Source: an optimization exercise on an open RTL-to-GDS flow (aim: small area and a short achievable clock period). Production flows keep margins and buffers that such runs may drop.
The RTL was checked by simulation tests, not by an equivalence proof against the original design.
Some runs may be left out. An edit can pass the tests and still lose a function that they never use.
In runs 6 to 16 the design's own scripts or RTL, not TritonCTS, make the clock network.
The clock input has no modelled driver; a real chip could not lean on it and would need a root buffer or a full tree.

Run 1, signal wires on met3:
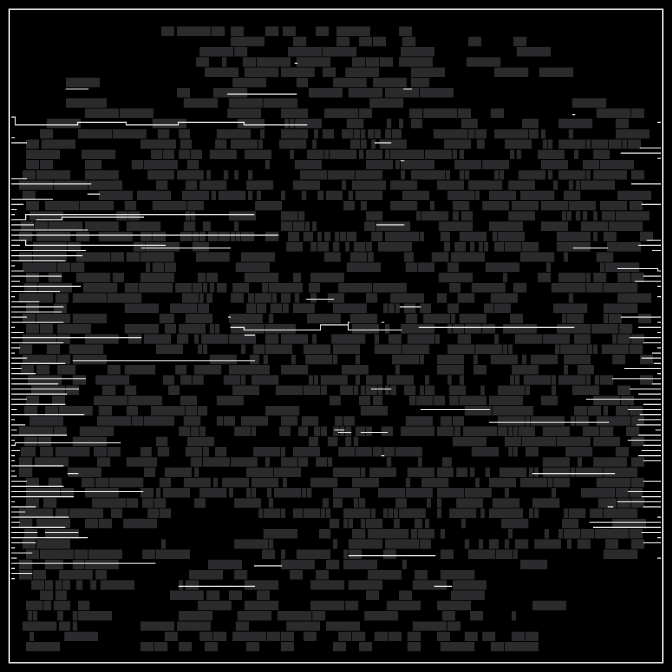
Run 1, supply voltage drop heat map:
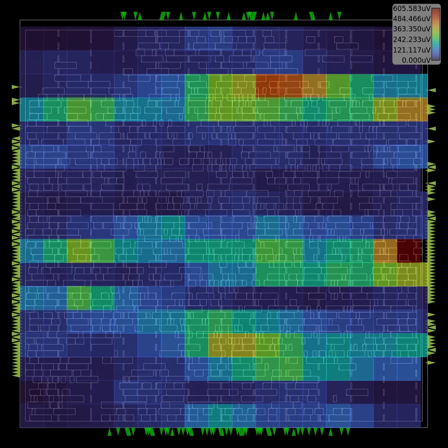
Run 1, register map, names as in the netlist:
Bar = 50 um.
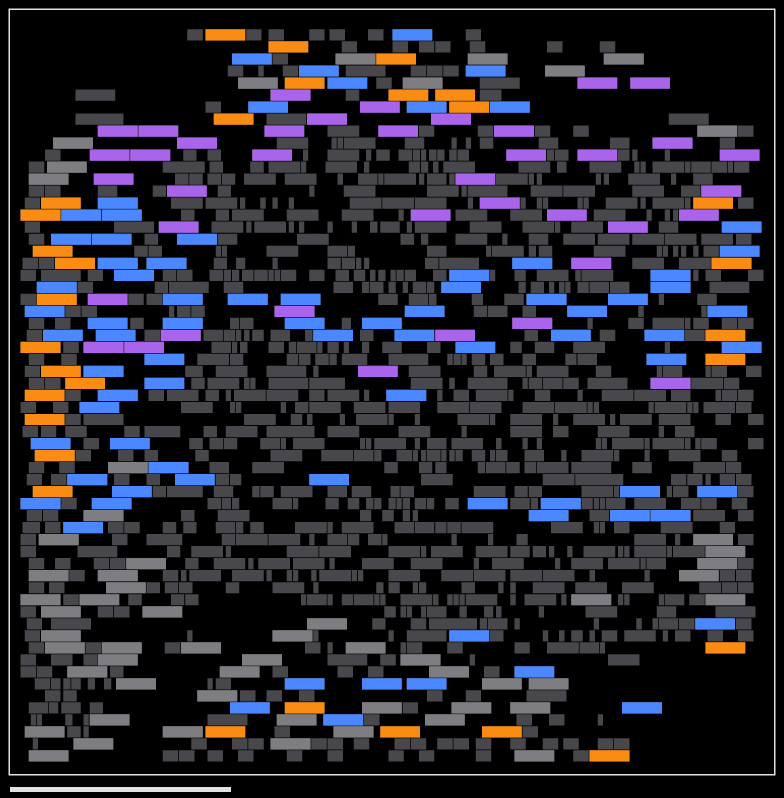
### design/flow/run.sh
#!/bin/bash
# synth_recipe.tcl (not shown) runs the flow's synth.tcl, then flattens the netlist and writes it again
# the make line also repeats each setting of config.mk as NAME=value (left out here)
make -C /OpenROAD-flow-scripts/flow DESIGN_CONFIG=/design/flow/config.mk WORK_HOME=/design/flow/orfs CLKGATE_MAP_FILE= SYNTH_SCRIPT=/design/flow/synth_recipe.tcl finish
### design/flow/config.mk
export PLATFORM = sky130hd
export DESIGN_NAME = HW
export DESIGN_NICKNAME = HW
export VERILOG_FILES = /design/flow/design.v
export SDC_FILE = /design/flow/constraint.sdc
export NUM_CORES = 4
export LEC_CHECK = 0
export CAP_MARGIN = 20
export CORE_MARGIN = 2
export CORE_UTILIZATION = 40
export SLEW_MARGIN = 20
### design/flow/design.v
module HW(clk, rst, din, do0, do1, do2, count, di0, mo);
    input clk ;
    input rst ;
    localparam  dSize = 10;
    input [dSize*5-1:0] din ;
    output [dSize*3*3-1:0] mo ;
    output [dSize*3-1:0] di0 ;
    output reg [6:0] count ;
    always @(posedge clk, posedge rst) begin
        if (rst)
            count <= 0;
        else if (count == 10)
            count <= 0;
        else
            count <= count + 6'd1;
    end
    output [dSize-1:0] do0;
    output [dSize-1:0] do1;
    output [dSize-1:0] do2;
    reg [dSize-1:0] d0[0:2];
    reg [dSize-1:0] d1[0:2];
    reg [dSize-1:0] d2[0:2];
    assign di0 = { d0[2],d0[1],d0[0] };
    matrix #(.lSize(3), .dSize(dSize)) ma0(clk, rst, { d0[0],d0[1],d0[2] }, do0, mo);
    matrix #(.lSize(3), .dSize(dSize)) ma1(clk, rst, { d1[0],d1[1],d1[2] }, do1);
    matrix #(.lSize(3), .dSize(dSize)) ma2(clk, rst, { d2[0],d2[1],d2[2] }, do2);
    wire [dSize-1:0] data[0:4];
    generate
        genvar  i6 ;
        for ( i6 = 0; i6 < 5 ; i6 = i6 + 1) begin :rows
            assign data[i6] = din[dSize*i6 +: dSize];
        end
    endgenerate
    always @(posedge clk, posedge rst) begin
        if (rst) begin
            d0[0] <= 0;
            d0[1] <= 0;
            d0[2] <= 0;
            d1[0] <= 0;
            d1[1] <= 0;
            d1[2] <= 0;
            d2[0] <= 0;
            d2[1] <= 0;
            d2[2] <= 0;
        end else     begin
            d0[0] <= data[0];
            d0[1] <= data[1];
            d0[2] <= data[2];
            d1[0] <= data[1];
            d1[1] <= data[2];
            d1[2] <= data[3];
            d2[0] <= data[2];
            d2[1] <= data[3];
            d2[2] <= data[4];
        end
    end
endmodule
module matrix  ( clk, rst, ds, dOut, mo);
    parameter lSize = 3;
    parameter dSize = 3;
    input clk;
    input rst;
    input [0:dSize*lSize-1] ds;
    output [dSize-1:0] dOut ;
    reg [dSize-1:0] m[0:(lSize*lSize)-1];
    wire [dSize-1:0] a[0:(lSize*lSize)-1];
    output [dSize*lSize*lSize-1:0] mo ;
    assign mo = {m[8], m[7], m[6], m[5], m[4], m[3], m[2],m[1], m[0]};
    unit #(.dSize(dSize), .h(10'd4)) u0(m[0], 10'd0,a[0]);
    unit #(.dSize(dSize), .h(10'd4)) u1(m[1], a[0] ,a[1]);
    unit #(.dSize(dSize), .h(10'd4)) u2(m[2], a[1] ,a[2]);
    unit #(.dSize(dSize), .h(10'd3)) u3(m[3], a[2] ,a[3]);
    unit #(.dSize(dSize), .h(10'd3)) u4(m[4], a[3] ,a[4]);
    unit #(.dSize(dSize), .h(10'd3)) u5(m[5], a[4] ,a[5]);
    unit #(.dSize(dSize), .h(10'd2)) u6(m[6], a[5] ,a[6]);
    unit #(.dSize(dSize), .h(10'd2)) u7(m[7], a[6] ,a[7]);
    unit #(.dSize(dSize), .h(10'd2)) u8(m[8], a[7] ,a[8]);
    wire [dSize-1:0] d[0:lSize-1];
    generate
        genvar  i0 ;
        for ( i0 = 0; i0 < lSize; i0 = i0 + 1) begin :N
            assign d[i0] = ds[dSize*i0 : dSize*(i0+1)-1];
        end
    endgenerate
    integer i2;
    integer i3;
    integer i4;
    always @(posedge clk, posedge rst) begin
        if (rst) begin
            for ( i2 = 0; i2 < (lSize*lSize) ; i2 = i2 + 1)
                m[i2] <= 0;
        end else begin
            for ( i3 = 0; i3 < lSize ; i3 = i3 + 1)
            m[i3] <= d[i3];
            for ( i4 = lSize; i4 < (lSize*lSize) ; i4 = i4 + 1)
            m[i4] <= m[i4-lSize];
        end
    end
    assign dOut = a[(lSize*lSize)-1];
endmodule
module unit (dIn, aIn, aOut);
    parameter dSize = 3;
    parameter h = 1;
    input [dSize-1 :0] dIn;
    input [dSize-1 :0] aIn;
    output [dSize-1 :0] aOut;
    wire [dSize-1:0] snap;
    assign snap = dIn * h;
    assign aOut = aIn + snap;
endmodule
### design/flow/constraint.sdc
create_clock -name core_clock -period 9.0 [get_ports {clk}]
set_input_delay 1.8000 -clock core_clock [delete_from_list [all_inputs] [get_ports {clk}]]
set_output_delay 1.8000 -clock core_clock [all_outputs]
set_load 0.01 [all_outputs]
==> reports/qor.yml, run 1 <==
status:
  status: "complete, no violations"
cells_and_area:
  buffers: 210
  nMultiInputCombCells: 435
  register_area_um2: 5130
  fin_nets: 1346
  stdcell_area_um2: 14900
  most-common-layout-cells: "207 x clkdlybuf4s50_1, 205 x dfrtp_1, 194 x inv_1, 156 x fa_1, 69 x xnor2_1"
  fin_cells: 1465
  syn_to_final_growth_pct: 30.1
yosys:
  synth_compound_area_share_pct: 4.17
  ys_seq_area_share_pct: 44.9
  netlist_instances: 835
  synth_top_family_by_area: "adder cells"
  synthAdderAreaFrac_pct: 34.8
  yosysWarnings: 7
  ys_top_cells_by_area: "dfrtp_1 45%, fa_1 27%, ha_1 7.2%"
  synth_enable_flop_cells: 0
  syn_avg_cell_area_um2: 13.7
setup_path:
  r2r-end: "count[2]"
  crit_chain: "ha_1 > a21o_1 > a21oi_1 > o21bai_1 > a21oi_1 > xor2_1 > fa_1 > inv_1 > fa_1 > fa_1 > fa_1 > inv_1 > fa_1 > inv_1 > ha_1 > o21ai_1 > a21boi_0 > o21a_1 > nor2_1 > xnor3_1 > clkdlybuf4s50_1"
  crit_top_cell: "fa_1"
  crit_type: "reg2out"
  cp_slowest_stage_delay_ps: 540
  slowest_stage: "fa_1"
  crit_family: "adder cells"
  crit_fanout: 5
  start_kind: "flop"
  cp.depth: 21
  crit-reg2reg-launch: "count[2]"
detailed_routing:
  wl_per_cell_um: 16.1
  dr.pass1.iters: 4
sta:
  timing.fmax_mhz: 116
  skew_ps: 18.5
  setup_ws_ps: 397
  min_period_ps: 8600
  worst_slew_margin_rel_pct: 40.7
  tightest_slew_ps: 890
  final.setup.tns_ps: 0
grt:
  track_usage_pct: 16.7
  use_met1_pct: 21.8
  antenna_found_initial: 0
  grt_pass1_wl_mm: 39.4
cts:
  root_buffer: "clkbuf_16"
  hold_buffers: 0
  cts_tree: "yes"
  path_clk_slew_ps: 60
  cts-resized-gates: 0
worst_hold_path:
  holdPathStages: 0
  hold_end: "ma2.m[2][2]"
  hp-class: "reg2reg"
  min_from: "d2[2][2]"
die:
  die_y_um: 173
  start_util_pct: 40.9
  rows: 61
  fp.dieArea_um2: 29900
place:
  dp_hpwl_mm: 18.9
-- 'signal wires on met3' (at the start) --
- nets with wire on the layer: 145
- main direction: horizontal
GR met3 Demand/Resource: 4.62%
routed vias: 6429
Routed WL: 23.7 mm

-- 'supply voltage drop heat map' (at the start) --

-- 'register map, names as in the netlist' (at the start) --
- orange: d1 (placed flops 30; where spread over the die)
- blue: ma1.m (placed flops 79)
- purple: ma2.m (placed flops 39)
post-layout util: 53.2%
sequential share of cell area: 34.5%

## Run 2: what changed since run 1
==> design/flow/design.v (replaced) <==
module HW(clk, rst, din, do0, do1, do2, count, di0, mo);
    input clk;
    input rst;
    input [49:0] din;
    output reg [9:0] do0;
    output reg [9:0] do1;
    output reg [9:0] do2;
    output [6:0] count;
    output [29:0] di0;
    output [89:0] mo;
    reg [3:0] cnt;
    assign count = {3'b000, cnt};
    reg [29:0] x012;      
    reg [19:0] x34;       
    reg [89:0] hist;      
    reg [9:0] d0, d1, d2;
    reg [8:0] e0, e1, e2;
    assign di0 = x012;
    assign mo = hist;
    wire [9:0] x0 = x012[9:0];
    wire [9:0] x1 = x012[19:10];
    wire [9:0] x2 = x012[29:20];
    wire [9:0] x3 = x34[9:0];
    wire [9:0] x4 = x34[19:10];
    always @(posedge clk, posedge rst) begin
        if (rst) begin
            cnt <= 4'd0;
            x012 <= 30'd0;
            x34 <= 20'd0;
            hist <= 90'd0;
            do0 <= 10'd0; do1 <= 10'd0; do2 <= 10'd0;
            d0 <= 10'd0; d1 <= 10'd0; d2 <= 10'd0;
            e0 <= 9'd0; e1 <= 9'd0; e2 <= 9'd0;
        end else begin
            cnt <= (cnt == 4'd10) ? 4'd0 : cnt + 4'd1;
            x012 <= din[29:0];
            x34 <= din[49:30];
            hist <= {hist[59:0], x012};
            do0 <= {x0[7:0], 2'b00} + {x1[7:0], 2'b00} + {x2[7:0], 2'b00} + d0 + {d0[8:0], 1'b0} + {e0, 1'b0};
            do1 <= {x1[7:0], 2'b00} + {x2[7:0], 2'b00} + {x3[7:0], 2'b00} + d1 + {d1[8:0], 1'b0} + {e1, 1'b0};
            do2 <= {x2[7:0], 2'b00} + {x3[7:0], 2'b00} + {x4[7:0], 2'b00} + d2 + {d2[8:0], 1'b0} + {e2, 1'b0};
            d0 <= x0 + x1 + x2;
            d1 <= x1 + x2 + x3;
            d2 <= x2 + x3 + x4;
            e0 <= d0[8:0];
            e1 <= d1[8:0];
            e2 <= d2[8:0];
        end
    end
endmodule
==> design/flow/flow/run.sh (new file) <==
#!/bin/bash
# Layout flow: the standard ORFS flow, with extra ORFS settings from flow/extra.mk
# appended to config.mk (smaller port buffers, repair targets). Each tool's output goes
# to a log file in this folder.
set -euo pipefail
here=$(pwd)
cat "$here/flow/extra.mk" >> "$here/config.mk"
bash "$here/standard.sh" > "$here/orfs_make.log" 2>&1
==> design/flow/flow/extra.mk (new file) <==
export BUFFER_PORTS_ARGS = -buffer_cell sky130_fd_sc_hd__buf_1
==> design/flow/standard.sh (new file) <==
#!/bin/bash
# synth_recipe.tcl (not shown) runs the flow's synth.tcl, then flattens the netlist and writes it again
# the make line also repeats each setting of config.mk as NAME=value (left out here)
make -C /OpenROAD-flow-scripts/flow DESIGN_CONFIG=/design/flow/config.mk WORK_HOME=/design/flow/orfs CLKGATE_MAP_FILE= SYNTH_SCRIPT=/design/flow/synth_recipe.tcl "${@:-finish}"
--- a/design/flow/config.mk
+++ b/design/flow/config.mk
@@ -11 +11,2 @@
 export SLEW_MARGIN = 20
+export BUFFER_PORTS_ARGS = -buffer_cell sky130_fd_sc_hd__buf_1
removed: design/flow/run.sh
Run 2, supply voltage drop heat map:
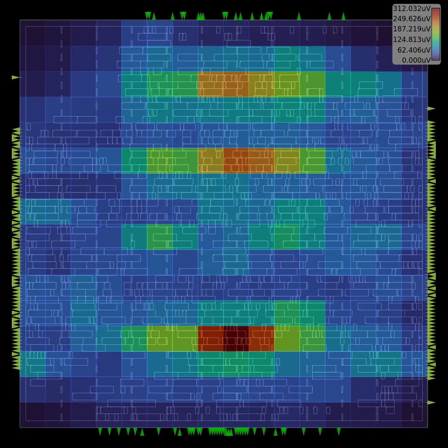

Run 2, register map, names as in the netlist:
Bar = 50 um.
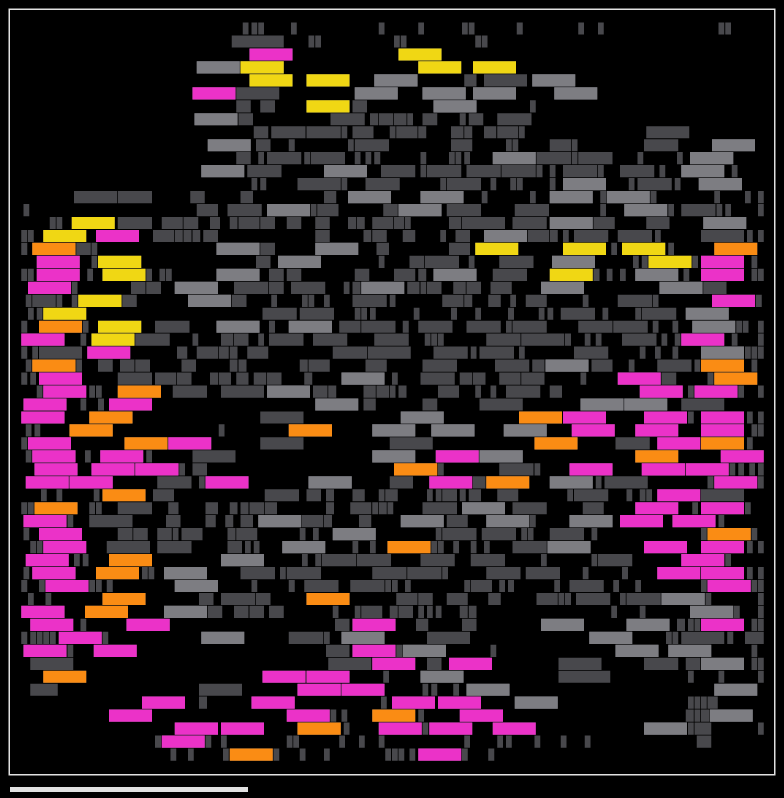
- orange: x012 (placed flops 30)
- yellow: x34 (placed flops 20)
- magenta: hist (placed flops 90)
- not colored: 88
post-layout util: 49.0%
Reg area: 5710 um^2
sequential share of cell area: 48.2%

Run 2, the metal 1 layer:
Supply wires on this layer in gray.
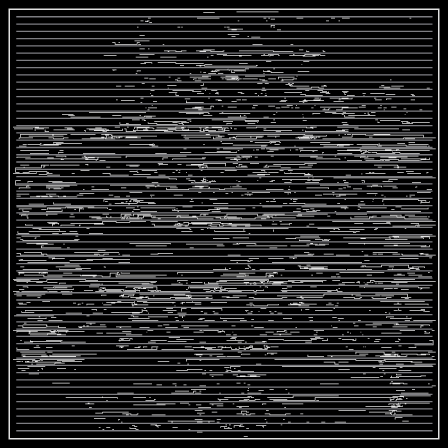
- nets with wire on the layer: 947
- main direction: horizontal
M1 GR Usage: 19.5%
routed vias: 5359
Routed WL: 18.4 mm

==> reports/qor.yml, run 2 <==
setup_path:
  crit_family: "adder cells"
  crit_type: "reg2reg"
  slowest_stage: "fa_1"
  crit_chain: "inv_1 > fa_1 > inv_1 > fa_1 > inv_1 > fa_1 > inv_1 > ha_1 > a21o_1 > a21oi_1 > o21bai_1 > a21oi_1 > xnor2_1"
  crit_fanout: 5  # unchanged
  r2r-end: "do0[9]"
  start_kind: "flop"
  cp.depth: 13  # -38%
yosys:
  syn_avg_cell_area_um2: 14.6  # +7.0%
  netlist_instances: 668  # -20%
  synthAdderAreaFrac_pct: 24.7  # -10 points
  ys_seq_area_share_pct: 58.4  # +13 points
cells_and_area:
  fin_cells: 1244  # -15%
  most-common-layout-cells: "228 x dfrtp_1, 205 x buf_1, 152 x inv_1, 96 x fa_1, 43 x xnor2_1"
  fin_nets: 1086  # -19%
  stdcell_area_um2: 11800  # -20%
  buffers: 207  # -1.4%
  syn_to_final_growth_pct: 21.3
grt:
  grt_pass1_wl_mm: 30.3  # -23%
  track_usage_pct: 15.1  # -1.7 points
  antenna_found_initial: 2  # +2
sta:
  tightest_slew_ps: 798  # -91.7 ps
  setup_ws_ps: 5530  # +5140 ps
  skew_ps: 9.44  # -9.04 ps
  min_period_ps: 3470  # -5140 ps
  timing.fmax_mhz: 288  # +150%
worst_hold_path:
  min_from: "hist[3]"
  holdPathStages: 0  # unchanged
die:
  rows: 57  # -6.6%
  fp.dieArea_um2: 25700  # -14%
  die_y_um: 160  # -7.3%
status:
  status: "complete, no violations"
cts:
  cts-resized-gates: 0  # unchanged
place:
  dp_hpwl_mm: 14.1  # -26%
Run 2, layout detail:
Window x 68 to 93, y 100 to 125 um. Cells in gray, sequential cells in the stronger gray; small squares are vias.
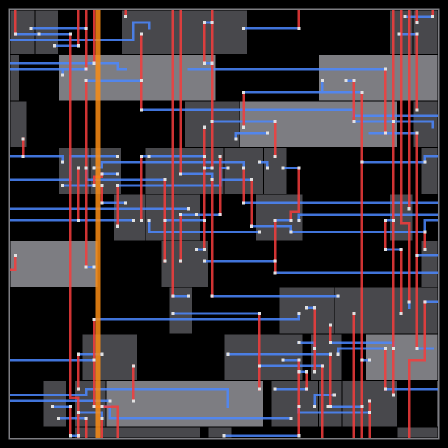

## Run 3: what changed since run 2
==> design/flow/flow/extra.mk (replaced) <==
export BUFFER_PORTS_ARGS = -buffer_cell sky130_fd_sc_hd__buf_1
export SYNTH_ARGS = -noabc
--- a/design/flow/config.mk
+++ b/design/flow/config.mk
@@ -12 +12,2 @@
 export BUFFER_PORTS_ARGS = -buffer_cell sky130_fd_sc_hd__buf_1
+export SYNTH_ARGS = -noabc
Run 3, layout detail:
Window x 65 to 90, y 97 to 122 um. Cells in gray, sequential cells in the stronger gray; small squares are vias.
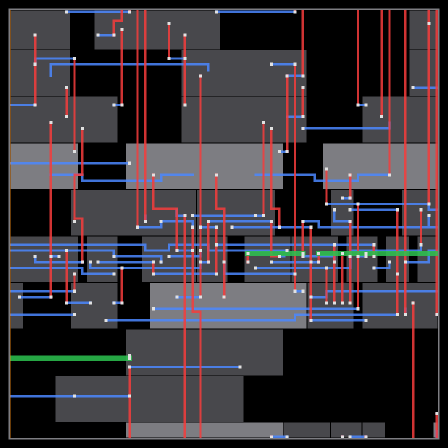
- blue: met1
- orange: met4
- red: met2
- green: met3
- netlist names of flops here include: d2 (2), e2 (1)
- cells with their middle in the window: 25
- sequential cells in the window: 3
- most frequent: fa_1 (7), dfrtp_1 (3)

Run 3, the metal 1 layer:
Supply wires on this layer in gray.
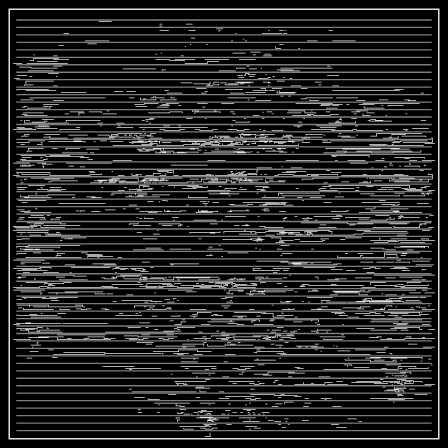
- longest straight run: 32.7 um
- nets with wire on the layer: 805
routed vias: 4864
Routed WL: 17.3 mm
M1 GR Usage: 19.6%

==> reports/qor.yml, run 3 <==
setup_path:
  slowest_stage: "fa_1"
  crit_chain: "fa_1 > fa_1 > fa_1 > ha_1 > fa_1 > a21oi_1 > nor2_1 > nor2_1 > xnor2_1"
  start_kind: "flop"
  crit_type: "reg2reg"
  crit_family: "adder cells"
  cp.depth: 9  # -4
  r2r-end: "do2[8]"
  crit_fanout: 5  # unchanged
cells_and_area:
  register_area_um2: 5710  # unchanged
  n_sequential_cell: 228
  buffers: 206  # -0.48%
  seq_share_pct: 50.8  # +2.6 points
  multiInputGateArea_um2: 3470
  utilization_pct: 49.6  # +0.60 points
  fin_nets: 942  # -13%
worst_hold_path:
  min_from: "hist[34]"
  holdPathStages: 0  # unchanged
status:
  status: "complete, no violations"
die:
  fp.dieArea_um2: 24300  # -5.3%
  rows: 55  # -3.5%
  die_y_um: 156  # -2.7%
grt:
  grt_pass1_wl_mm: 27.9  # -8.1%
  antenna_found_initial: 1  # -1
yosys:
  synthAdderAreaFrac_pct: 26.4  # +1.7 points
  synth_top_family_by_area: "adder cells"
  netlist_instances: 524  # -22%
  yosysTopAreaCellShare_pct: 61.8
  syn_avg_cell_area_um2: 17.6  # +21%
sta:
  min_period_ps: 3350  # -120 ps
  tightest_slew_ps: 878  # +79.9 ps
  skew_ps: 10.4  # +0.913 ps
  timing.fmax_mhz: 299  # +3.6%
place:
  dp_hpwl_mm: 12.9  # -8.3%
Run 3, signal wires on met3:
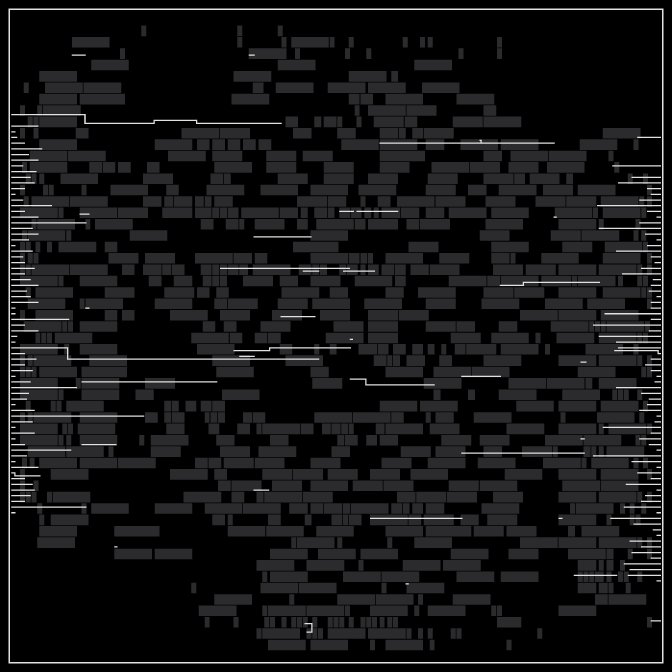
- longest straight run: 60.0 um
- share of all routed wire: 7.0%
- main direction: horizontal
- nets with wire on the layer: 155
GR met3 Demand/Resource: 3.22%

## Run 4: what changed since run 3
==> design/flow/flow/extra.mk (replaced) <==
export BUFFER_PORTS_ARGS = -buffer_cell sky130_fd_sc_hd__buf_1
export SYNTH_ARGS = -noabc
export SETUP_SLACK_MARGIN = 6.0
--- a/design/flow/config.mk
+++ b/design/flow/config.mk
@@ -13 +13,2 @@
 export SYNTH_ARGS = -noabc
+export SETUP_SLACK_MARGIN = 6.0
==> reports/qor.yml, run 4 <==
setup_path:
  start_kind: "flop"
  cp_slowest_stage_delay_ps: 460
  crit_fanout: 4  # -1
  crit_type: "reg2out"
  r2r-end: "do0[8]"
  crit_path_start: "x012[23]"
  crit_chain: "buf_4 > buf_2"
  slowest_stage: "dfrtp_2"
  crit_family: "flip-flops"
  cp.depth: 2  # -7
sta:
  skew_ps: 19.3  # +8.92 ps
  timing.fmax_mhz: 325  # +8.8%
  tightest_slew_ps: 740  # -138 ps
  min_period_ps: 3080  # -271 ps
yosys:
  synth_top_family_by_area: "adder cells"
  netlist_instances: 524  # unchanged
  synthAdderAreaFrac_pct: 26.4  # unchanged
  yosysTopAreaCellShare_pct: 61.8  # unchanged
  yosysTopAreaCell: "dfrtp_1"
grt:
  grt_pass1_wl_mm: 28.3  # +1.6%
  use_met1_pct: 19.3  # -0.35 points
  antenna_found_initial: 0  # -1
cells_and_area:
  buffers: 230  # +12%
  n_sequential_cell: 228  # unchanged
  multiInputGateArea_um2: 3560  # +2.7%
worst_hold_path:
  min_from: "hist[14]"
  holdPathStages: 0  # unchanged
place:
  dp_hpwl_mm: 13.1  # +1.9%
detailed_routing:
  finalWirelength_mm: 18.1  # +4.7%
die:
  fp.dieArea_um2: 24300  # unchanged
  die_y_um: 156  # unchanged
  rows: 55  # unchanged
status:
  status: "complete, no violations"
cts:
  hold_buffers: 0
Run 4, register map, names as in the netlist:
Bar = 50 um.
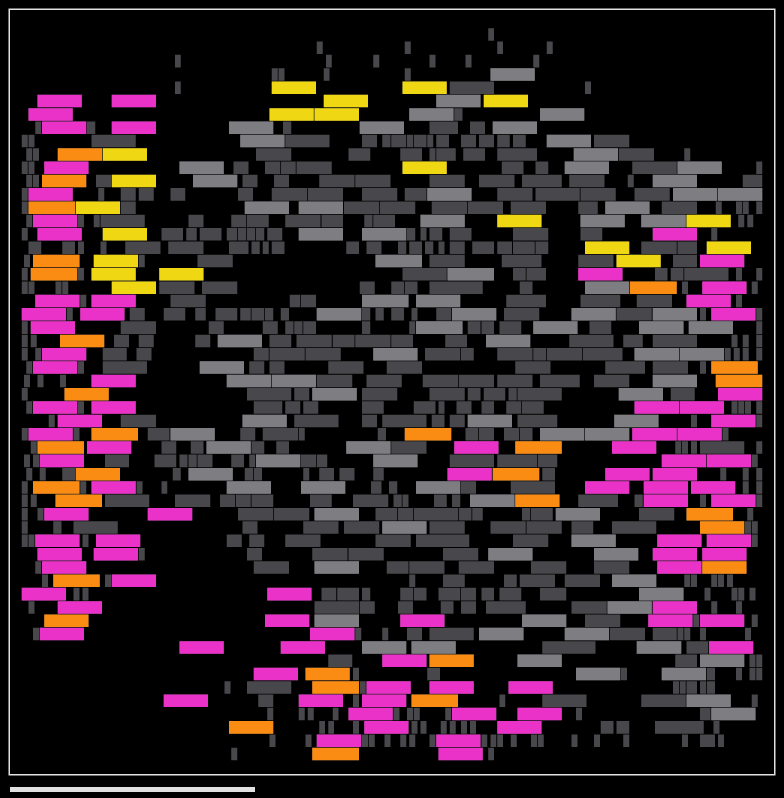
- yellow: x34 (placed flops 20)
- magenta: hist (placed flops 90; where spread over the die)
- orange: x012 (placed flops 30)
- not colored: 88
post-layout util: 51.1%
sequential share of cell area: 49.6%
Reg area: 5730 um^2

Run 4, signal wires on met3:
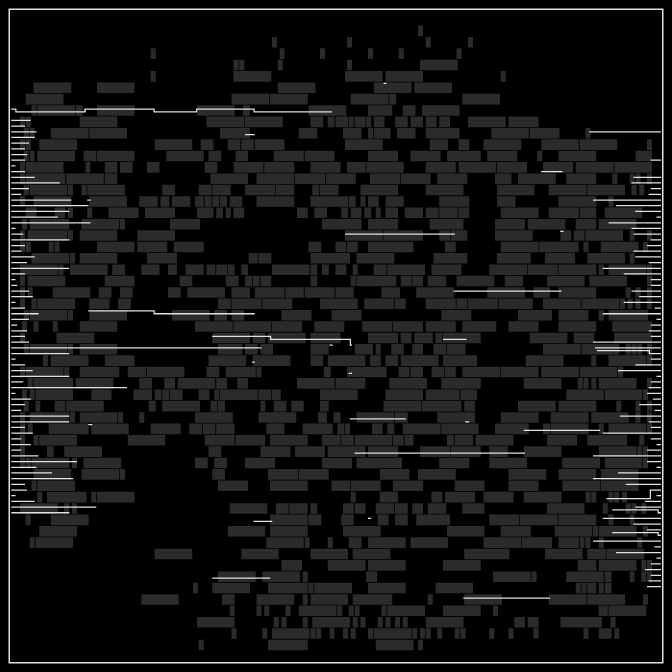
- nets with wire on the layer: 149
- main direction: horizontal
GR met3 Demand/Resource: 4.00%
routed vias: 4950

Run 4, supply voltage drop heat map:
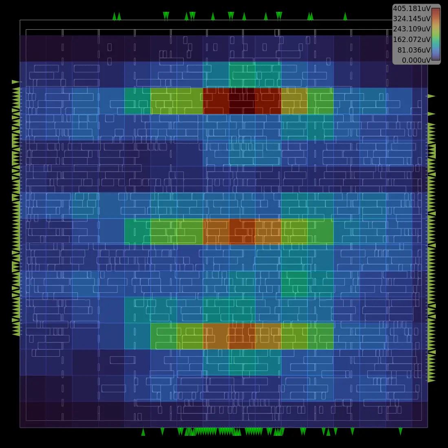

## Run 5: what changed since run 4
==> design/flow/design.v (replaced) <==
module HW(clk, rst, din, do0, do1, do2, count, di0, mo);
    input clk;
    input rst;
    input [49:0] din;
    output reg [9:0] do0;
    output reg [9:0] do1;
    output reg [9:0] do2;
    output [6:0] count;
    output [29:0] di0;
    output [89:0] mo;
    reg [3:0] cnt;
    assign count = {3'b000, cnt};
    reg [29:0] x012;      
    reg [19:0] x34;       
    reg [89:0] hist;      
    reg [9:0] b0, b1, b2;
    reg [8:0] c0, c1, c2;
    assign di0 = x012;
    assign mo = hist;
    wire [9:0] x0 = x012[9:0];
    wire [9:0] x1 = x012[19:10];
    wire [9:0] x2 = x012[29:20];
    wire [9:0] x3 = x34[9:0];
    wire [9:0] x4 = x34[19:10];
    wire [9:0] p12 = x1 + x2;
    wire [9:0] s0 = x0 + p12;
    wire [9:0] s1 = p12 + x3;
    wire [9:0] s2 = x2 + x3 + x4;
    always @(posedge clk, posedge rst) begin
        if (rst) begin
            cnt <= 4'd0;
            x012 <= 30'd0;
            x34 <= 20'd0;
            hist <= 90'd0;
            do0 <= 10'd0; do1 <= 10'd0; do2 <= 10'd0;
            b0 <= 10'd0; b1 <= 10'd0; b2 <= 10'd0;
            c0 <= 9'd0; c1 <= 9'd0; c2 <= 9'd0;
        end else begin
            cnt <= (cnt == 4'd10) ? 4'd0 : cnt + 4'd1;
            x012 <= din[29:0];
            x34 <= din[49:30];
            hist <= {hist[59:0], x012};
            do0 <= {s0[7:0], 2'b00} + b0;
            do1 <= {s1[7:0], 2'b00} + b1;
            do2 <= {s2[7:0], 2'b00} + b2;
            b0 <= s0 + {s0[8:0], 1'b0} + {c0, 1'b0};
            b1 <= s1 + {s1[8:0], 1'b0} + {c1, 1'b0};
            b2 <= s2 + {s2[8:0], 1'b0} + {c2, 1'b0};
            c0 <= s0[8:0];
            c1 <= s1[8:0];
            c2 <= s2[8:0];
        end
    end
endmodule
==> design/flow/run.sh (new file) <==
#!/bin/bash
# synth_recipe.tcl (not shown) runs the flow's synth.tcl, then flattens the netlist and writes it again
# the make line also repeats each setting of config.mk as NAME=value (left out here)
make -C /OpenROAD-flow-scripts/flow DESIGN_CONFIG=/design/flow/config.mk WORK_HOME=/design/flow/orfs CLKGATE_MAP_FILE= SYNTH_SCRIPT=/design/flow/synth_recipe.tcl finish
--- a/design/flow/config.mk
+++ b/design/flow/config.mk
@@ -11,4 +11 @@
 export SLEW_MARGIN = 20
-export BUFFER_PORTS_ARGS = -buffer_cell sky130_fd_sc_hd__buf_1
-export SYNTH_ARGS = -noabc
-export SETUP_SLACK_MARGIN = 6.0
removed: design/flow/flow/run.sh
removed: design/flow/flow/extra.mk
removed: design/flow/standard.sh
Run 5, register map, names as in the netlist:
Bar = 50 um.
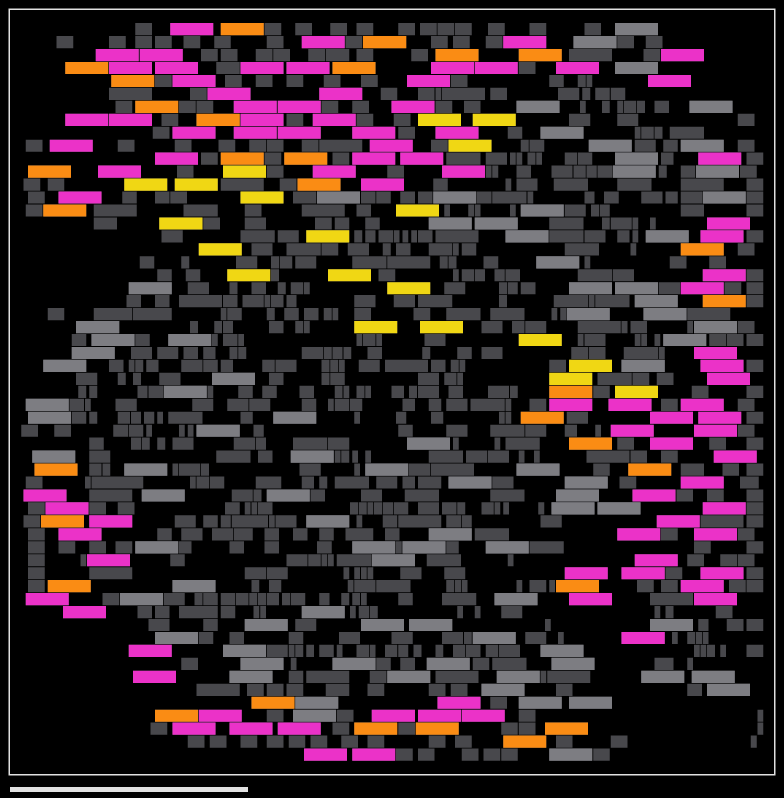
- magenta: hist (placed flops 90; where spread over the die)
- orange: x012 (placed flops 30; where spread over the die)
- yellow: x34 (placed flops 20)
Reg area: 5710 um^2
post-layout util: 54.0%

Run 5, layout detail:
Window x 68 to 93, y 100 to 125 um. Cells in gray, sequential cells in the stronger gray; small squares are vias.
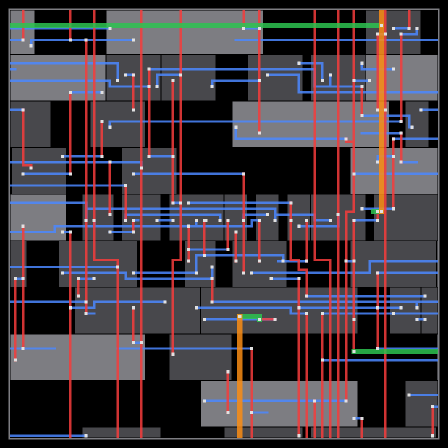
- blue: met1
- red: met2
- green: met3
- orange: met4
- sequential cells in the window: 6
- cells with their middle in the window: 31
- most frequent: xnor2_1 (8), dfrtp_1 (6), nor2_1 (3)
- netlist names of flops here include: x34 (3), c2 (2)

Run 5, signal wires on met3:
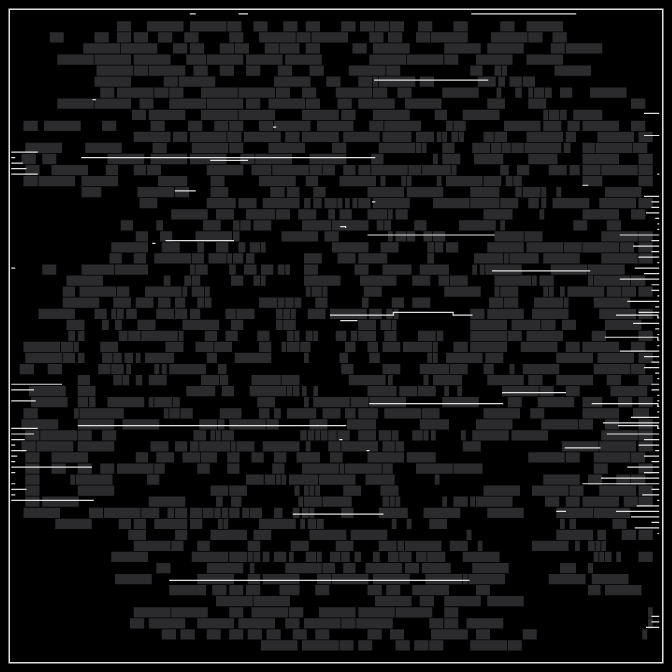
- wire length on this layer: 878 um
- main direction: horizontal
GR met3 Demand/Resource: 2.79%
Routed WL: 19.8 mm

==> reports/qor.yml, run 5 <==
sta:
  hold_ws_ps: 348
  tightest_slew_ps: 920  # +180 ps
  min_period_ps: 5150  # +2070 ps
  skew_ps: 12.5  # -6.78 ps
setup_path:
  slowest_stage: "ha_1"
  crit_path_start: "x012[20]"
  crit_fanout: 7  # +3
  start_kind: "flop"
  crit_chain: "ha_1 > fa_1 > a21o_1 > a21oi_1 > o21bai_1 > a21oi_1 > xnor2_1 > ha_1 > nand3_1 > nor3_1 > o21ai_1 > and2b_1 > xor2_1 > ha_1 > ha_1 > o21a_1 > nor2_1 > a21oi_1 > xnor3_1 > xnor2_1 > xnor3_1"
  r2r-end: "b1[9]"
  crit_type: "reg2reg"
  cp.depth: 21  # +19
grt:
  grt_pass1_wl_mm: 32.8  # +16%
  use_met1_pct: 22.2  # +2.9 points
  antenna_found_initial: 0  # unchanged
place:
  dp_hpwl_mm: 15.1  # +15%
die:
  rows: 57  # +3.6%
  fp.dieArea_um2: 25700  # +5.8%
  die_y_um: 160  # +2.9%
yosys:
  synthAdderAreaFrac_pct: 18.3  # -8.1 points
  synth_top_family_by_area: "adder cells"
  yosysTopAreaCell: "dfrtp_1"
  yosysTopAreaCellShare_pct: 58.3  # -3.5 points
cells_and_area:
  most-common-layout-cells: "228 x dfrtp_1, 205 x clkdlybuf4s50_1, 84 x ha_1, 66 x inv_1, 62 x xnor2_1"
  multiInputGateArea_um2: 3790  # +6.5%
  seq_share_pct: 43.7  # -5.9 points
  fill_cells: 2010
worst_hold_path:
  holdPathStages: 0  # unchanged
  min_from: "b1[1]"
  hold_end: "do1[1]"
status:
  status: "complete, no violations"
detailed_routing:
  vias: 5779  # +17%
  top_layer: "met4"
## Run 6: files that changed since run 5, shown whole
removed: design/flow/run.sh
==> design/flow/design.v <==
module HW(clk, rst, din, do0, do1, do2, count, di0, mo);
    input clk;
    input rst;
    input [49:0] din;
    output reg [9:0] do0;
    output reg [9:0] do1;
    output reg [9:0] do2;
    output [6:0] count;
    output [29:0] di0;
    output [89:0] mo;
    reg [3:0] cnt;
    assign count = {3'b000, cnt};
    reg [29:0] x012;      
    reg [19:0] x34;       
    reg [89:0] hist;      
    reg [9:0] d0, d1, d2;
    reg [8:0] e0, e1, e2;
    assign di0 = x012;
    assign mo = hist;
    wire [9:0] x0 = x012[9:0];
    wire [9:0] x1 = x012[19:10];
    wire [9:0] x2 = x012[29:20];
    wire [9:0] x3 = x34[9:0];
    wire [9:0] x4 = x34[19:10];
    always @(posedge clk, posedge rst) begin
        if (rst) begin
            cnt <= 4'd0;
            x012 <= 30'd0;
            x34 <= 20'd0;
            hist <= 90'd0;
            do0 <= 10'd0; do1 <= 10'd0; do2 <= 10'd0;
            d0 <= 10'd0; d1 <= 10'd0; d2 <= 10'd0;
            e0 <= 9'd0; e1 <= 9'd0; e2 <= 9'd0;
        end else begin
            cnt <= (cnt == 4'd10) ? 4'd0 : cnt + 4'd1;
            x012 <= din[29:0];
            x34 <= din[49:30];
            hist <= {hist[59:0], x012};
            do0 <= {x0[7:0], 2'b00} + {x1[7:0], 2'b00} + {x2[7:0], 2'b00} + d0 + {d0[8:0], 1'b0} + {e0, 1'b0};
            do1 <= {x1[7:0], 2'b00} + {x2[7:0], 2'b00} + {x3[7:0], 2'b00} + d1 + {d1[8:0], 1'b0} + {e1, 1'b0};
            do2 <= {x2[7:0], 2'b00} + {x3[7:0], 2'b00} + {x4[7:0], 2'b00} + d2 + {d2[8:0], 1'b0} + {e2, 1'b0};
            d0 <= x0 + x1 + x2;
            d1 <= x1 + x2 + x3;
            d2 <= x2 + x3 + x4;
            e0 <= d0[8:0];
            e1 <= d1[8:0];
            e2 <= d2[8:0];
        end
    end
endmodule
==> design/flow/flow/run.sh <==
#!/bin/bash
# Layout flow: the standard ORFS flow, with extra ORFS settings from flow/extra.mk
# appended to config.mk (smaller port buffers, repair targets) and a flat two-level
# clock tree built by flow/mycts.tcl in place of TritonCTS (flow/pre_cts.tcl).
# Each tool's output goes to a log file in this folder.
set -euo pipefail
here=$(pwd)
cat "$here/flow/extra.mk" >> "$here/config.mk"
echo "export PRE_CTS_TCL = $here/flow/pre_cts.tcl" >> "$here/config.mk"
bash "$here/standard.sh" > "$here/orfs_make.log" 2>&1
==> design/flow/flow/extra.mk <==
export BUFFER_PORTS_ARGS = -buffer_cell sky130_fd_sc_hd__buf_1
export SYNTH_ARGS = -noabc
export SETUP_SLACK_MARGIN = 6.4
export MYCTS_N = 12
export MYCTS_ROOTS = 4
export MYCTS_CELL = sky130_fd_sc_hd__clkbuf_16
export MYCTS_ROOTCELL = sky130_fd_sc_hd__clkbuf_8
==> design/flow/flow/mycts.tcl <==
# Flat clock tree: the clock port drives NCTS clkbuf cells, each of which drives the clock
# pins of one cluster of flip-flops (k-means on placed locations). Balanced by construction.
set nbuf [expr {[info exists ::env(MYCTS_N)] ? $::env(MYCTS_N) : 4}]
set bufcell [expr {[info exists ::env(MYCTS_CELL)] ? $::env(MYCTS_CELL) : "sky130_fd_sc_hd__clkbuf_16"}]
set block [ord::get_db_block]
set clknet [$block findNet clk]
set sinks {}
foreach it [$clknet getITerms] {
  set inst [$it getInst]
  set bb [$inst getBBox]
  lappend sinks [list [$inst getName] [$it getMTerm] [expr {([$bb xMin] + [$bb xMax]) / 2.0}] [expr {([$bb yMin] + [$bb yMax]) / 2.0}]]
}
set n [llength $sinks]
puts "MYCTS sinks $n buffers $nbuf"
# k-means, seeded by sorting on angle around the centroid
set cx 0; set cy 0
foreach s $sinks { set cx [expr {$cx + [lindex $s 2]}]; set cy [expr {$cy + [lindex $s 3]}] }
set cx [expr {$cx / $n}]; set cy [expr {$cy / $n}]
set ang {}
foreach s $sinks { lappend ang [list [expr {atan2([lindex $s 3] - $cy, [lindex $s 2] - $cx)}] $s] }
set ang [lsort -real -index 0 $ang]
set cent {}
for {set k 0} {$k < $nbuf} {incr k} {
  set s [lindex [lindex $ang [expr {int(($k + 0.5) * $n / $nbuf)}]] 1]
  lappend cent [list [expr {($cx + [lindex $s 2]) / 2.0}] [expr {($cy + [lindex $s 3]) / 2.0}]]
}
set cap [expr {int(ceil(1.0 * $n / $nbuf)) + 2}]
for {set iter 0} {$iter < 30} {incr iter} {
  # balanced assignment: sinks sorted by best-cluster distance, capacity-limited
  set cnt [lrepeat $nbuf 0]
  set assign {}
  set pairs {}
  set i 0
  foreach s $sinks {
    for {set k 0} {$k < $nbuf} {incr k} {
      set c [lindex $cent $k]
      lappend pairs [list [expr {abs([lindex $s 2] - [lindex $c 0]) + abs([lindex $s 3] - [lindex $c 1])}] $i $k]
    }
    incr i
  }
  set pairs [lsort -real -index 0 $pairs]
  array unset asg
  foreach p $pairs {
    lassign $p d i k
    if {[info exists asg($i)]} continue
    if {[lindex $cnt $k] >= $cap} continue
    set asg($i) $k
    lset cnt $k [expr {[lindex $cnt $k] + 1}]
  }
  set newc {}
  for {set k 0} {$k < $nbuf} {incr k} { lappend newc {0 0 0} }
  for {set i 0} {$i < $n} {incr i} {
    set k $asg($i); set s [lindex $sinks $i]
    lassign [lindex $newc $k] a b m
    lset newc $k [list [expr {$a + [lindex $s 2]}] [expr {$b + [lindex $s 3]}] [expr {$m + 1}]]
  }
  set cent {}
  foreach c $newc { lassign $c a b m; lappend cent [list [expr {$a / max($m,1)}] [expr {$b / max($m,1)}]] }
}
for {set k 0} {$k < $nbuf} {incr k} {
  set pins {}
  for {set i 0} {$i < $n} {incr i} {
    if {$asg($i) == $k} {
      set s [lindex $sinks $i]
      lappend pins [get_pins "[lindex $s 0]/[[lindex $s 1] getName]"]
    }
  }
  set c [lindex $cent $k]
  set dbu [$block getDbUnitsPerMicron]
  puts "MYCTS cluster $k: [llength $pins] sinks at [expr {[lindex $c 0] / $dbu}] [expr {[lindex $c 1] / $dbu}]"
  insert_buffer -buffer_cell $bufcell -net clk -load_pins $pins \
    -location [list [expr {[lindex $c 0] / $dbu}] [expr {[lindex $c 1] / $dbu}]] \
    -buffer_name myclkbuf_$k -net_name myclknet_$k
  set s0 [lindex $sinks [lsearch -exact -integer -index 0 [lmap i [lsort -integer [array names asg]] {list $asg($i)}] $k]]
  set lnet [[[$block findInst [lindex $s0 0]] findITerm [[lindex $s0 1] getName]] getNet]
  $lnet setSigType CLOCK
  puts "MYCTS net [$lnet getName] driver of [llength [$lnet getITerms]] pins"
}
# second level: the clock port drives NROOT buffers, each feeding a share of the leaf buffers
set nroot [expr {[info exists ::env(MYCTS_ROOTS)] ? $::env(MYCTS_ROOTS) : 1}]
set rootcell [expr {[info exists ::env(MYCTS_ROOTCELL)] ? $::env(MYCTS_ROOTCELL) : $bufcell}]
if {$nroot > 0} {
  set leaves {}
  foreach it [$clknet getITerms] {
    set inst [$it getInst]
    set bb [$inst getBBox]
    lappend leaves [list [$inst getName] [[$it getMTerm] getName] [expr {([$bb xMin] + [$bb xMax]) / 2.0}] [expr {([$bb yMin] + [$bb yMax]) / 2.0}]]
  }
  # split leaves into nroot groups by angle around their centroid
  set lx 0; set ly 0
  foreach l $leaves { set lx [expr {$lx + [lindex $l 2]}]; set ly [expr {$ly + [lindex $l 3]}] }
  set lx [expr {$lx / [llength $leaves]}]; set ly [expr {$ly / [llength $leaves]}]
  set la {}
  foreach l $leaves { lappend la [list [expr {atan2([lindex $l 3] - $ly, [lindex $l 2] - $lx)}] $l] }
  set la [lsort -real -index 0 $la]
  set nl [llength $la]
  for {set r 0} {$r < $nroot} {incr r} {
    set pins {}; set gx 0; set gy 0; set gm 0
    for {set i [expr {$r * $nl / $nroot}]} {$i < ($r + 1) * $nl / $nroot} {incr i} {
      set l [lindex [lindex $la $i] 1]
      lappend pins [get_pins "[lindex $l 0]/[lindex $l 1]"]
      set gx [expr {$gx + [lindex $l 2]}]; set gy [expr {$gy + [lindex $l 3]}]; incr gm
    }
    set dbu [$block getDbUnitsPerMicron]
    puts "MYCTS root $r: $gm leaf buffers"
    insert_buffer -buffer_cell $rootcell -net clk -load_pins $pins \
      -location [list [expr {$gx / $gm / $dbu}] [expr {$gy / $gm / $dbu}]] \
      -buffer_name myclkroot_$r -net_name myclkrootnet_$r
    set l [lindex [lindex $la [expr {$r * $nl / $nroot}]] 1]
    [[[$block findInst [lindex $l 0]] findITerm [lindex $l 1]] getNet] setSigType CLOCK
  }
}
$clknet setSigType CLOCK
global_connect
set_propagated_clock [all_clocks]
==> design/flow/flow/pre_cts.tcl <==
# PRE_CTS hook: build the clock tree with mycts.tcl and skip TritonCTS.
source [file join [file dirname [info script]] mycts.tcl]
rename clock_tree_synthesis {}
proc clock_tree_synthesis {args} { puts "clock tree built by mycts.tcl; TritonCTS skipped" }
==> design/flow/standard.sh <==
#!/bin/bash
# synth_recipe.tcl (not shown) runs the flow's synth.tcl, then flattens the netlist and writes it again
# the make line also repeats each setting of config.mk as NAME=value (left out here)
make -C /OpenROAD-flow-scripts/flow DESIGN_CONFIG=/design/flow/config.mk WORK_HOME=/design/flow/orfs CLKGATE_MAP_FILE= SYNTH_SCRIPT=/design/flow/synth_recipe.tcl "${@:-finish}"
==> design/flow/config.mk <==
export PLATFORM = sky130hd
export DESIGN_NAME = HW
export DESIGN_NICKNAME = HW
export VERILOG_FILES = /design/flow/design.v
export SDC_FILE = /design/flow/constraint.sdc
export NUM_CORES = 4
export LEC_CHECK = 0
export CAP_MARGIN = 20
export CORE_MARGIN = 2
export CORE_UTILIZATION = 40
export SLEW_MARGIN = 20
export BUFFER_PORTS_ARGS = -buffer_cell sky130_fd_sc_hd__buf_1
export SYNTH_ARGS = -noabc
export SETUP_SLACK_MARGIN = 6.4
export MYCTS_N = 12
export MYCTS_ROOTS = 4
export MYCTS_CELL = sky130_fd_sc_hd__clkbuf_16
export MYCTS_ROOTCELL = sky130_fd_sc_hd__clkbuf_8
export PRE_CTS_TCL = /design/flow/flow/pre_cts.tcl
==> reports/qor.yml, run 6 <==
die:
  tap-cell-count: 285
  fp.dieArea_um2: 24300  # -5.5%
  rows: 55  # -3.5%
  fp.dieW_um: 156
  die_y_um: 156  # -2.8%
yosys:
  yosysTopAreaCell: "dfrtp_1"
  synth_most_common_cell: "dfrtp_1"
  yosysWarnings: 1
  synthAdderAreaFrac_pct: 26.4  # +8.1 points
setup_path:
  start_kind: "flop"
  r2r-end: "do1[9]"
  crit_chain: "buf_4 > buf_6 > buf_6 > buf_2"
  crit_path_start: "x012[11]"
  slowest_stage: "dfrtp_2"
  crit_type: "reg2out"
  crit_fanout: 4  # -3
  cp.depth: 4  # -81%
grt:
  grt_pass1_wl_mm: 29.1  # -11%
  grt-ovfl-total: 0
  antenna_found_initial: 0  # unchanged
cells_and_area:
  multiInputGateArea_um2: 3640  # -4.1%
  fill_cells: 1921  # -4.4%
  utilization_pct: 52.3  # -1.8 points
  most-common-layout-cells: "205 x dfrtp_1, 94 x clkbuf_2, 83 x fa_1, 68 x buf_1, 54 x buf_4"
  register_area_um2: 5730  # +0.50%
  seq_share_pct: 48.5  # +4.8 points
worst_hold_path:
  holdPathStages: 0  # unchanged
  min_from: "hist[40]"
  hold_end: "hist[70]"
sta:
  period_share_pct: 34.2
  skew_ps: 18.6  # +6.14 ps
  hold_ws_ps: 376  # +27.8 ps
  setup_ws_ps: 5930
  min_period_ps: 3070  # -2070 ps
place:
  dp_hpwl_mm: 13.0  # -14%
status:
  status: "complete, no violations"
detailed_routing:
  top_layer: "met4"
Run 6, layout detail:
Window x 65 to 90, y 97 to 122 um. Cells in gray, sequential cells in the stronger gray; small squares are vias.
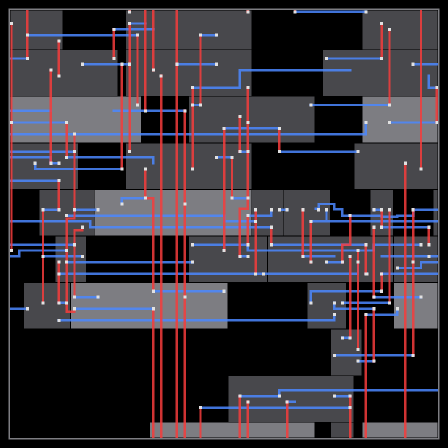
- blue: met1
- red: met2
- most frequent: fa_1 (8), dfrtp_1 (3)
- netlist names of flops here include: e2 (2), d2 (1)
- cells with their middle in the window: 24
- sequential cells in the window: 3

Run 6, the metal 1 layer:
Supply wires on this layer in gray.
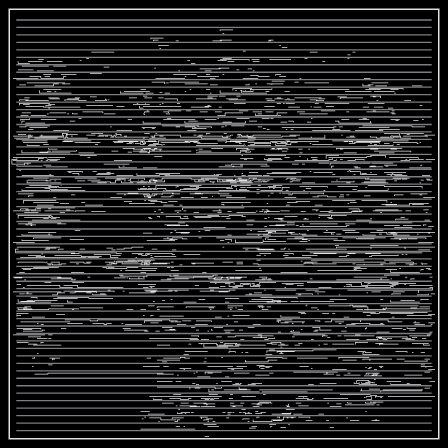
- main direction: horizontal
- nets with wire on the layer: 842
Routed WL: 18.2 mm
routed vias: 5064
M1 GR Usage: 20.0%

Run 6, signal wires on met3:
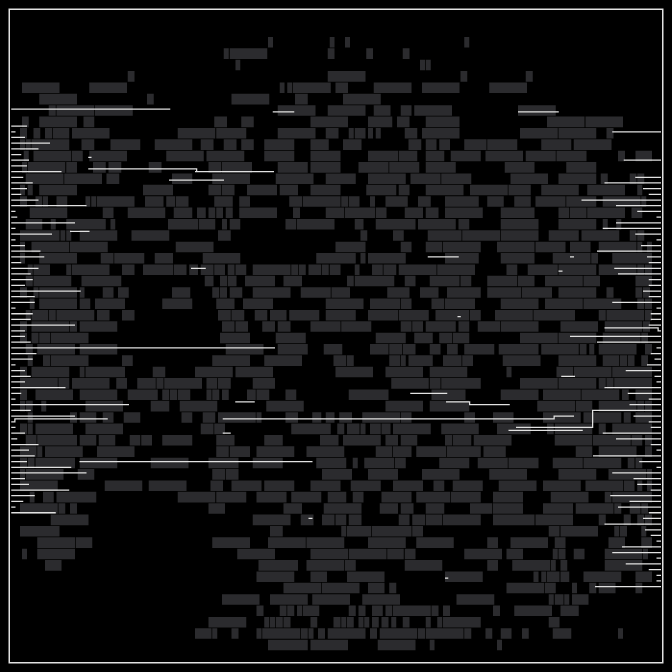
- share of all routed wire: 7.2%
- longest straight run: 79.1 um
- wire length on this layer: 1300 um
- nets with wire on the layer: 151
GR met3 Demand/Resource: 2.83%

## Run 7: what changed since run 6
--- a/design/flow/flow/extra.mk
+++ b/design/flow/flow/extra.mk
@@ -2,3 +2,3 @@
 export SYNTH_ARGS = -noabc
-export SETUP_SLACK_MARGIN = 6.4
+export SETUP_SLACK_MARGIN = 6.2
 export MYCTS_N = 12
--- a/design/flow/config.mk
+++ b/design/flow/config.mk
@@ -13,3 +13,3 @@
 export SYNTH_ARGS = -noabc
-export SETUP_SLACK_MARGIN = 6.4
+export SETUP_SLACK_MARGIN = 6.2
 export MYCTS_N = 12
Run 7, supply voltage drop heat map:
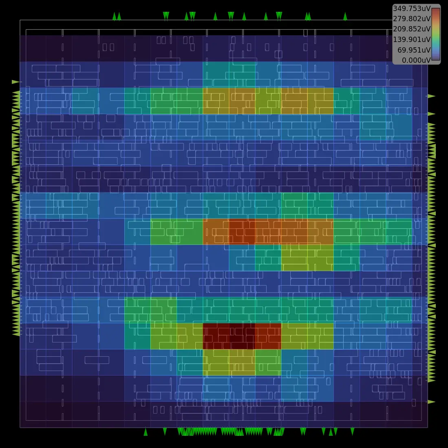

Run 7, signal wires on met3:
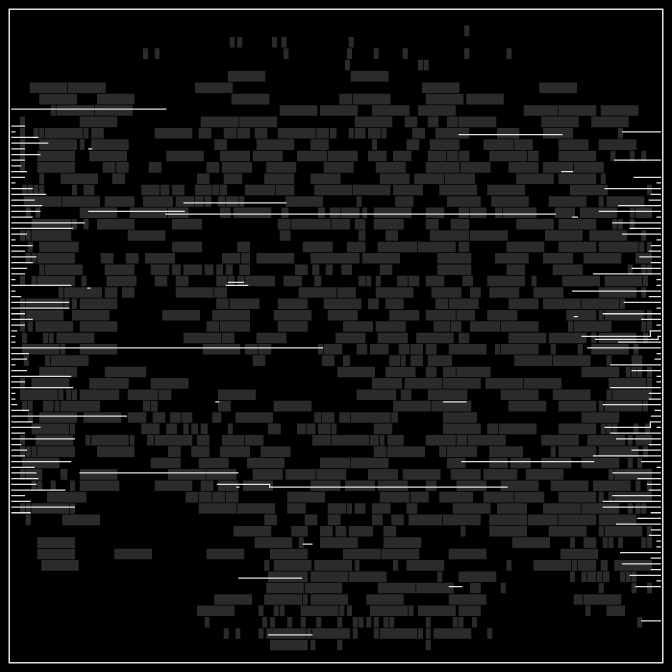
- nets with wire on the layer: 153
- main direction: horizontal
- share of all routed wire: 7.6%
- longest straight run: 93.2 um
- wire length on this layer: 1350 um
GR met3 Demand/Resource: 3.22%
Routed WL: 17.9 mm
routed vias: 4895

Run 7, layout detail:
Window x 65 to 90, y 97 to 122 um. Cells in gray, sequential cells in the stronger gray; small squares are vias.
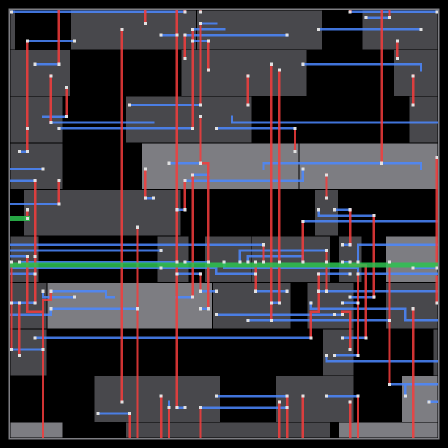
- blue: met1
- red: met2
- green: met3
- sequential cells in the window: 3
- most frequent: fa_1 (5), ha_1 (3)
- cells with their middle in the window: 23
- netlist names of flops here include: d2 (2), e2 (1)

==> reports/qor.yml, run 7 <==
status:
  status: "complete, no violations"
setup_path:
  crit_fanout: 4  # unchanged
  cp.depth: 8  # +4
  crit_chain: "fa_2 > fa_1 > fa_1 > ha_4 > fa_2 > a21o_1 > a21oi_2 > xnor2_1"
  crit_path_start: "x012[12]"
  r2r-end: "do1[8]"
  start_kind: "flop"
  slowest_stage: "fa_1"
  crit_type: "reg2reg"
die:
  fp.dieArea_um2: 24300  # unchanged
  tap-cell-count: 285  # unchanged
  rows: 55  # unchanged
  die_y_um: 156  # unchanged
worst_hold_path:
  holdPathStages: 0  # unchanged
  min_from: "hist[42]"
  hold_end: "hist[72]"
cells_and_area:
  register_area_um2: 5730  # about the same
  most-common-layout-cells: "207 x dfrtp_1, 198 x buf_1, 82 x fa_1, 38 x xnor2_1, 37 x ha_1"
  multiInputGateArea_um2: 3610  # -0.89%
  seq_share_pct: 51.4  # +2.9 points
  utilization_pct: 49.3  # -3.0 points
place:
  dp_hpwl_mm: 13.3  # +2.0%
  io_buffers: 205
  gp_congestion: 0.711
sta:
  min_period_ps: 3110  # +32.8 ps
  hold_ws_ps: 366  # -9.73 ps
  skew_ps: 16.5  # -2.14 ps
  setup_ws_ps: 5890  # -32.8 ps
  rsz0062_at_grt: "true"
  period_share_pct: 34.5  # +0.36 points
  finalSetupViolations: 0
grt:
  use_met1_pct: 20.6  # +0.64 points
  antenna_found_initial: 0  # unchanged
  grt_pass1_wl_mm: 29.1  # -0.24%
detailed_routing:
  top_layer: "met4"
yosys:
  synth_top_family_by_area: "adder cells"
  async_reset_ff_share_pct: 100
  yosysWarnings: 1  # unchanged
  synth_most_common_cell: "dfrtp_1"
  yosysTopAreaCell: "dfrtp_1"
## Run 8: what changed since run 7
--- a/design/flow/flow/extra.mk
+++ b/design/flow/flow/extra.mk
@@ -2,3 +2,3 @@
 export SYNTH_ARGS = -noabc
-export SETUP_SLACK_MARGIN = 6.2
+export SETUP_SLACK_MARGIN = 6.0
 export MYCTS_N = 12
--- a/design/flow/config.mk
+++ b/design/flow/config.mk
@@ -9,3 +9,3 @@
 export CORE_MARGIN = 2
-export CORE_UTILIZATION = 40
+export CORE_UTILIZATION = 60
 export SLEW_MARGIN = 20
@@ -13,3 +13,3 @@
 export SYNTH_ARGS = -noabc
-export SETUP_SLACK_MARGIN = 6.2
+export SETUP_SLACK_MARGIN = 6.0
 export MYCTS_N = 12
Run 8, the metal 1 layer:
Supply wires on this layer in gray.
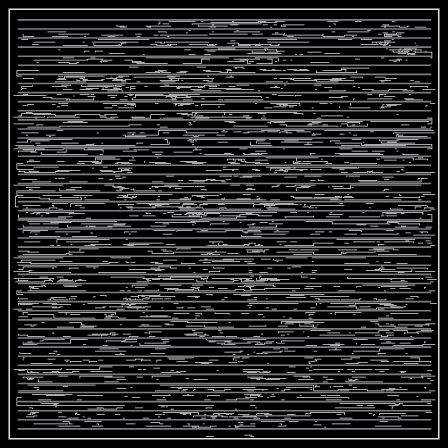
- main direction: horizontal
- share of all routed wire: 41%
- wire length on this layer: 6990 um
- longest straight run: 46.0 um
- nets with wire on the layer: 818
routed vias: 4857
M1 GR Usage: 29.6%

Run 8, supply voltage drop heat map:
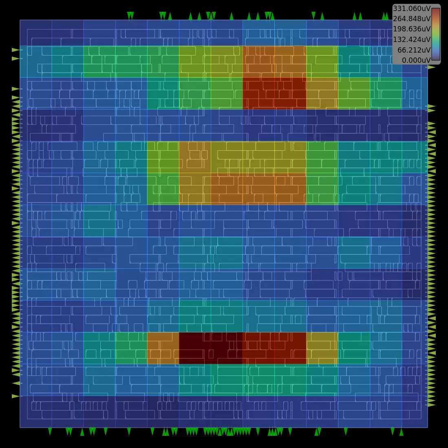

Run 8, signal wires on met3:
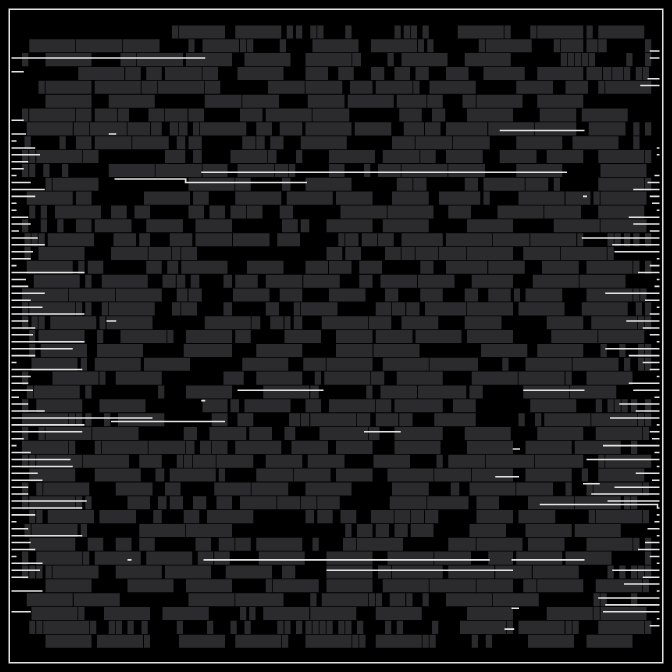
- nets with wire on the layer: 149
- share of all routed wire: 6.0%
- wire length on this layer: 1020 um
- longest straight run: 71.5 um
Routed WL: 17.1 mm
GR met3 Demand/Resource: 3.51%

==> reports/qor.yml, run 8 <==
setup_path:
  slowest_stage: "fa_1"
  r2r_slack_ps: 5970
  crit_fanout: 3  # -1
  crit_chain: "fa_1 > fa_1 > fa_2 > ha_4 > fa_2 > a21oi_2 > nor2_1 > nor2_1 > xnor2_1"
  crit_path_start: "d2[3]"
  crit_family: "adder cells"
  cp.depth: 9  # +1
  start_kind: "flop"
  worst_ep_required_time_ps: 9240
  r2r-end: "do2[8]"
  crit_type: "reg2reg"
yosys:
  synthDistinctLibCells: 29
  yosysWarnings: 1  # unchanged
  netlist_area_um2: 9240
  synth_top_family_by_area: "adder cells"
  yosysTopAreaCell: "dfrtp_1"
  synth_xor_area_share_pct: 5.50
  synth_simple_gate_area_share_pct: 1.38
  async_reset_ff_share_pct: 100  # unchanged
  synth_most_common_cell: "dfrtp_1"
die:
  rows: 45  # -18%
  fp.dieArea_um2: 16400  # -33%
  die_y_um: 128  # -18%
  tap-cell-count: 188  # -34%
  fp.dieW_um: 128
sta:
  hold_ws_ps: 373  # +7.32 ps
  period_share_pct: 33.7  # -0.84 points
  skew_ps: 24.5  # +7.99 ps
  min_period_ps: 3030  # -75.8 ps
  finalSetupViolations: 0  # unchanged
  setup_ws_ps: 5970  # +75.8 ps
  rsz0062_at_grt: "true"
place:
  io_buffers: 205  # unchanged
  gp_congestion: 0.792  # +11%
  dp_hpwl_mm: 13.0  # -2.4%
cells_and_area:
  multiInputGateArea_um2: 3550  # -1.5%
  syn_to_final_growth_pct: 17.1
  register_area_um2: 5720  # -0.24%
  fin_cells: 947
  fill_cells: 1047
  seq_share_pct: 52.9  # +1.5 points
  final_common_cell: "dfrtp_1"
  utilization_pct: 71.4  # +22 points
  multi_input_area_share_pct: 32.8
  most-common-layout-cells: "218 x dfrtp_1, 205 x buf_1, 84 x fa_1, 39 x xnor2_1, 38 x ha_1"
detailed_routing:
  top_layer: "met4"
  dr.pass1.iters: 4
grt:
  grt_pass1_wl_mm: 27.9  # -4.0%
  grt-ovfl-total: 0
  antenna_found_initial: 0  # unchanged
  track_usage_pct: 21.8
status:
  status: "complete, no violations"
worst_hold_path:
  holdPathStages: 0  # unchanged
  hold_end: "hist[35]"
  min_from: "hist[5]"
## Run 9: what changed since run 8
--- a/design/flow/config.mk
+++ b/design/flow/config.mk
@@ -9,3 +9,3 @@
 export CORE_MARGIN = 2
-export CORE_UTILIZATION = 60
+export CORE_UTILIZATION = 75
 export SLEW_MARGIN = 20
Run 9, layout detail:
Window x 45 to 70, y 68 to 93 um. Cells in gray, sequential cells in the stronger gray; small squares are vias.
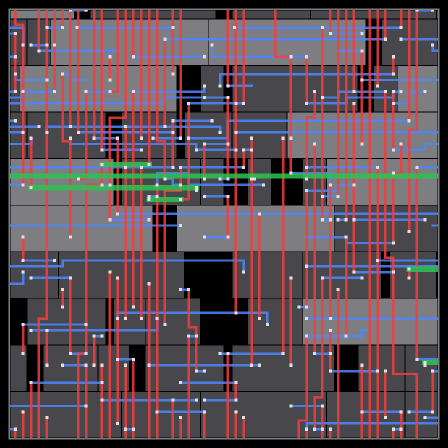
- red: met2
- green: met3
- blue: met1
- netlist names of flops here include: d2 (3), do1 (2), e2 (2)
- sequential cells in the window: 9
- most frequent: dfrtp_1 (9), ha_1 (6), fa_1 (5)
- cells with their middle in the window: 45

Run 9, register map, names as in the netlist:
Bar = 20 um.
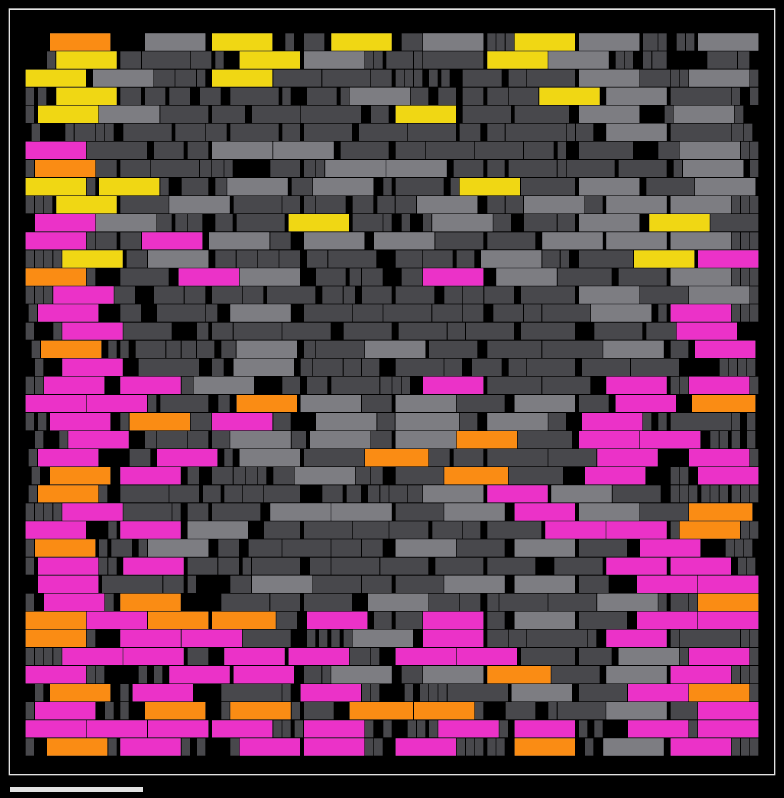
- orange: x012 (placed flops 30)
- yellow: x34 (placed flops 20)
- magenta: hist (placed flops 90)
sequential share of cell area: 52.5%
Reg area: 5720 um^2
post-layout util: 90.7%

Run 9, supply voltage drop heat map:
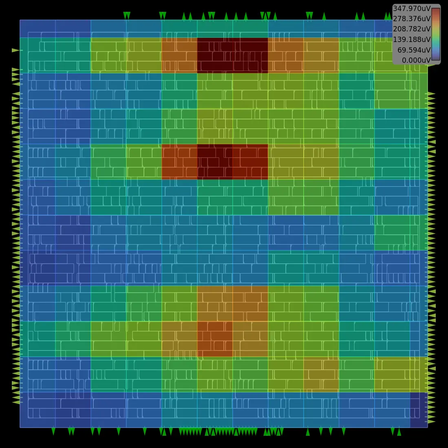

==> reports/qor.yml, run 9 <==
sta:
  hold_ws_ps: 377  # +3.50 ps
  min_period_ps: 3150  # +117 ps
  rsz0062_at_grt: "true"
  skew_ps: 24.6  # +0.143 ps
  finalSetupViolations: 0  # unchanged
  setup_ws_ps: 5850  # -117 ps
  period_share_pct: 35.0  # +1.3 points
yosys:
  synth_most_common_cell: "dfrtp_1"
  async_reset_ff_share_pct: 100  # unchanged
  netlist_area_um2: 9240  # unchanged
  yosysTopAreaCell: "dfrtp_1"
  synth_simple_gate_area_share_pct: 1.38  # unchanged
  synthDistinctLibCells: 29  # unchanged
  synth_top_family_by_area: "adder cells"
  synth_xor_area_share_pct: 5.50  # unchanged
  yosysWarnings: 1  # unchanged
setup_path:
  worst_ep_required_time_ps: 9230  # about the same
  start_kind: "flop"
  crit_path_start: "x012[22]"
  crit_fanout: 5  # +2
  crit_type: "reg2reg"
  crit_chain: "fa_2 > fa_1 > fa_1 > ha_1 > a21o_1 > a21oi_2 > o21bai_1 > a21oi_2 > xnor2_1"
  rr_worst_depth: 9
  r2r_slack_ps: 5850  # -120 ps
  cp.depth: 9  # unchanged
  r2r-end: "do2[9]"
  worst-path-buf-inv: 0
  crit_family: "adder cells"
grt:
  antenna_found_initial: 0  # unchanged
  met3_usage_pct: 4.16  # +0.66 points
  use_met1_pct: 36.6  # +6.9 points
  grt-ovfl-total: 0  # unchanged
  track_usage_pct: 29.1  # +7.3 points
die:
  fp.dieArea_um2: 13200  # -19%
  tap-cell-count: 147  # -22%
  die_y_um: 115  # -10%
  rows: 40  # -11%
  fp.dieW_um: 115  # -10%
cells_and_area:
  final_common_cell: "dfrtp_1"
  fill_cells: 437  # -58%
  multiInputGateArea_um2: 3630  # +2.0%
  multi_input_area_share_pct: 33.3  # +0.44 points
  most-common-layout-cells: "220 x dfrtp_1, 205 x buf_1, 83 x fa_1, 37 x xnor2_1, 37 x ha_1"
  fin_cells: 913  # -3.6%
  syn_to_final_growth_pct: 17.9
detailed_routing:
  finalWirelength_mm: 20.1  # +18%
  dr.pass1.iters: 4  # unchanged
  vias: 5190  # +6.9%
  top_layer: "met4"
place:
  gp_congestion: 0.799  # +0.82%
  io_buffers: 205  # unchanged
worst_hold_path:
  holdPathStages: 0  # unchanged
  min_from: "hist[24]"
  hold_end: "hist[54]"
status:
  status: "complete, no violations"
## Run 10: what changed since run 9
--- a/design/flow/config.mk
+++ b/design/flow/config.mk
@@ -9,3 +9,3 @@
 export CORE_MARGIN = 2
-export CORE_UTILIZATION = 75
+export CORE_UTILIZATION = 40
 export SLEW_MARGIN = 20
Run 10, register map, names as in the netlist:
Bar = 50 um.
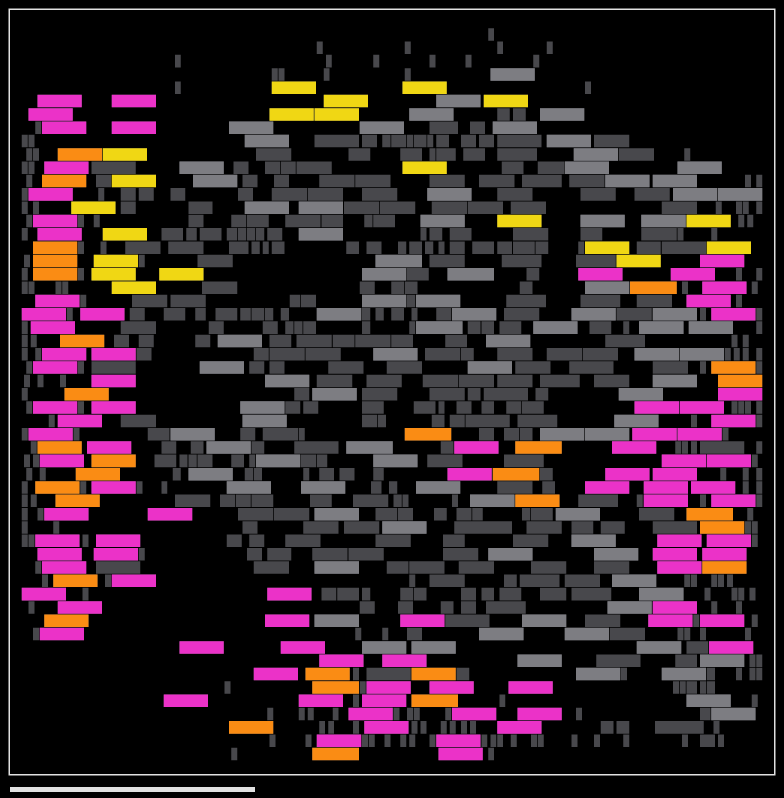
- orange: x012 (placed flops 30)
- yellow: x34 (placed flops 20)
- magenta: hist (placed flops 90)
- not colored: 88
Reg area: 5720 um^2
sequential share of cell area: 52.0%

Run 10, supply voltage drop heat map:
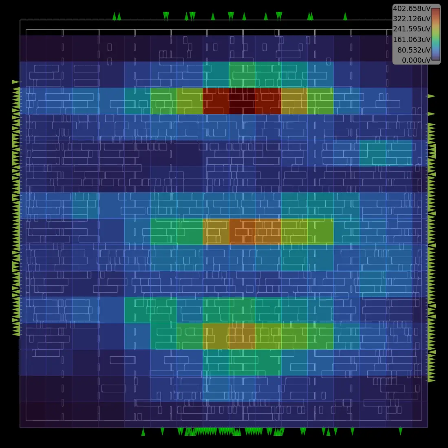

Run 10, layout detail:
Window x 65 to 90, y 97 to 122 um. Cells in gray, sequential cells in the stronger gray; small squares are vias.
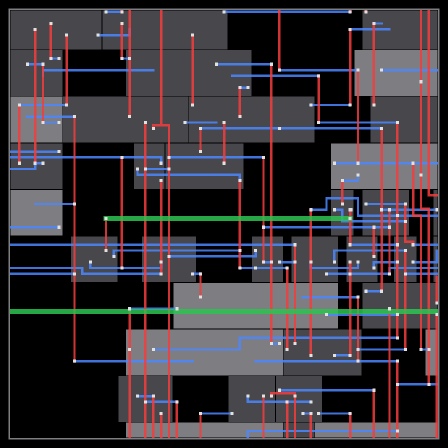
- green: met3
- red: met2
- blue: met1
- cells with their middle in the window: 27
- netlist names of flops here include: d2 (2), e2 (2)
- sequential cells in the window: 4
- most frequent: fa_1 (8), dfrtp_1 (3)

==> reports/qor.yml, run 10 <==
status:
  status: "complete, no violations"
setup_path:
  crit_family: "adder cells"
  worst_ep_required_time_ps: 9240  # about the same
  crit_path_start: "x012[12]"
  crit_chain: "fa_2 > fa_1 > fa_2 > ha_4 > fa_2 > a21o_1 > a21oi_2 > xnor2_1"
  r2r_slack_ps: 5970  # +110 ps
  crit_fanout: 3  # -2
  cp.depth: 8  # -1
  r2r-end: "do1[8]"
  crit_type: "reg2reg"
  rr_worst_depth: 8  # -1
sta:
  hold_ws_ps: 371  # -5.93 ps
  period_share_pct: 33.7  # -1.3 points
  skew_ps: 18.2  # -6.46 ps
  setup_ws_ps: 5970  # +114 ps
  rsz0062_at_grt: "true"
  finalSetupViolations: 0  # unchanged
  min_period_ps: 3030  # -114 ps
detailed_routing:
  vias: 4867  # -6.2%
  dr.pass1.iters: 4  # unchanged
  top_layer: "met4"
  finalWirelength_mm: 17.6  # -12%
cells_and_area:
  utilization_pct: 48.6  # -42 points
  fin_cells: 1044  # +14%
  syn_to_final_growth_pct: 19.0
  most-common-layout-cells: "216 x dfrtp_1, 205 x buf_1, 82 x fa_1, 39 x xnor2_1, 36 x ha_1"
  final_common_cell: "dfrtp_1"
  multiInputGateArea_um2: 3580  # -1.2%
  fill_cells: 1982  # +350%
  multi_input_area_share_pct: 32.6  # -0.69 points
place:
  dp_hpwl_mm: 13.1
  gp_congestion: 0.720  # -9.8%
  io_buffers: 205  # unchanged
grt:
  antenna_found_initial: 0  # unchanged
  use_met1_pct: 19.6  # -17 points
  track_usage_pct: 14.5  # -15 points
  met3_usage_pct: 3.00  # -1.2 points
yosys:
  synth_simple_gate_area_share_pct: 1.38  # unchanged
  synth_top_family_by_area: "adder cells"
  async_reset_ff_share_pct: 100  # unchanged
  synthDistinctLibCells: 29  # unchanged
  synth_most_common_cell: "dfrtp_1"
  yosysWarnings: 1  # unchanged
die:
  fp.dieW_um: 156  # +36%
  rows: 55  # +38%
  fp.dieArea_um2: 24300  # +84%
cts:
  hold_buffers: 0
worst_hold_path:
  min_from: "hist[30]"
  hold_end: "hist[60]"
Run 10, signal wires on met3:
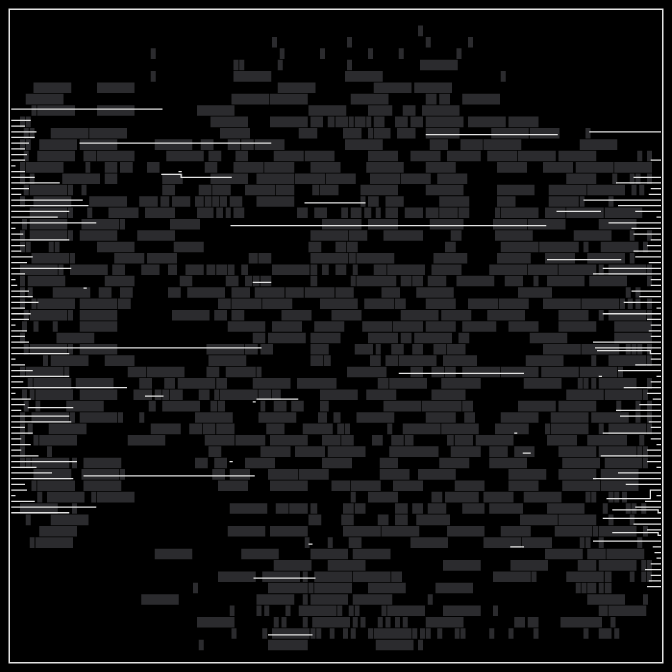

## Run 11: what changed since run 10
--- a/design/flow/flow/extra.mk
+++ b/design/flow/flow/extra.mk
@@ -2,3 +2,3 @@
 export SYNTH_ARGS = -noabc
-export SETUP_SLACK_MARGIN = 6.0
+export SETUP_SLACK_MARGIN = 5.9
 export MYCTS_N = 12
--- a/design/flow/config.mk
+++ b/design/flow/config.mk
@@ -13,3 +13,3 @@
 export SYNTH_ARGS = -noabc
-export SETUP_SLACK_MARGIN = 6.0
+export SETUP_SLACK_MARGIN = 5.9
 export MYCTS_N = 12
Run 11, signal wires on met3:
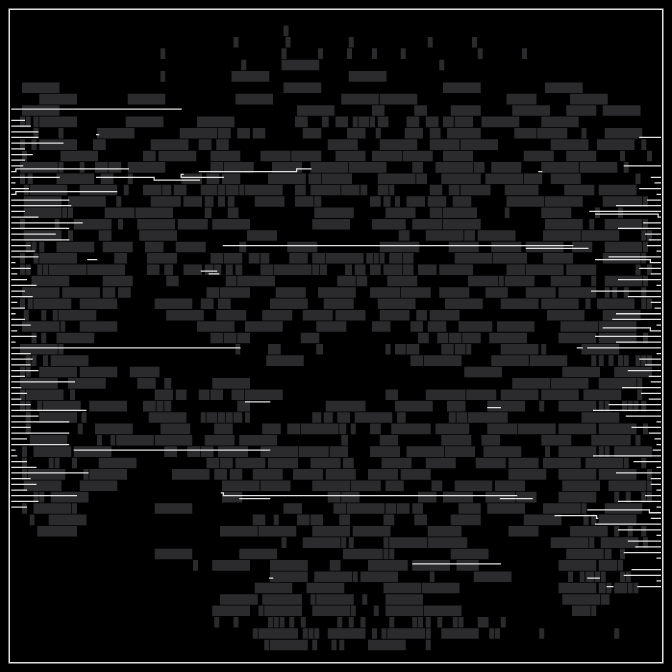
- main direction: horizontal
- nets with wire on the layer: 152
Routed WL: 17.1 mm
routed vias: 4820
GR met3 Demand/Resource: 3.06%

Run 11, the metal 1 layer:
Supply wires on this layer in gray.
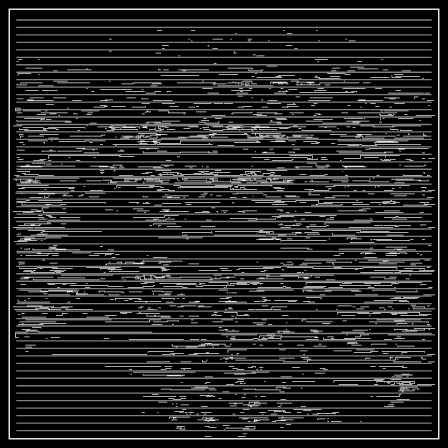
- share of all routed wire: 42%
- longest straight run: 41.4 um
- nets with wire on the layer: 794
M1 GR Usage: 19.4%

Run 11, layout detail:
Window x 65 to 90, y 97 to 122 um. Cells in gray, sequential cells in the stronger gray; small squares are vias.
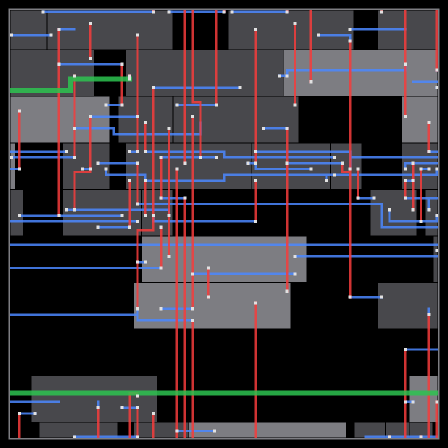
- red: met2
- blue: met1
- green: met3
- netlist names of flops here include: e2 (2)
- cells with their middle in the window: 19
- most frequent: fa_1 (6), dfrtp_1 (3), ha_1 (2)
- sequential cells in the window: 4

==> reports/qor.yml, run 11 <==
status:
  status: "complete, no violations"
sta:
  rsz0062_at_grt: "true"
  setup_ws_ps: 5920  # -47.3 ps
  period_share_pct: 34.2  # +0.53 points
  hold_ws_ps: 376  # +4.89 ps
grt:
  track_usage_pct: 14.2  # -0.26 points
  antenna_found_initial: 0  # unchanged
cells_and_area:
  register_area_um2: 5720  # about the same
  fill_cells: 2051  # +3.5%
  multi_input_area_share_pct: 32.4  # -0.23 points
  final_common_cell: "dfrtp_1"
  seq_share_pct: 52.5  # +0.49 points
  utilization_pct: 48.1  # -0.43 points
  fin_cells: 1042  # -0.19%
  multiInputGateArea_um2: 3530  # -1.6%
  syn_to_final_growth_pct: 18.0
yosys:
  async_reset_ff_share_pct: 100  # unchanged
  synthDistinctLibCells: 29  # unchanged
  synth_most_common_cell: "dfrtp_1"
  synth_top_family_by_area: "adder cells"
setup_path:
  crit_chain: "fa_1 > fa_1 > fa_1 > ha_1 > a21o_1 > a21oi_2 > o21bai_1 > a21oi_1 > xnor2_1"
  crit_fanout: 3  # unchanged
  cp.depth: 9  # +1
  rr_worst_depth: 9  # +1
  crit_type: "reg2reg"
place:
  dp_hpwl_mm: 13.1  # -0.21%
  gp_congestion: 0.769  # +6.8%
  io_buffers: 205  # unchanged
die:
  fp.dieW_um: 156  # unchanged
  fp.dieArea_um2: 24300  # unchanged
  rows: 55  # unchanged
worst_hold_path:
  min_from: "hist[33]"
  hold_end: "hist[63]"
detailed_routing:
  top_layer: "met4"
cts:
  hold_buffers: 0  # unchanged
## Run 12: what changed since run 11
--- a/design/flow/flow/extra.mk
+++ b/design/flow/flow/extra.mk
@@ -2,3 +2,3 @@
 export SYNTH_ARGS = -noabc
-export SETUP_SLACK_MARGIN = 5.9
+export SETUP_SLACK_MARGIN = 6.1
 export MYCTS_N = 12
--- a/design/flow/config.mk
+++ b/design/flow/config.mk
@@ -13,3 +13,3 @@
 export SYNTH_ARGS = -noabc
-export SETUP_SLACK_MARGIN = 5.9
+export SETUP_SLACK_MARGIN = 6.1
 export MYCTS_N = 12
==> reports/qor.yml, run 12 <==
status:
  status: "complete, no violations"
setup_path:
  crit_chain: "buf_12 > fa_2 > fa_1 > fa_2 > ha_1 > a21o_1 > a21oi_2 > o21bai_1 > a21oi_2 > xnor2_1"
  crit_type: "reg2reg"
  crit_fanout: 3  # unchanged
  rr_worst_depth: 10  # +1
grt:
  met2_usage_pct: 24.5
  track_usage_pct: 14.3  # +0.070 points
  antenna_found_initial: 0  # unchanged
die:
  coreArea_um2: 22600
  fp.dieArea_um2: 24300  # unchanged
  rows: 55  # unchanged
  fp.dieW_um: 156  # unchanged
sta:
  hold_ws_ps: 368  # -8.02 ps
  rsz0062_at_grt: "true"
  min_period_ps: 3070
  timing.fmax_mhz: 326
  tightest_slew_ps: 614
  setup_ws_ps: 5930  # +13.2 ps
  period_share_pct: 34.1  # -0.15 points
cells_and_area:
  fin_cells: 1058  # +1.5%
  seq_share_pct: 51.4  # -1.1 points
  final_common_cell: "dfrtp_1"
  fill_cells: 1967  # -4.1%
  drive_gt1_share_pct: 13.3
  multi_input_area_share_pct: 32.5  # +0.092 points
  utilization_pct: 49.2  # +1.1 points
  register_area_um2: 5730  # about the same
  multiInputGateArea_um2: 3620  # +2.5%
  inverters: 6
  syn_to_final_growth_pct: 20.6
place:
  gp_congestion: 0.727  # -5.4%
  dp_hpwl_mm: 13.2  # +0.64%
  io_buffers: 205  # unchanged
detailed_routing:
  top_layer: "met4"
  met2_length_mm: 8.38
  ant_nets: 0
worst_hold_path:
  hold_end: "hist[81]"
  min_from: "hist[51]"
  holdPathStages: 0
yosys:
  synth_top_family_by_area: "adder cells"
  synthDistinctLibCells: 29  # unchanged
  ys_seq_elements: 228
  async_reset_ff_share_pct: 100  # unchanged
  synth_most_common_cell: "dfrtp_1"
Run 12, layout detail:
Window x 65 to 90, y 97 to 122 um. Cells in gray, sequential cells in the stronger gray; small squares are vias.
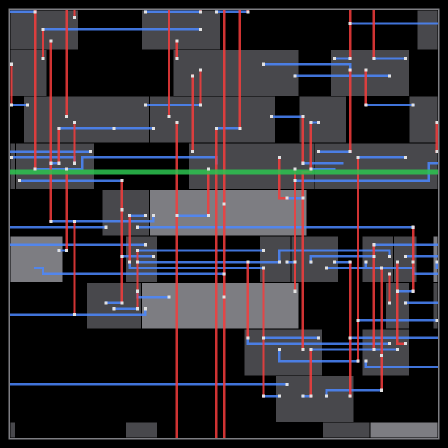
- blue: met1
- red: met2
- green: met3
- most frequent: fa_1 (5), ha_1 (4)
- netlist names of flops here include: d2 (1), e2 (1)
- sequential cells in the window: 2
- cells with their middle in the window: 22

Run 12, signal wires on met3:
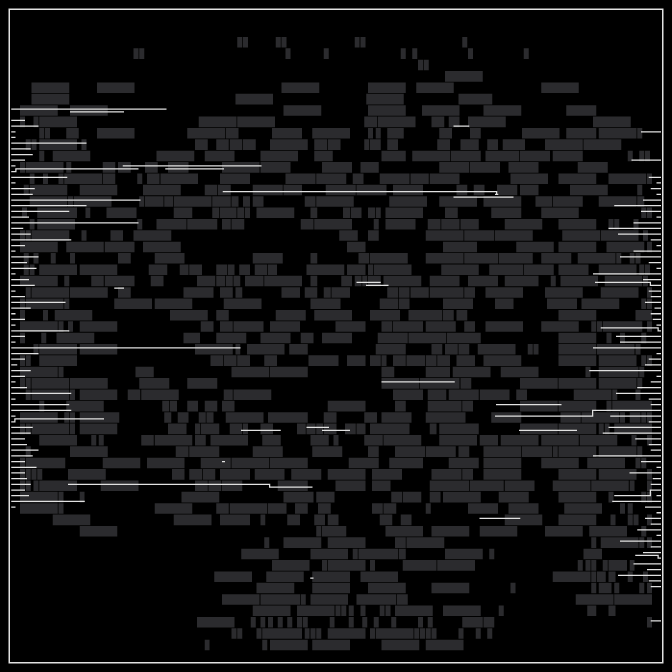
- wire length on this layer: 1270 um
- share of all routed wire: 7.4%
GR met3 Demand/Resource: 2.86%
Routed WL: 17.3 mm
routed vias: 4857

Run 12, the metal 1 layer:
Supply wires on this layer in gray.
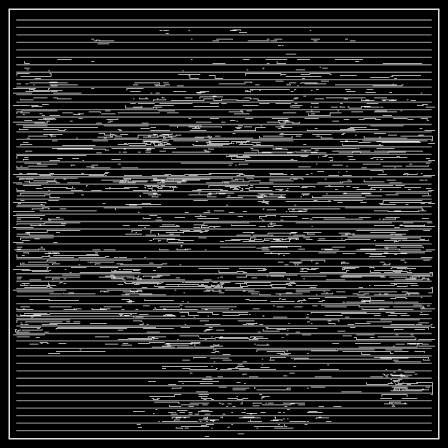
- wire length on this layer: 7360 um
- main direction: horizontal
M1 GR Usage: 19.6%

## Run 13: what changed since run 12
==> design/flow/flow/extra.mk (replaced) <==
export BUFFER_PORTS_ARGS = -buffer_cell sky130_fd_sc_hd__buf_1
export SYNTH_ARGS = -noabc
export SETUP_SLACK_MARGIN = 6.0
export MYCTS_N = 16
export MYCTS_ROOTS = 4
export MYCTS_CELL = sky130_fd_sc_hd__clkbuf_8
export MYCTS_ROOTCELL = sky130_fd_sc_hd__clkbuf_8
--- a/design/flow/config.mk
+++ b/design/flow/config.mk
@@ -13,6 +13,6 @@
 export SYNTH_ARGS = -noabc
-export SETUP_SLACK_MARGIN = 6.1
-export MYCTS_N = 12
+export SETUP_SLACK_MARGIN = 6.0
+export MYCTS_N = 16
 export MYCTS_ROOTS = 4
-export MYCTS_CELL = sky130_fd_sc_hd__clkbuf_16
+export MYCTS_CELL = sky130_fd_sc_hd__clkbuf_8
 export MYCTS_ROOTCELL = sky130_fd_sc_hd__clkbuf_8
==> reports/qor.yml, run 13 <==
detailed_routing:
  met2_length_mm: 8.59  # +2.5%
  route.met3.wl_mm: 1.35
  top_layer: "met4"
  vias: 4857  # unchanged
  ant_nets: 0  # unchanged
grt:
  track_usage_pct: 14.6  # +0.28 points
  met2_usage_pct: 24.7  # +0.23 points
  met3_usage_pct: 3.25  # +0.39 points
  antenna_found_initial: 0  # unchanged
sta:
  timing.fmax_mhz: 327  # +0.41%
  rsz0062_at_grt: "true"
  final_max_slew_viol_count: 0
  setup_ws_ps: 5940  # +12.5 ps
  min_period_ps: 3060  # -12.5 ps
  hold_ws_ps: 343  # -24.4 ps
  tightest_slew_ps: 740  # +127 ps
  period_share_pct: 34.0  # -0.14 points
die:
  fp.dieArea_um2: 24300  # unchanged
  rows: 55  # unchanged
  fp.dieW_um: 156  # unchanged
  coreArea_um2: 22600  # unchanged
  die_y_um: 156
cells_and_area:
  seq_share_pct: 52.4  # +0.97 points
  fin_cells: 1050  # -0.76%
  multi_input_area_share_pct: 32.7  # +0.22 points
  inverters: 6  # unchanged
  fill_cells: 1986  # +0.97%
  final_common_cell: "dfrtp_1"
  register_area_um2: 5720  # -0.11%
  fin_nets: 956
  syn_to_final_growth_pct: 18.3
  multiInputGateArea_um2: 3570  # -1.3%
  drive_gt1_share_pct: 10.3  # -3.0 points
setup_path:
  crit_type: "reg2reg"
  crit_top_cell: "fa_1"
  r2r-end: "do2[9]"
  crit_end: "do2[9]"
  crit_fanout: 4  # +1
  rr_worst_depth: 9  # -1
  r2r_slack_ps: 5940
  crit_chain: "fa_1 > fa_1 > fa_1 > ha_1 > a21o_1 > a21oi_2 > o21bai_1 > a21oi_1 > xnor2_1"
yosys:
  synth_top_family_by_area: "adder cells"
  synthDistinctLibCells: 29  # unchanged
  async_reset_ff_share_pct: 100  # unchanged
  syn_avg_cell_area_um2: 17.6
  synth_most_common_cell: "dfrtp_1"
  ys_seq_elements: 228  # unchanged
  synth_xor_area_share_pct: 5.50
place:
  io_buffers: 205  # unchanged
  dp_hpwl_mm: 13.1  # -0.43%
  gp_congestion: 0.720  # -0.96%
worst_hold_path:
  min_from: "hist[6]"
  hold_end: "hist[36]"
  holdPathStages: 0  # unchanged
status:
  status: "complete, no violations"
Run 13, the metal 1 layer:
Supply wires on this layer in gray.
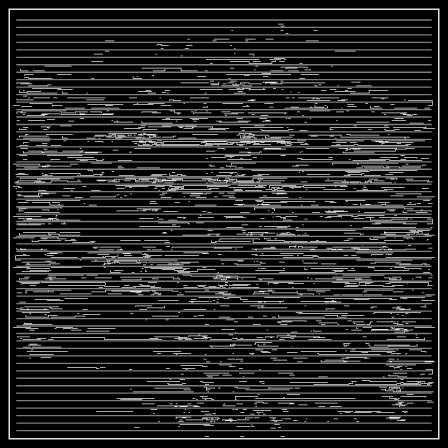
- wire length on this layer: 7450 um
- share of all routed wire: 42%
- longest straight run: 54.7 um
- main direction: horizontal
- nets with wire on the layer: 798
Routed WL: 17.7 mm
M1 GR Usage: 19.8%

Run 13, layout detail:
Window x 65 to 90, y 97 to 122 um. Cells in gray, sequential cells in the stronger gray; small squares are vias.
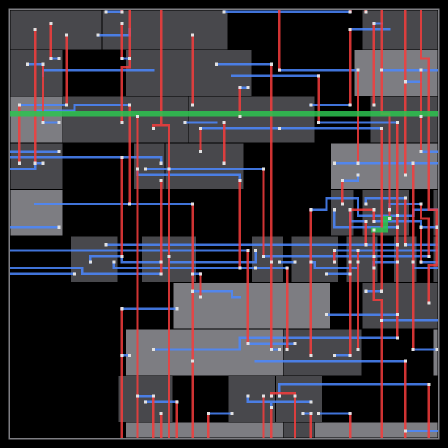
- red: met2
- green: met3
- blue: met1
- netlist names of flops here include: d2 (2), e2 (2)
- sequential cells in the window: 4
- most frequent: fa_1 (8), dfrtp_1 (3)
- cells with their middle in the window: 27

Run 13, supply voltage drop heat map:
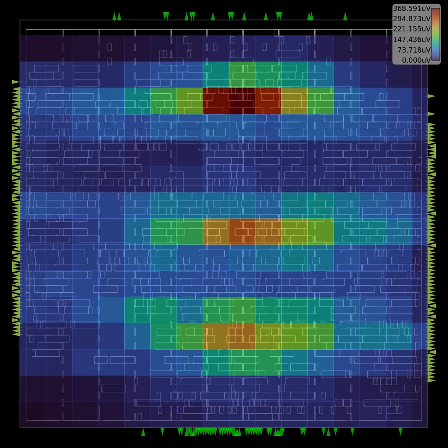

## Run 14: what changed since run 13
--- a/design/flow/flow/extra.mk
+++ b/design/flow/flow/extra.mk
@@ -3,3 +3,3 @@
 export SETUP_SLACK_MARGIN = 6.0
-export MYCTS_N = 16
+export MYCTS_N = 18
 export MYCTS_ROOTS = 4
@@ -7 +7,4 @@
 export MYCTS_ROOTCELL = sky130_fd_sc_hd__clkbuf_8
+export MYCTS_NLATE = 3
+export MYCTS_LATE = ^do
+export MYCTS_DLYCELL = sky130_fd_sc_hd__clkbuf_4
==> design/flow/flow/mycts.tcl (replaced) <==
# Flat clock tree in place of TritonCTS.
#  - The flip-flops are split into clusters (balanced k-means on their placed locations);
#    each cluster is driven by one leaf buffer (MYCTS_CELL).
#  - Flip-flops whose names match MYCTS_LATE (the output registers of the filter sums)
#    form their own clusters, whose leaf buffers are fed through one more buffer
#    (MYCTS_DLYCELL): useful skew for the register-to-register paths that end there.
#  - The clock port drives MYCTS_ROOTS root buffers (MYCTS_ROOTCELL), each feeding a
#    share of the leaf (and delay) buffers.
proc envor {name def} { expr {[info exists ::env($name)] ? $::env($name) : $def} }
set nbuf     [envor MYCTS_N 12]
set nlate    [envor MYCTS_NLATE 0]
set latepat  [envor MYCTS_LATE ""]
set bufcell  [envor MYCTS_CELL sky130_fd_sc_hd__clkbuf_16]
set dlycell  [envor MYCTS_DLYCELL sky130_fd_sc_hd__clkbuf_4]
set nroot    [envor MYCTS_ROOTS 4]
set rootcell [envor MYCTS_ROOTCELL sky130_fd_sc_hd__clkbuf_8]
set block [ord::get_db_block]
set dbu [$block getDbUnitsPerMicron]
set clknet [$block findNet clk]

proc center {inst} {
  set bb [$inst getBBox]
  list [expr {([$bb xMin] + [$bb xMax]) / 2.0}] [expr {([$bb yMin] + [$bb yMax]) / 2.0}]
}

# Balanced k-means: returns a list of k lists of indexes into pts ({x y} pairs).
proc kmeans {pts k} {
  set n [llength $pts]
  if {$k <= 1} { set all {}; for {set i 0} {$i < $n} {incr i} { lappend all $i }; return [list $all] }
  set cx 0; set cy 0
  foreach p $pts { set cx [expr {$cx + [lindex $p 0]}]; set cy [expr {$cy + [lindex $p 1]}] }
  set cx [expr {$cx / $n}]; set cy [expr {$cy / $n}]
  set ang {}
  set i 0
  foreach p $pts { lappend ang [list [expr {atan2([lindex $p 1] - $cy, [lindex $p 0] - $cx)}] $i]; incr i }
  set ang [lsort -real -index 0 $ang]
  set cent {}
  for {set c 0} {$c < $k} {incr c} {
    set p [lindex $pts [lindex [lindex $ang [expr {int(($c + 0.5) * $n / $k)}]] 1]]
    lappend cent [list [expr {($cx + [lindex $p 0]) / 2.0}] [expr {($cy + [lindex $p 1]) / 2.0}]]
  }
  set cap [expr {int(ceil(1.0 * $n / $k)) + 2}]
  for {set iter 0} {$iter < 30} {incr iter} {
    set pairs {}
    for {set i 0} {$i < $n} {incr i} {
      set p [lindex $pts $i]
      for {set c 0} {$c < $k} {incr c} {
        set q [lindex $cent $c]
        lappend pairs [list [expr {abs([lindex $p 0] - [lindex $q 0]) + abs([lindex $p 1] - [lindex $q 1])}] $i $c]
      }
    }
    set pairs [lsort -real -index 0 $pairs]
    set cnt [lrepeat $k 0]
    array unset asg
    foreach pr $pairs {
      lassign $pr dd i c
      if {[info exists asg($i)] || [lindex $cnt $c] >= $cap} continue
      set asg($i) $c
      lset cnt $c [expr {[lindex $cnt $c] + 1}]
    }
    set groups [lrepeat $k {}]
    for {set i 0} {$i < $n} {incr i} { lset groups $asg($i) [concat [lindex $groups $asg($i)] $i] }
    set cent {}
    foreach g $groups {
      set sx 0; set sy 0
      foreach i $g { set sx [expr {$sx + [lindex [lindex $pts $i] 0]}]; set sy [expr {$sy + [lindex [lindex $pts $i] 1]}] }
      set m [expr {max([llength $g], 1)}]
      lappend cent [list [expr {$sx / $m}] [expr {$sy / $m}]]
    }
  }
  return $groups
}

# Insert one buffer of cell on net clk driving pins (list of {inst mterm}); returns its output net.
proc drive {cell pins name} {
  set block [ord::get_db_block]
  set dbu [$block getDbUnitsPerMicron]
  set sx 0; set sy 0; set sp {}
  foreach p $pins {
    lassign $p iname mname
    set inst [$block findInst $iname]
    lassign [center $inst] x y
    set sx [expr {$sx + $x}]; set sy [expr {$sy + $y}]
    lappend sp [get_pins "$iname/$mname"]
  }
  set m [llength $pins]
  insert_buffer -buffer_cell $cell -net clk -load_pins $sp \
    -location [list [expr {$sx / $m / $dbu}] [expr {$sy / $m / $dbu}]] -buffer_name $name -net_name ${name}_net
  lassign [lindex $pins 0] iname mname
  set net [[[$block findInst $iname] findITerm $mname] getNet]
  $net setSigType CLOCK
  set drv [$net getFirstOutput]
  puts "MYCTS $name ([[[$drv getInst] getMaster] getName]) drives $m pins at [expr {$sx / $m / $dbu}] [expr {$sy / $m / $dbu}]"
  return [list [[$drv getInst] getName] A]
}

set normal {}; set late {}
foreach it [$clknet getITerms] {
  set inst [$it getInst]
  set pin [list [$inst getName] [[$it getMTerm] getName]]
  if {$latepat ne "" && $nlate > 0 && [regexp $latepat [$inst getName]]} { lappend late $pin } else { lappend normal $pin }
}
puts "MYCTS sinks: [llength $normal] normal, [llength $late] late"

set tops {}
foreach {sinks k tag} [list $normal $nbuf leaf $late $nlate late] {
  if {[llength $sinks] == 0} continue
  set pts {}
  foreach p $sinks { lappend pts [center [$block findInst [lindex $p 0]]] }
  set c 0
  set leafpins {}
  foreach g [kmeans $pts $k] {
    if {[llength $g] == 0} continue
    set pins {}
    foreach i $g { lappend pins [lindex $sinks $i] }
    lappend leafpins [drive $bufcell $pins myclk${tag}_$c]
    incr c
  }
  if {$tag eq "late"} {
    lappend tops [drive $dlycell $leafpins myclkdly]
  } else {
    set tops [concat $tops $leafpins]
  }
}

if {$nroot > 0} {
  set pts {}
  foreach p $tops { lappend pts [center [$block findInst [lindex $p 0]]] }
  set r 0
  foreach g [kmeans $pts $nroot] {
    if {[llength $g] == 0} continue
    set pins {}
    foreach i $g { lappend pins [lindex $tops $i] }
    drive $rootcell $pins myclkroot_$r
    incr r
  }
}
$clknet setSigType CLOCK
global_connect
set_propagated_clock [all_clocks]
--- a/design/flow/config.mk
+++ b/design/flow/config.mk
@@ -14,3 +14,3 @@
 export SETUP_SLACK_MARGIN = 6.0
-export MYCTS_N = 16
+export MYCTS_N = 18
 export MYCTS_ROOTS = 4
@@ -18,2 +18,5 @@
 export MYCTS_ROOTCELL = sky130_fd_sc_hd__clkbuf_8
+export MYCTS_NLATE = 3
+export MYCTS_LATE = ^do
+export MYCTS_DLYCELL = sky130_fd_sc_hd__clkbuf_4
 export PRE_CTS_TCL = /design/flow/flow/pre_cts.tcl
Run 14, supply voltage drop heat map:
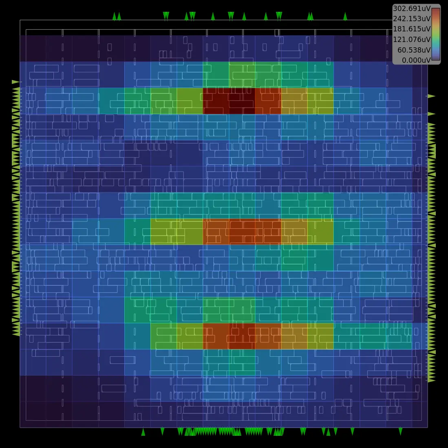

Run 14, the metal 1 layer:
Supply wires on this layer in gray.
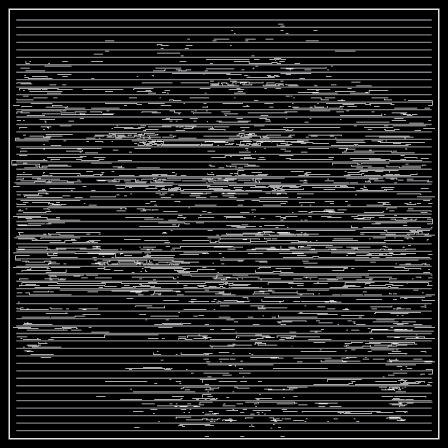
- main direction: horizontal
- wire length on this layer: 7560 um
- nets with wire on the layer: 798
- share of all routed wire: 42%
Routed WL: 17.8 mm
M1 GR Usage: 19.8%
routed vias: 4880

Run 14, register map, names as in the netlist:
Bar = 50 um.
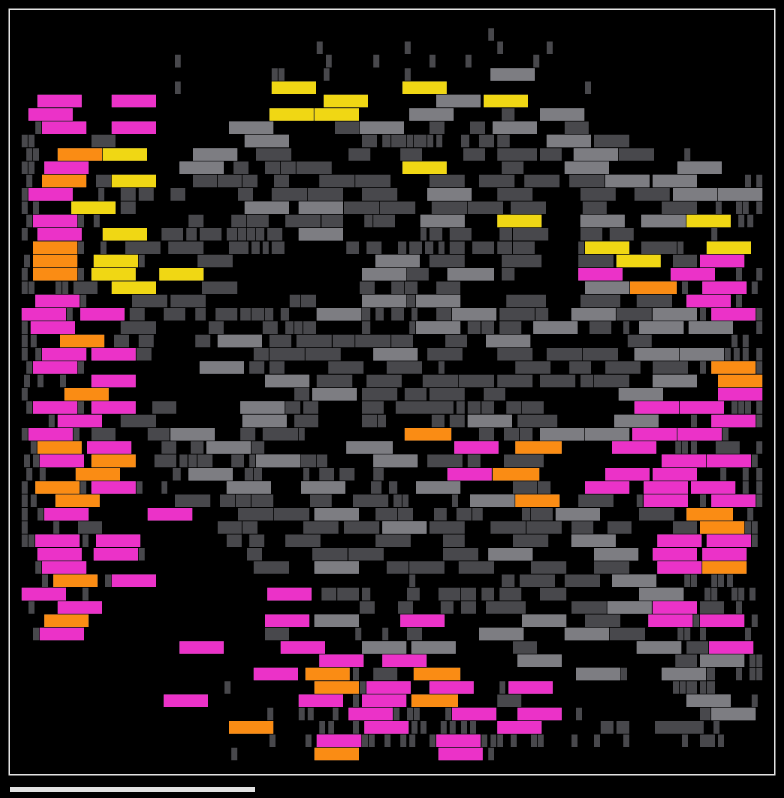
- magenta: hist (placed flops 90)
- orange: x012 (placed flops 30)
- yellow: x34 (placed flops 20)
- not colored: 88
Reg area: 5720 um^2
post-layout util: 48.0%
sequential share of cell area: 52.6%

==> reports/qor.yml, run 14 <==
setup_path:
  crit_end: "do2[9]"
  crit_chain: "fa_1 > fa_1 > fa_1 > ha_1 > a21o_1 > a21oi_2 > o21bai_1 > a21oi_1 > xnor2_1"
  r2r_slack_ps: 6050  # +110 ps
  crit_top_cell: "fa_1"
  r2r-end: "do2[9]"
  rr_worst_depth: 9  # unchanged
sta:
  tightest_slew_ps: 732  # -8.65 ps
  timing.fmax_mhz: 339  # +3.8%
  min_period_ps: 2950  # -111 ps
  hold_ws_ps: 360  # +17.1 ps
  final_max_slew_viol_count: 0  # unchanged
  setup_ws_ps: 6050  # +111 ps
  period_share_pct: 32.7  # -1.2 points
  rsz0062_at_grt: "true"
die:
  coreArea_um2: 22600  # unchanged
  die_y_um: 156  # unchanged
  fp.dieW_um: 156  # unchanged
  rows: 55  # unchanged
worst_hold_path:
  hold_end: "hist[77]"
  holdPathStages: 0  # unchanged
  min_from: "hist[47]"
detailed_routing:
  ant_nets: 0  # unchanged
  top_layer: "met4"
  met2_length_mm: 8.59  # about the same
  route.met3.wl_mm: 1.27  # -6.4%
yosys:
  synth_xor_area_share_pct: 5.50  # unchanged
  syn_avg_cell_area_um2: 17.6  # unchanged
  synth_most_common_cell: "dfrtp_1"
  synth_top_family_by_area: "adder cells"
grt:
  track_usage_pct: 14.6  # +0.034 points
  met3_usage_pct: 2.94  # -0.31 points
  antenna_found_initial: 0  # unchanged
  met2_usage_pct: 24.7  # -0.042 points
cells_and_area:
  inverters: 6  # unchanged
  drive_gt1_share_pct: 8.14  # -2.2 points
  fin_cells: 1047  # -0.29%
  final_common_cell: "dfrtp_1"
  multi_input_area_share_pct: 32.3  # -0.34 points
  multiInputGateArea_um2: 3510  # -1.6%
place:
  gp_congestion: 0.720  # unchanged
  dp_hpwl_mm: 13.1  # unchanged
  io_buffers: 205  # unchanged
status:
  status: "complete, no violations"
run:
  maxCapViolCount: 0
## Run 15: what changed since run 14
==> design/flow/flow/extra.mk (replaced) <==
export BUFFER_PORTS_ARGS = -buffer_cell sky130_fd_sc_hd__buf_1
export SYNTH_ARGS = -noabc
export SETUP_SLACK_MARGIN = 6.0
export MYCTS_N = 12
export MYCTS_ROOTS = 4
export MYCTS_CELL = sky130_fd_sc_hd__clkbuf_16
export MYCTS_ROOTCELL = sky130_fd_sc_hd__clkbuf_8
export MYCTS_NLATE = 2
export MYCTS_LATE = ^do
export MYCTS_DLYCELL = sky130_fd_sc_hd__clkbuf_4
--- a/design/flow/config.mk
+++ b/design/flow/config.mk
@@ -14,7 +14,7 @@
 export SETUP_SLACK_MARGIN = 6.0
-export MYCTS_N = 18
+export MYCTS_N = 12
 export MYCTS_ROOTS = 4
-export MYCTS_CELL = sky130_fd_sc_hd__clkbuf_8
+export MYCTS_CELL = sky130_fd_sc_hd__clkbuf_16
 export MYCTS_ROOTCELL = sky130_fd_sc_hd__clkbuf_8
-export MYCTS_NLATE = 3
+export MYCTS_NLATE = 2
 export MYCTS_LATE = ^do
==> reports/qor.yml, run 15 <==
sta:
  hold_ws_ps: 365  # +4.28 ps
  rsz0062_at_grt: "true"
  min_period_ps: 2950  # -0.290 ps
  final_max_slew_viol_count: 0  # unchanged
  period_share_pct: 32.7  # about the same
  finalSetupViolations: 0
  tightest_slew_ps: 731  # -0.275 ps
  setup_ws_ps: 6050  # +0.290 ps
yosys:
  synth.area.mux_share_pct: 0
  yosysTopAreaCellShare_pct: 61.8
  synthDistinctLibCells: 29
  syn_avg_cell_area_um2: 17.6  # unchanged
  async_reset_ff_share_pct: 100
  synth_top_family_by_area: "adder cells"
  yosysWarnings: 1
  synth_xor_area_share_pct: 5.50  # unchanged
cells_and_area:
  fin_cells: 1039  # -0.76%
  multiInputGateArea_um2: 3510  # unchanged
  n_sequential_cell: 228
  drive_gt1_share_pct: 7.03  # -1.1 points
  final_common_cell: "dfrtp_1"
  inverters: 6  # unchanged
place:
  io_buffers: 205  # unchanged
  gp_congestion: 0.720  # unchanged
  dp_hpwl_mm: 13.1  # unchanged
die:
  die_y_um: 156  # unchanged
  rows: 55  # unchanged
  coreArea_um2: 22600  # unchanged
  fp.dieW_um: 156  # unchanged
grt:
  use_met1_pct: 19.4  # -0.37 points
  met2_usage_pct: 24.9  # +0.23 points
  track_usage_pct: 14.5  # -0.15 points
  met3_usage_pct: 3.00  # +0.056 points
setup_path:
  crit_chain: "fa_1 > fa_1 > fa_1 > ha_1 > a21o_1 > a21oi_2 > o21bai_1 > a21oi_1 > xnor2_1"
  crit_top_cell: "fa_1"
  crit_end: "do0[9]"
  r2r_slack_ps: 6050  # about the same
  rr_worst_depth: 9  # unchanged
  crit_family: "adder cells"
  crit_path_start: "x012[3]"
  r2r-end: "do0[9]"
run:
  maxCapViolCount: 0  # unchanged
worst_hold_path:
  min_from: "d2[0]"
  hold_end: "do2[1]"
detailed_routing:
  route.met3.wl_mm: 1.33  # +4.7%
  ant_nets: 0  # unchanged
  top_layer: "met4"
  finalWirelength_mm: 17.6  # -1.2%
  met2_length_mm: 8.63  # +0.50%
  vias: 4832  # -0.98%
status:
  status: "complete, no violations"
Run 15, register map, names as in the netlist:
Bar = 50 um.
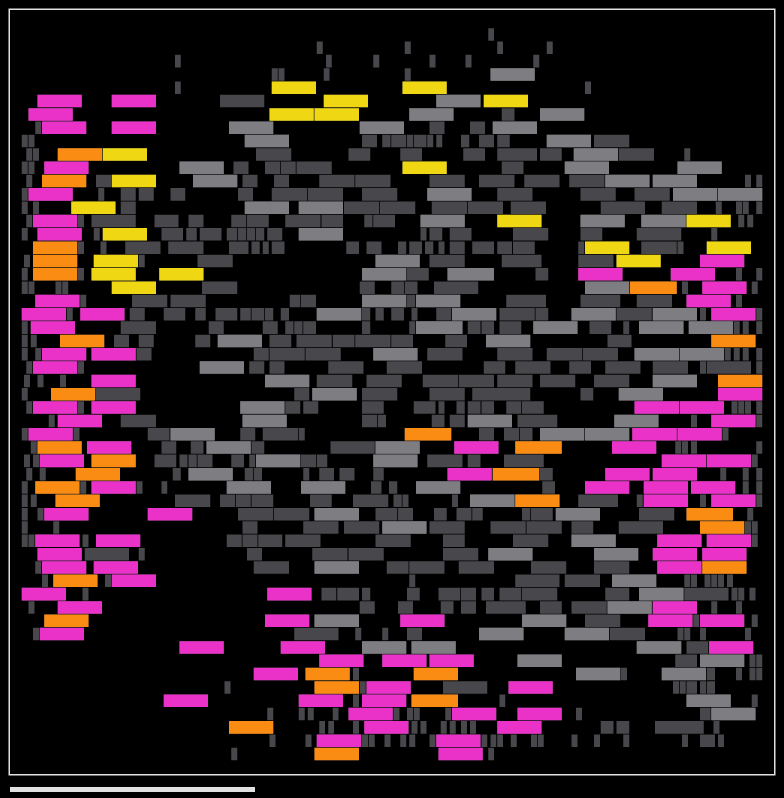
- magenta: hist (placed flops 90)
- orange: x012 (placed flops 30)
- yellow: x34 (placed flops 20)
- not colored: 88
Reg area: 5720 um^2
sequential share of cell area: 52.4%
post-layout util: 48.2%

Run 15, layout detail:
Window x 65 to 90, y 97 to 122 um. Cells in gray, sequential cells in the stronger gray; small squares are vias.
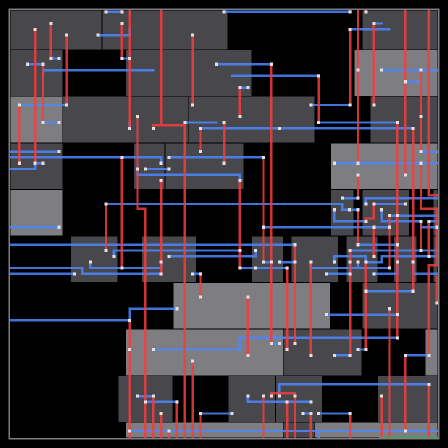
- green: met3
- red: met2
- blue: met1
- netlist names of flops here include: d2 (2), e2 (2)
- cells with their middle in the window: 27
- most frequent: fa_1 (8), dfrtp_1 (4)
- sequential cells in the window: 4

Run 15, supply voltage drop heat map:
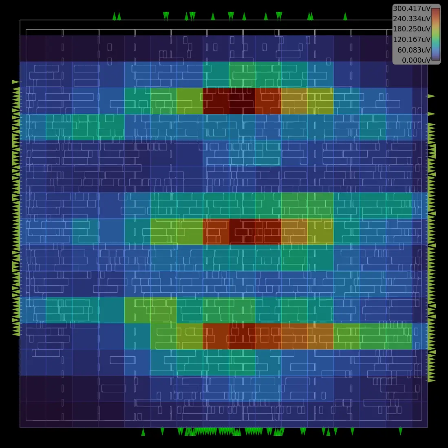

Run 15, signal wires on met3:
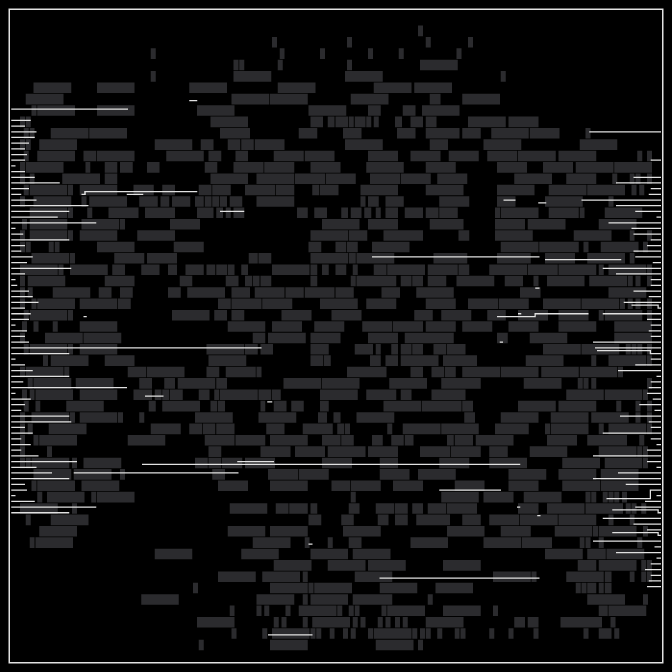

## Run 16: what changed since run 15
--- a/design/flow/flow/extra.mk
+++ b/design/flow/flow/extra.mk
@@ -2,3 +2,3 @@
 export SYNTH_ARGS = -noabc
-export SETUP_SLACK_MARGIN = 6.0
+export SETUP_SLACK_MARGIN = 6.25
 export MYCTS_N = 12
--- a/design/flow/config.mk
+++ b/design/flow/config.mk
@@ -13,3 +13,3 @@
 export SYNTH_ARGS = -noabc
-export SETUP_SLACK_MARGIN = 6.0
+export SETUP_SLACK_MARGIN = 6.25
 export MYCTS_N = 12
Run 16, signal wires on met3:
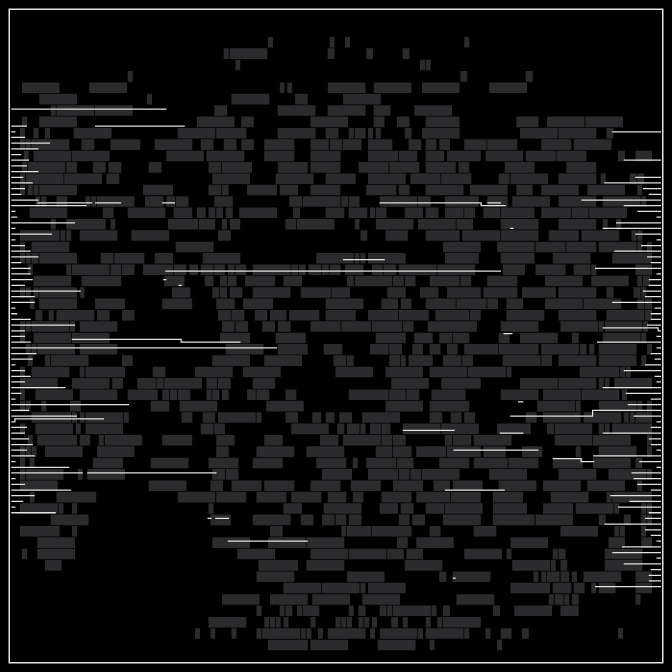
- longest straight run: 80.0 um
- wire length on this layer: 1290 um
GR met3 Demand/Resource: 2.97%
routed vias: 4962

Run 16, the metal 1 layer:
Supply wires on this layer in gray.
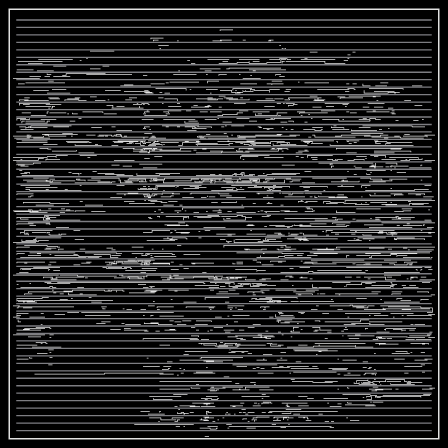
- nets with wire on the layer: 822
- share of all routed wire: 42%
- longest straight run: 53.4 um
- main direction: horizontal
- wire length on this layer: 7620 um
M1 GR Usage: 20.4%
Routed WL: 18.3 mm

==> reports/qor.yml, run 16 <==
worst_hold_path:
  hold_end: "do1[1]"
  min_from: "d1[0]"
place:
  dp_hpwl_mm: 13.0  # -0.76%
  io_buffers: 205  # unchanged
  gp_congestion: 0.728  # +1.1%
cells_and_area:
  final_common_cell: "dfrtp_1"
  n_sequential_cell: 228  # unchanged
  multiInputGateArea_um2: 3610  # +2.9%
  drive_gt1_share_pct: 22.0  # +15 points
  inverters: 7  # +1
detailed_routing:
  ant_nets: 0  # unchanged
  met2_length_mm: 9.03  # +4.7%
sta:
  period_share_pct: 32.6  # -0.10 points
  finalSetupViolations: 0  # unchanged
  rsz0062_at_grt: "true"
  tightest_slew_ps: 848  # +117 ps
  hold_ws_ps: 315  # -49.2 ps
yosys:
  yosysWarnings: 1  # unchanged
  synth_xor_area_share_pct: 5.50  # unchanged
  syn_avg_cell_area_um2: 17.6  # unchanged
  yosysTopAreaCellShare_pct: 61.8  # unchanged
die:
  coreArea_um2: 22600  # unchanged
  rows: 55  # unchanged
  die_y_um: 156  # unchanged
setup_path:
  crit_top_cell: "fa_2"
  crit_end: "do1[8]"
  crit_path_start: "x012[21]"
  r2r-end: "do1[8]"
  r2r_slack_ps: 6060  # about the same
  crit_family: "adder cells"
status:
  status: "complete, no violations"
Run 16, register map, names as in the netlist:
Bar = 50 um.
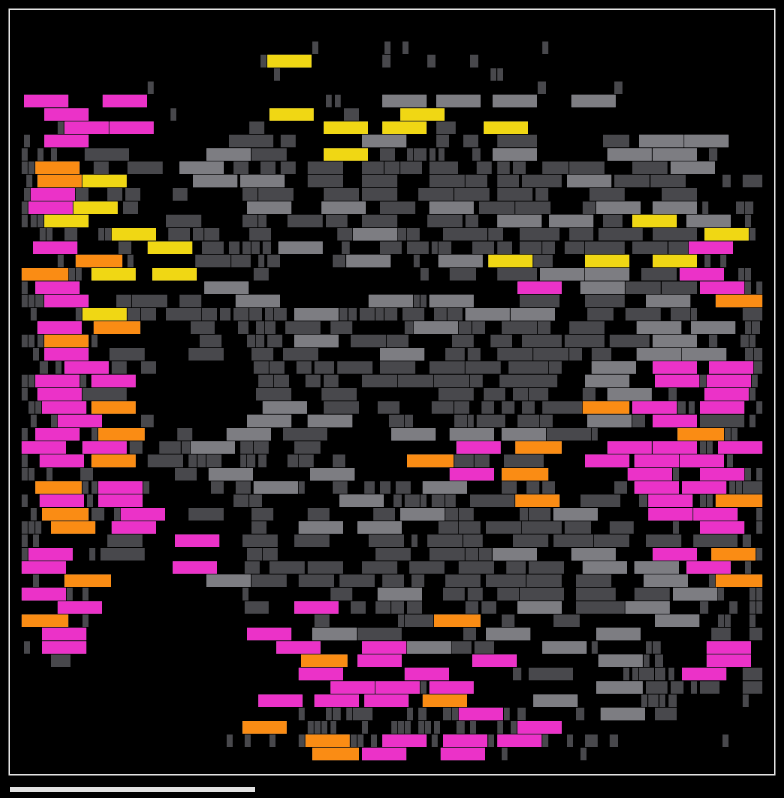
- orange: x012 (placed flops 30)
- yellow: x34 (placed flops 20)
- magenta: hist (placed flops 90)
post-layout util: 50.8%
Reg area: 5730 um^2
sequential share of cell area: 49.8%


==> gallery <==
Supply voltage drop heat map.
picture 1
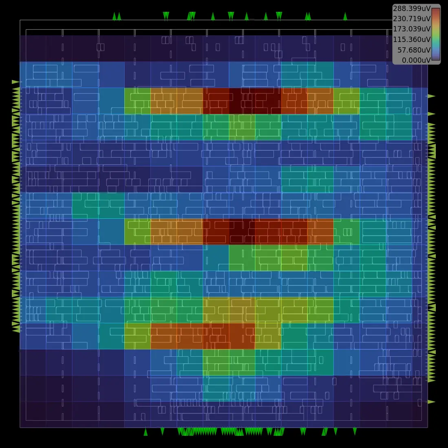
picture 2
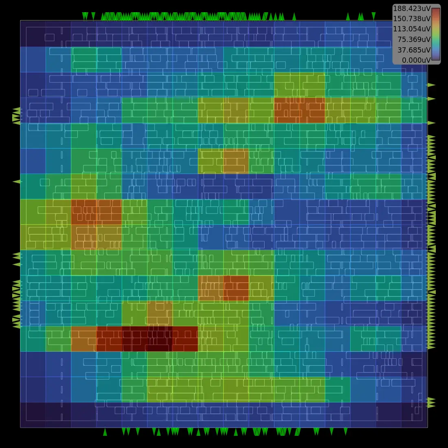
Picture 2 comes from run 5.
Picture 1 comes from run 12.

## afterwards: timing with drivers on the ports
Ports are ideal in the flow. The routed layouts listed here were re-timed in OpenROAD. Step 1 assumes that a clkbuf_16 drives the clock port and a buf_2 every other input. Step 2, shift: input delay + t, output delay - t, t = (earliest + latest rising clock arrival at the registers) / 2. This alone moves slack from input paths to output paths. a / b / c = no drivers / after step 1 / after step 2; a / b = the first two.
run	t (ns)	slack for setup (ns)	hold WS [ns]	latest minus earliest clock arrival (ns)	worst slew at a driven data input, ns
run 1	0.565	0.397 / 0.352 / 0.916	0.342 / 0.342 / 0.342	0.021 / 0.021	0.04
run 2	0.561	5.533 / 5.533 / 5.533	0.364 / 0.364 / 0.364	0.011 / 0.010	0.07
run 3	0.546	5.653 / 5.653 / 5.601	0.371 / 0.371 / 0.371	0.011 / 0.011	0.07
run 4	0.556	5.925 / 5.880 / 5.927	0.370 / 0.370 / 0.370	0.020 / 0.020	0.04
run 5	0.554	3.854 / 3.854 / 3.854	0.348 / 0.348 / 0.348	0.013 / 0.013	0.07
run 6	0.387	5.926 / 5.851 / 5.928	0.376 / 0.376 / 0.376	0.021 / 0.021	0.05
run 7	0.389	5.893 / 5.893 / 5.893	0.366 / 0.366 / 0.366	0.017 / 0.017	0.04
run 8	0.379	5.969 / 5.969 / 5.969	0.373 / 0.373 / 0.373	0.026 / 0.026	0.05
run 9	0.374	5.851 / 5.852 / 5.852	0.377 / 0.377 / 0.377	0.028 / 0.027	0.05
run 10	0.381	5.965 / 5.965 / 5.880	0.371 / 0.371 / 0.371	0.019 / 0.018	0.04
run 11	0.387	5.918 / 5.918 / 5.876	0.376 / 0.376 / 0.376	0.016 / 0.016	0.04
run 12	0.386	5.931 / 5.931 / 5.931	0.368 / 0.368 / 0.368	0.024 / 0.024	0.05
run 13	0.380	5.944 / 5.944 / 5.891	0.343 / 0.343 / 0.343	0.058 / 0.058	0.04
run 14	0.468	6.054 / 6.007 / 5.816	0.360 / 0.360 / 0.360	0.246 / 0.246	0.04
run 15	0.479	6.055 / 6.048 / 5.805	0.365 / 0.365 / 0.365	0.222 / 0.222	0.04
run 16	0.491	6.064 / 6.030 / 6.011	0.315 / 0.316 / 0.316	0.262 / 0.262	0.05
After both steps setup and hold are still met in every run listed. The setup slack of run 15, which loses most, moves by -0.007 ns with the drivers and by -0.250 ns with both steps. The worst setup slack also covers recovery checks on asynchronous resets.
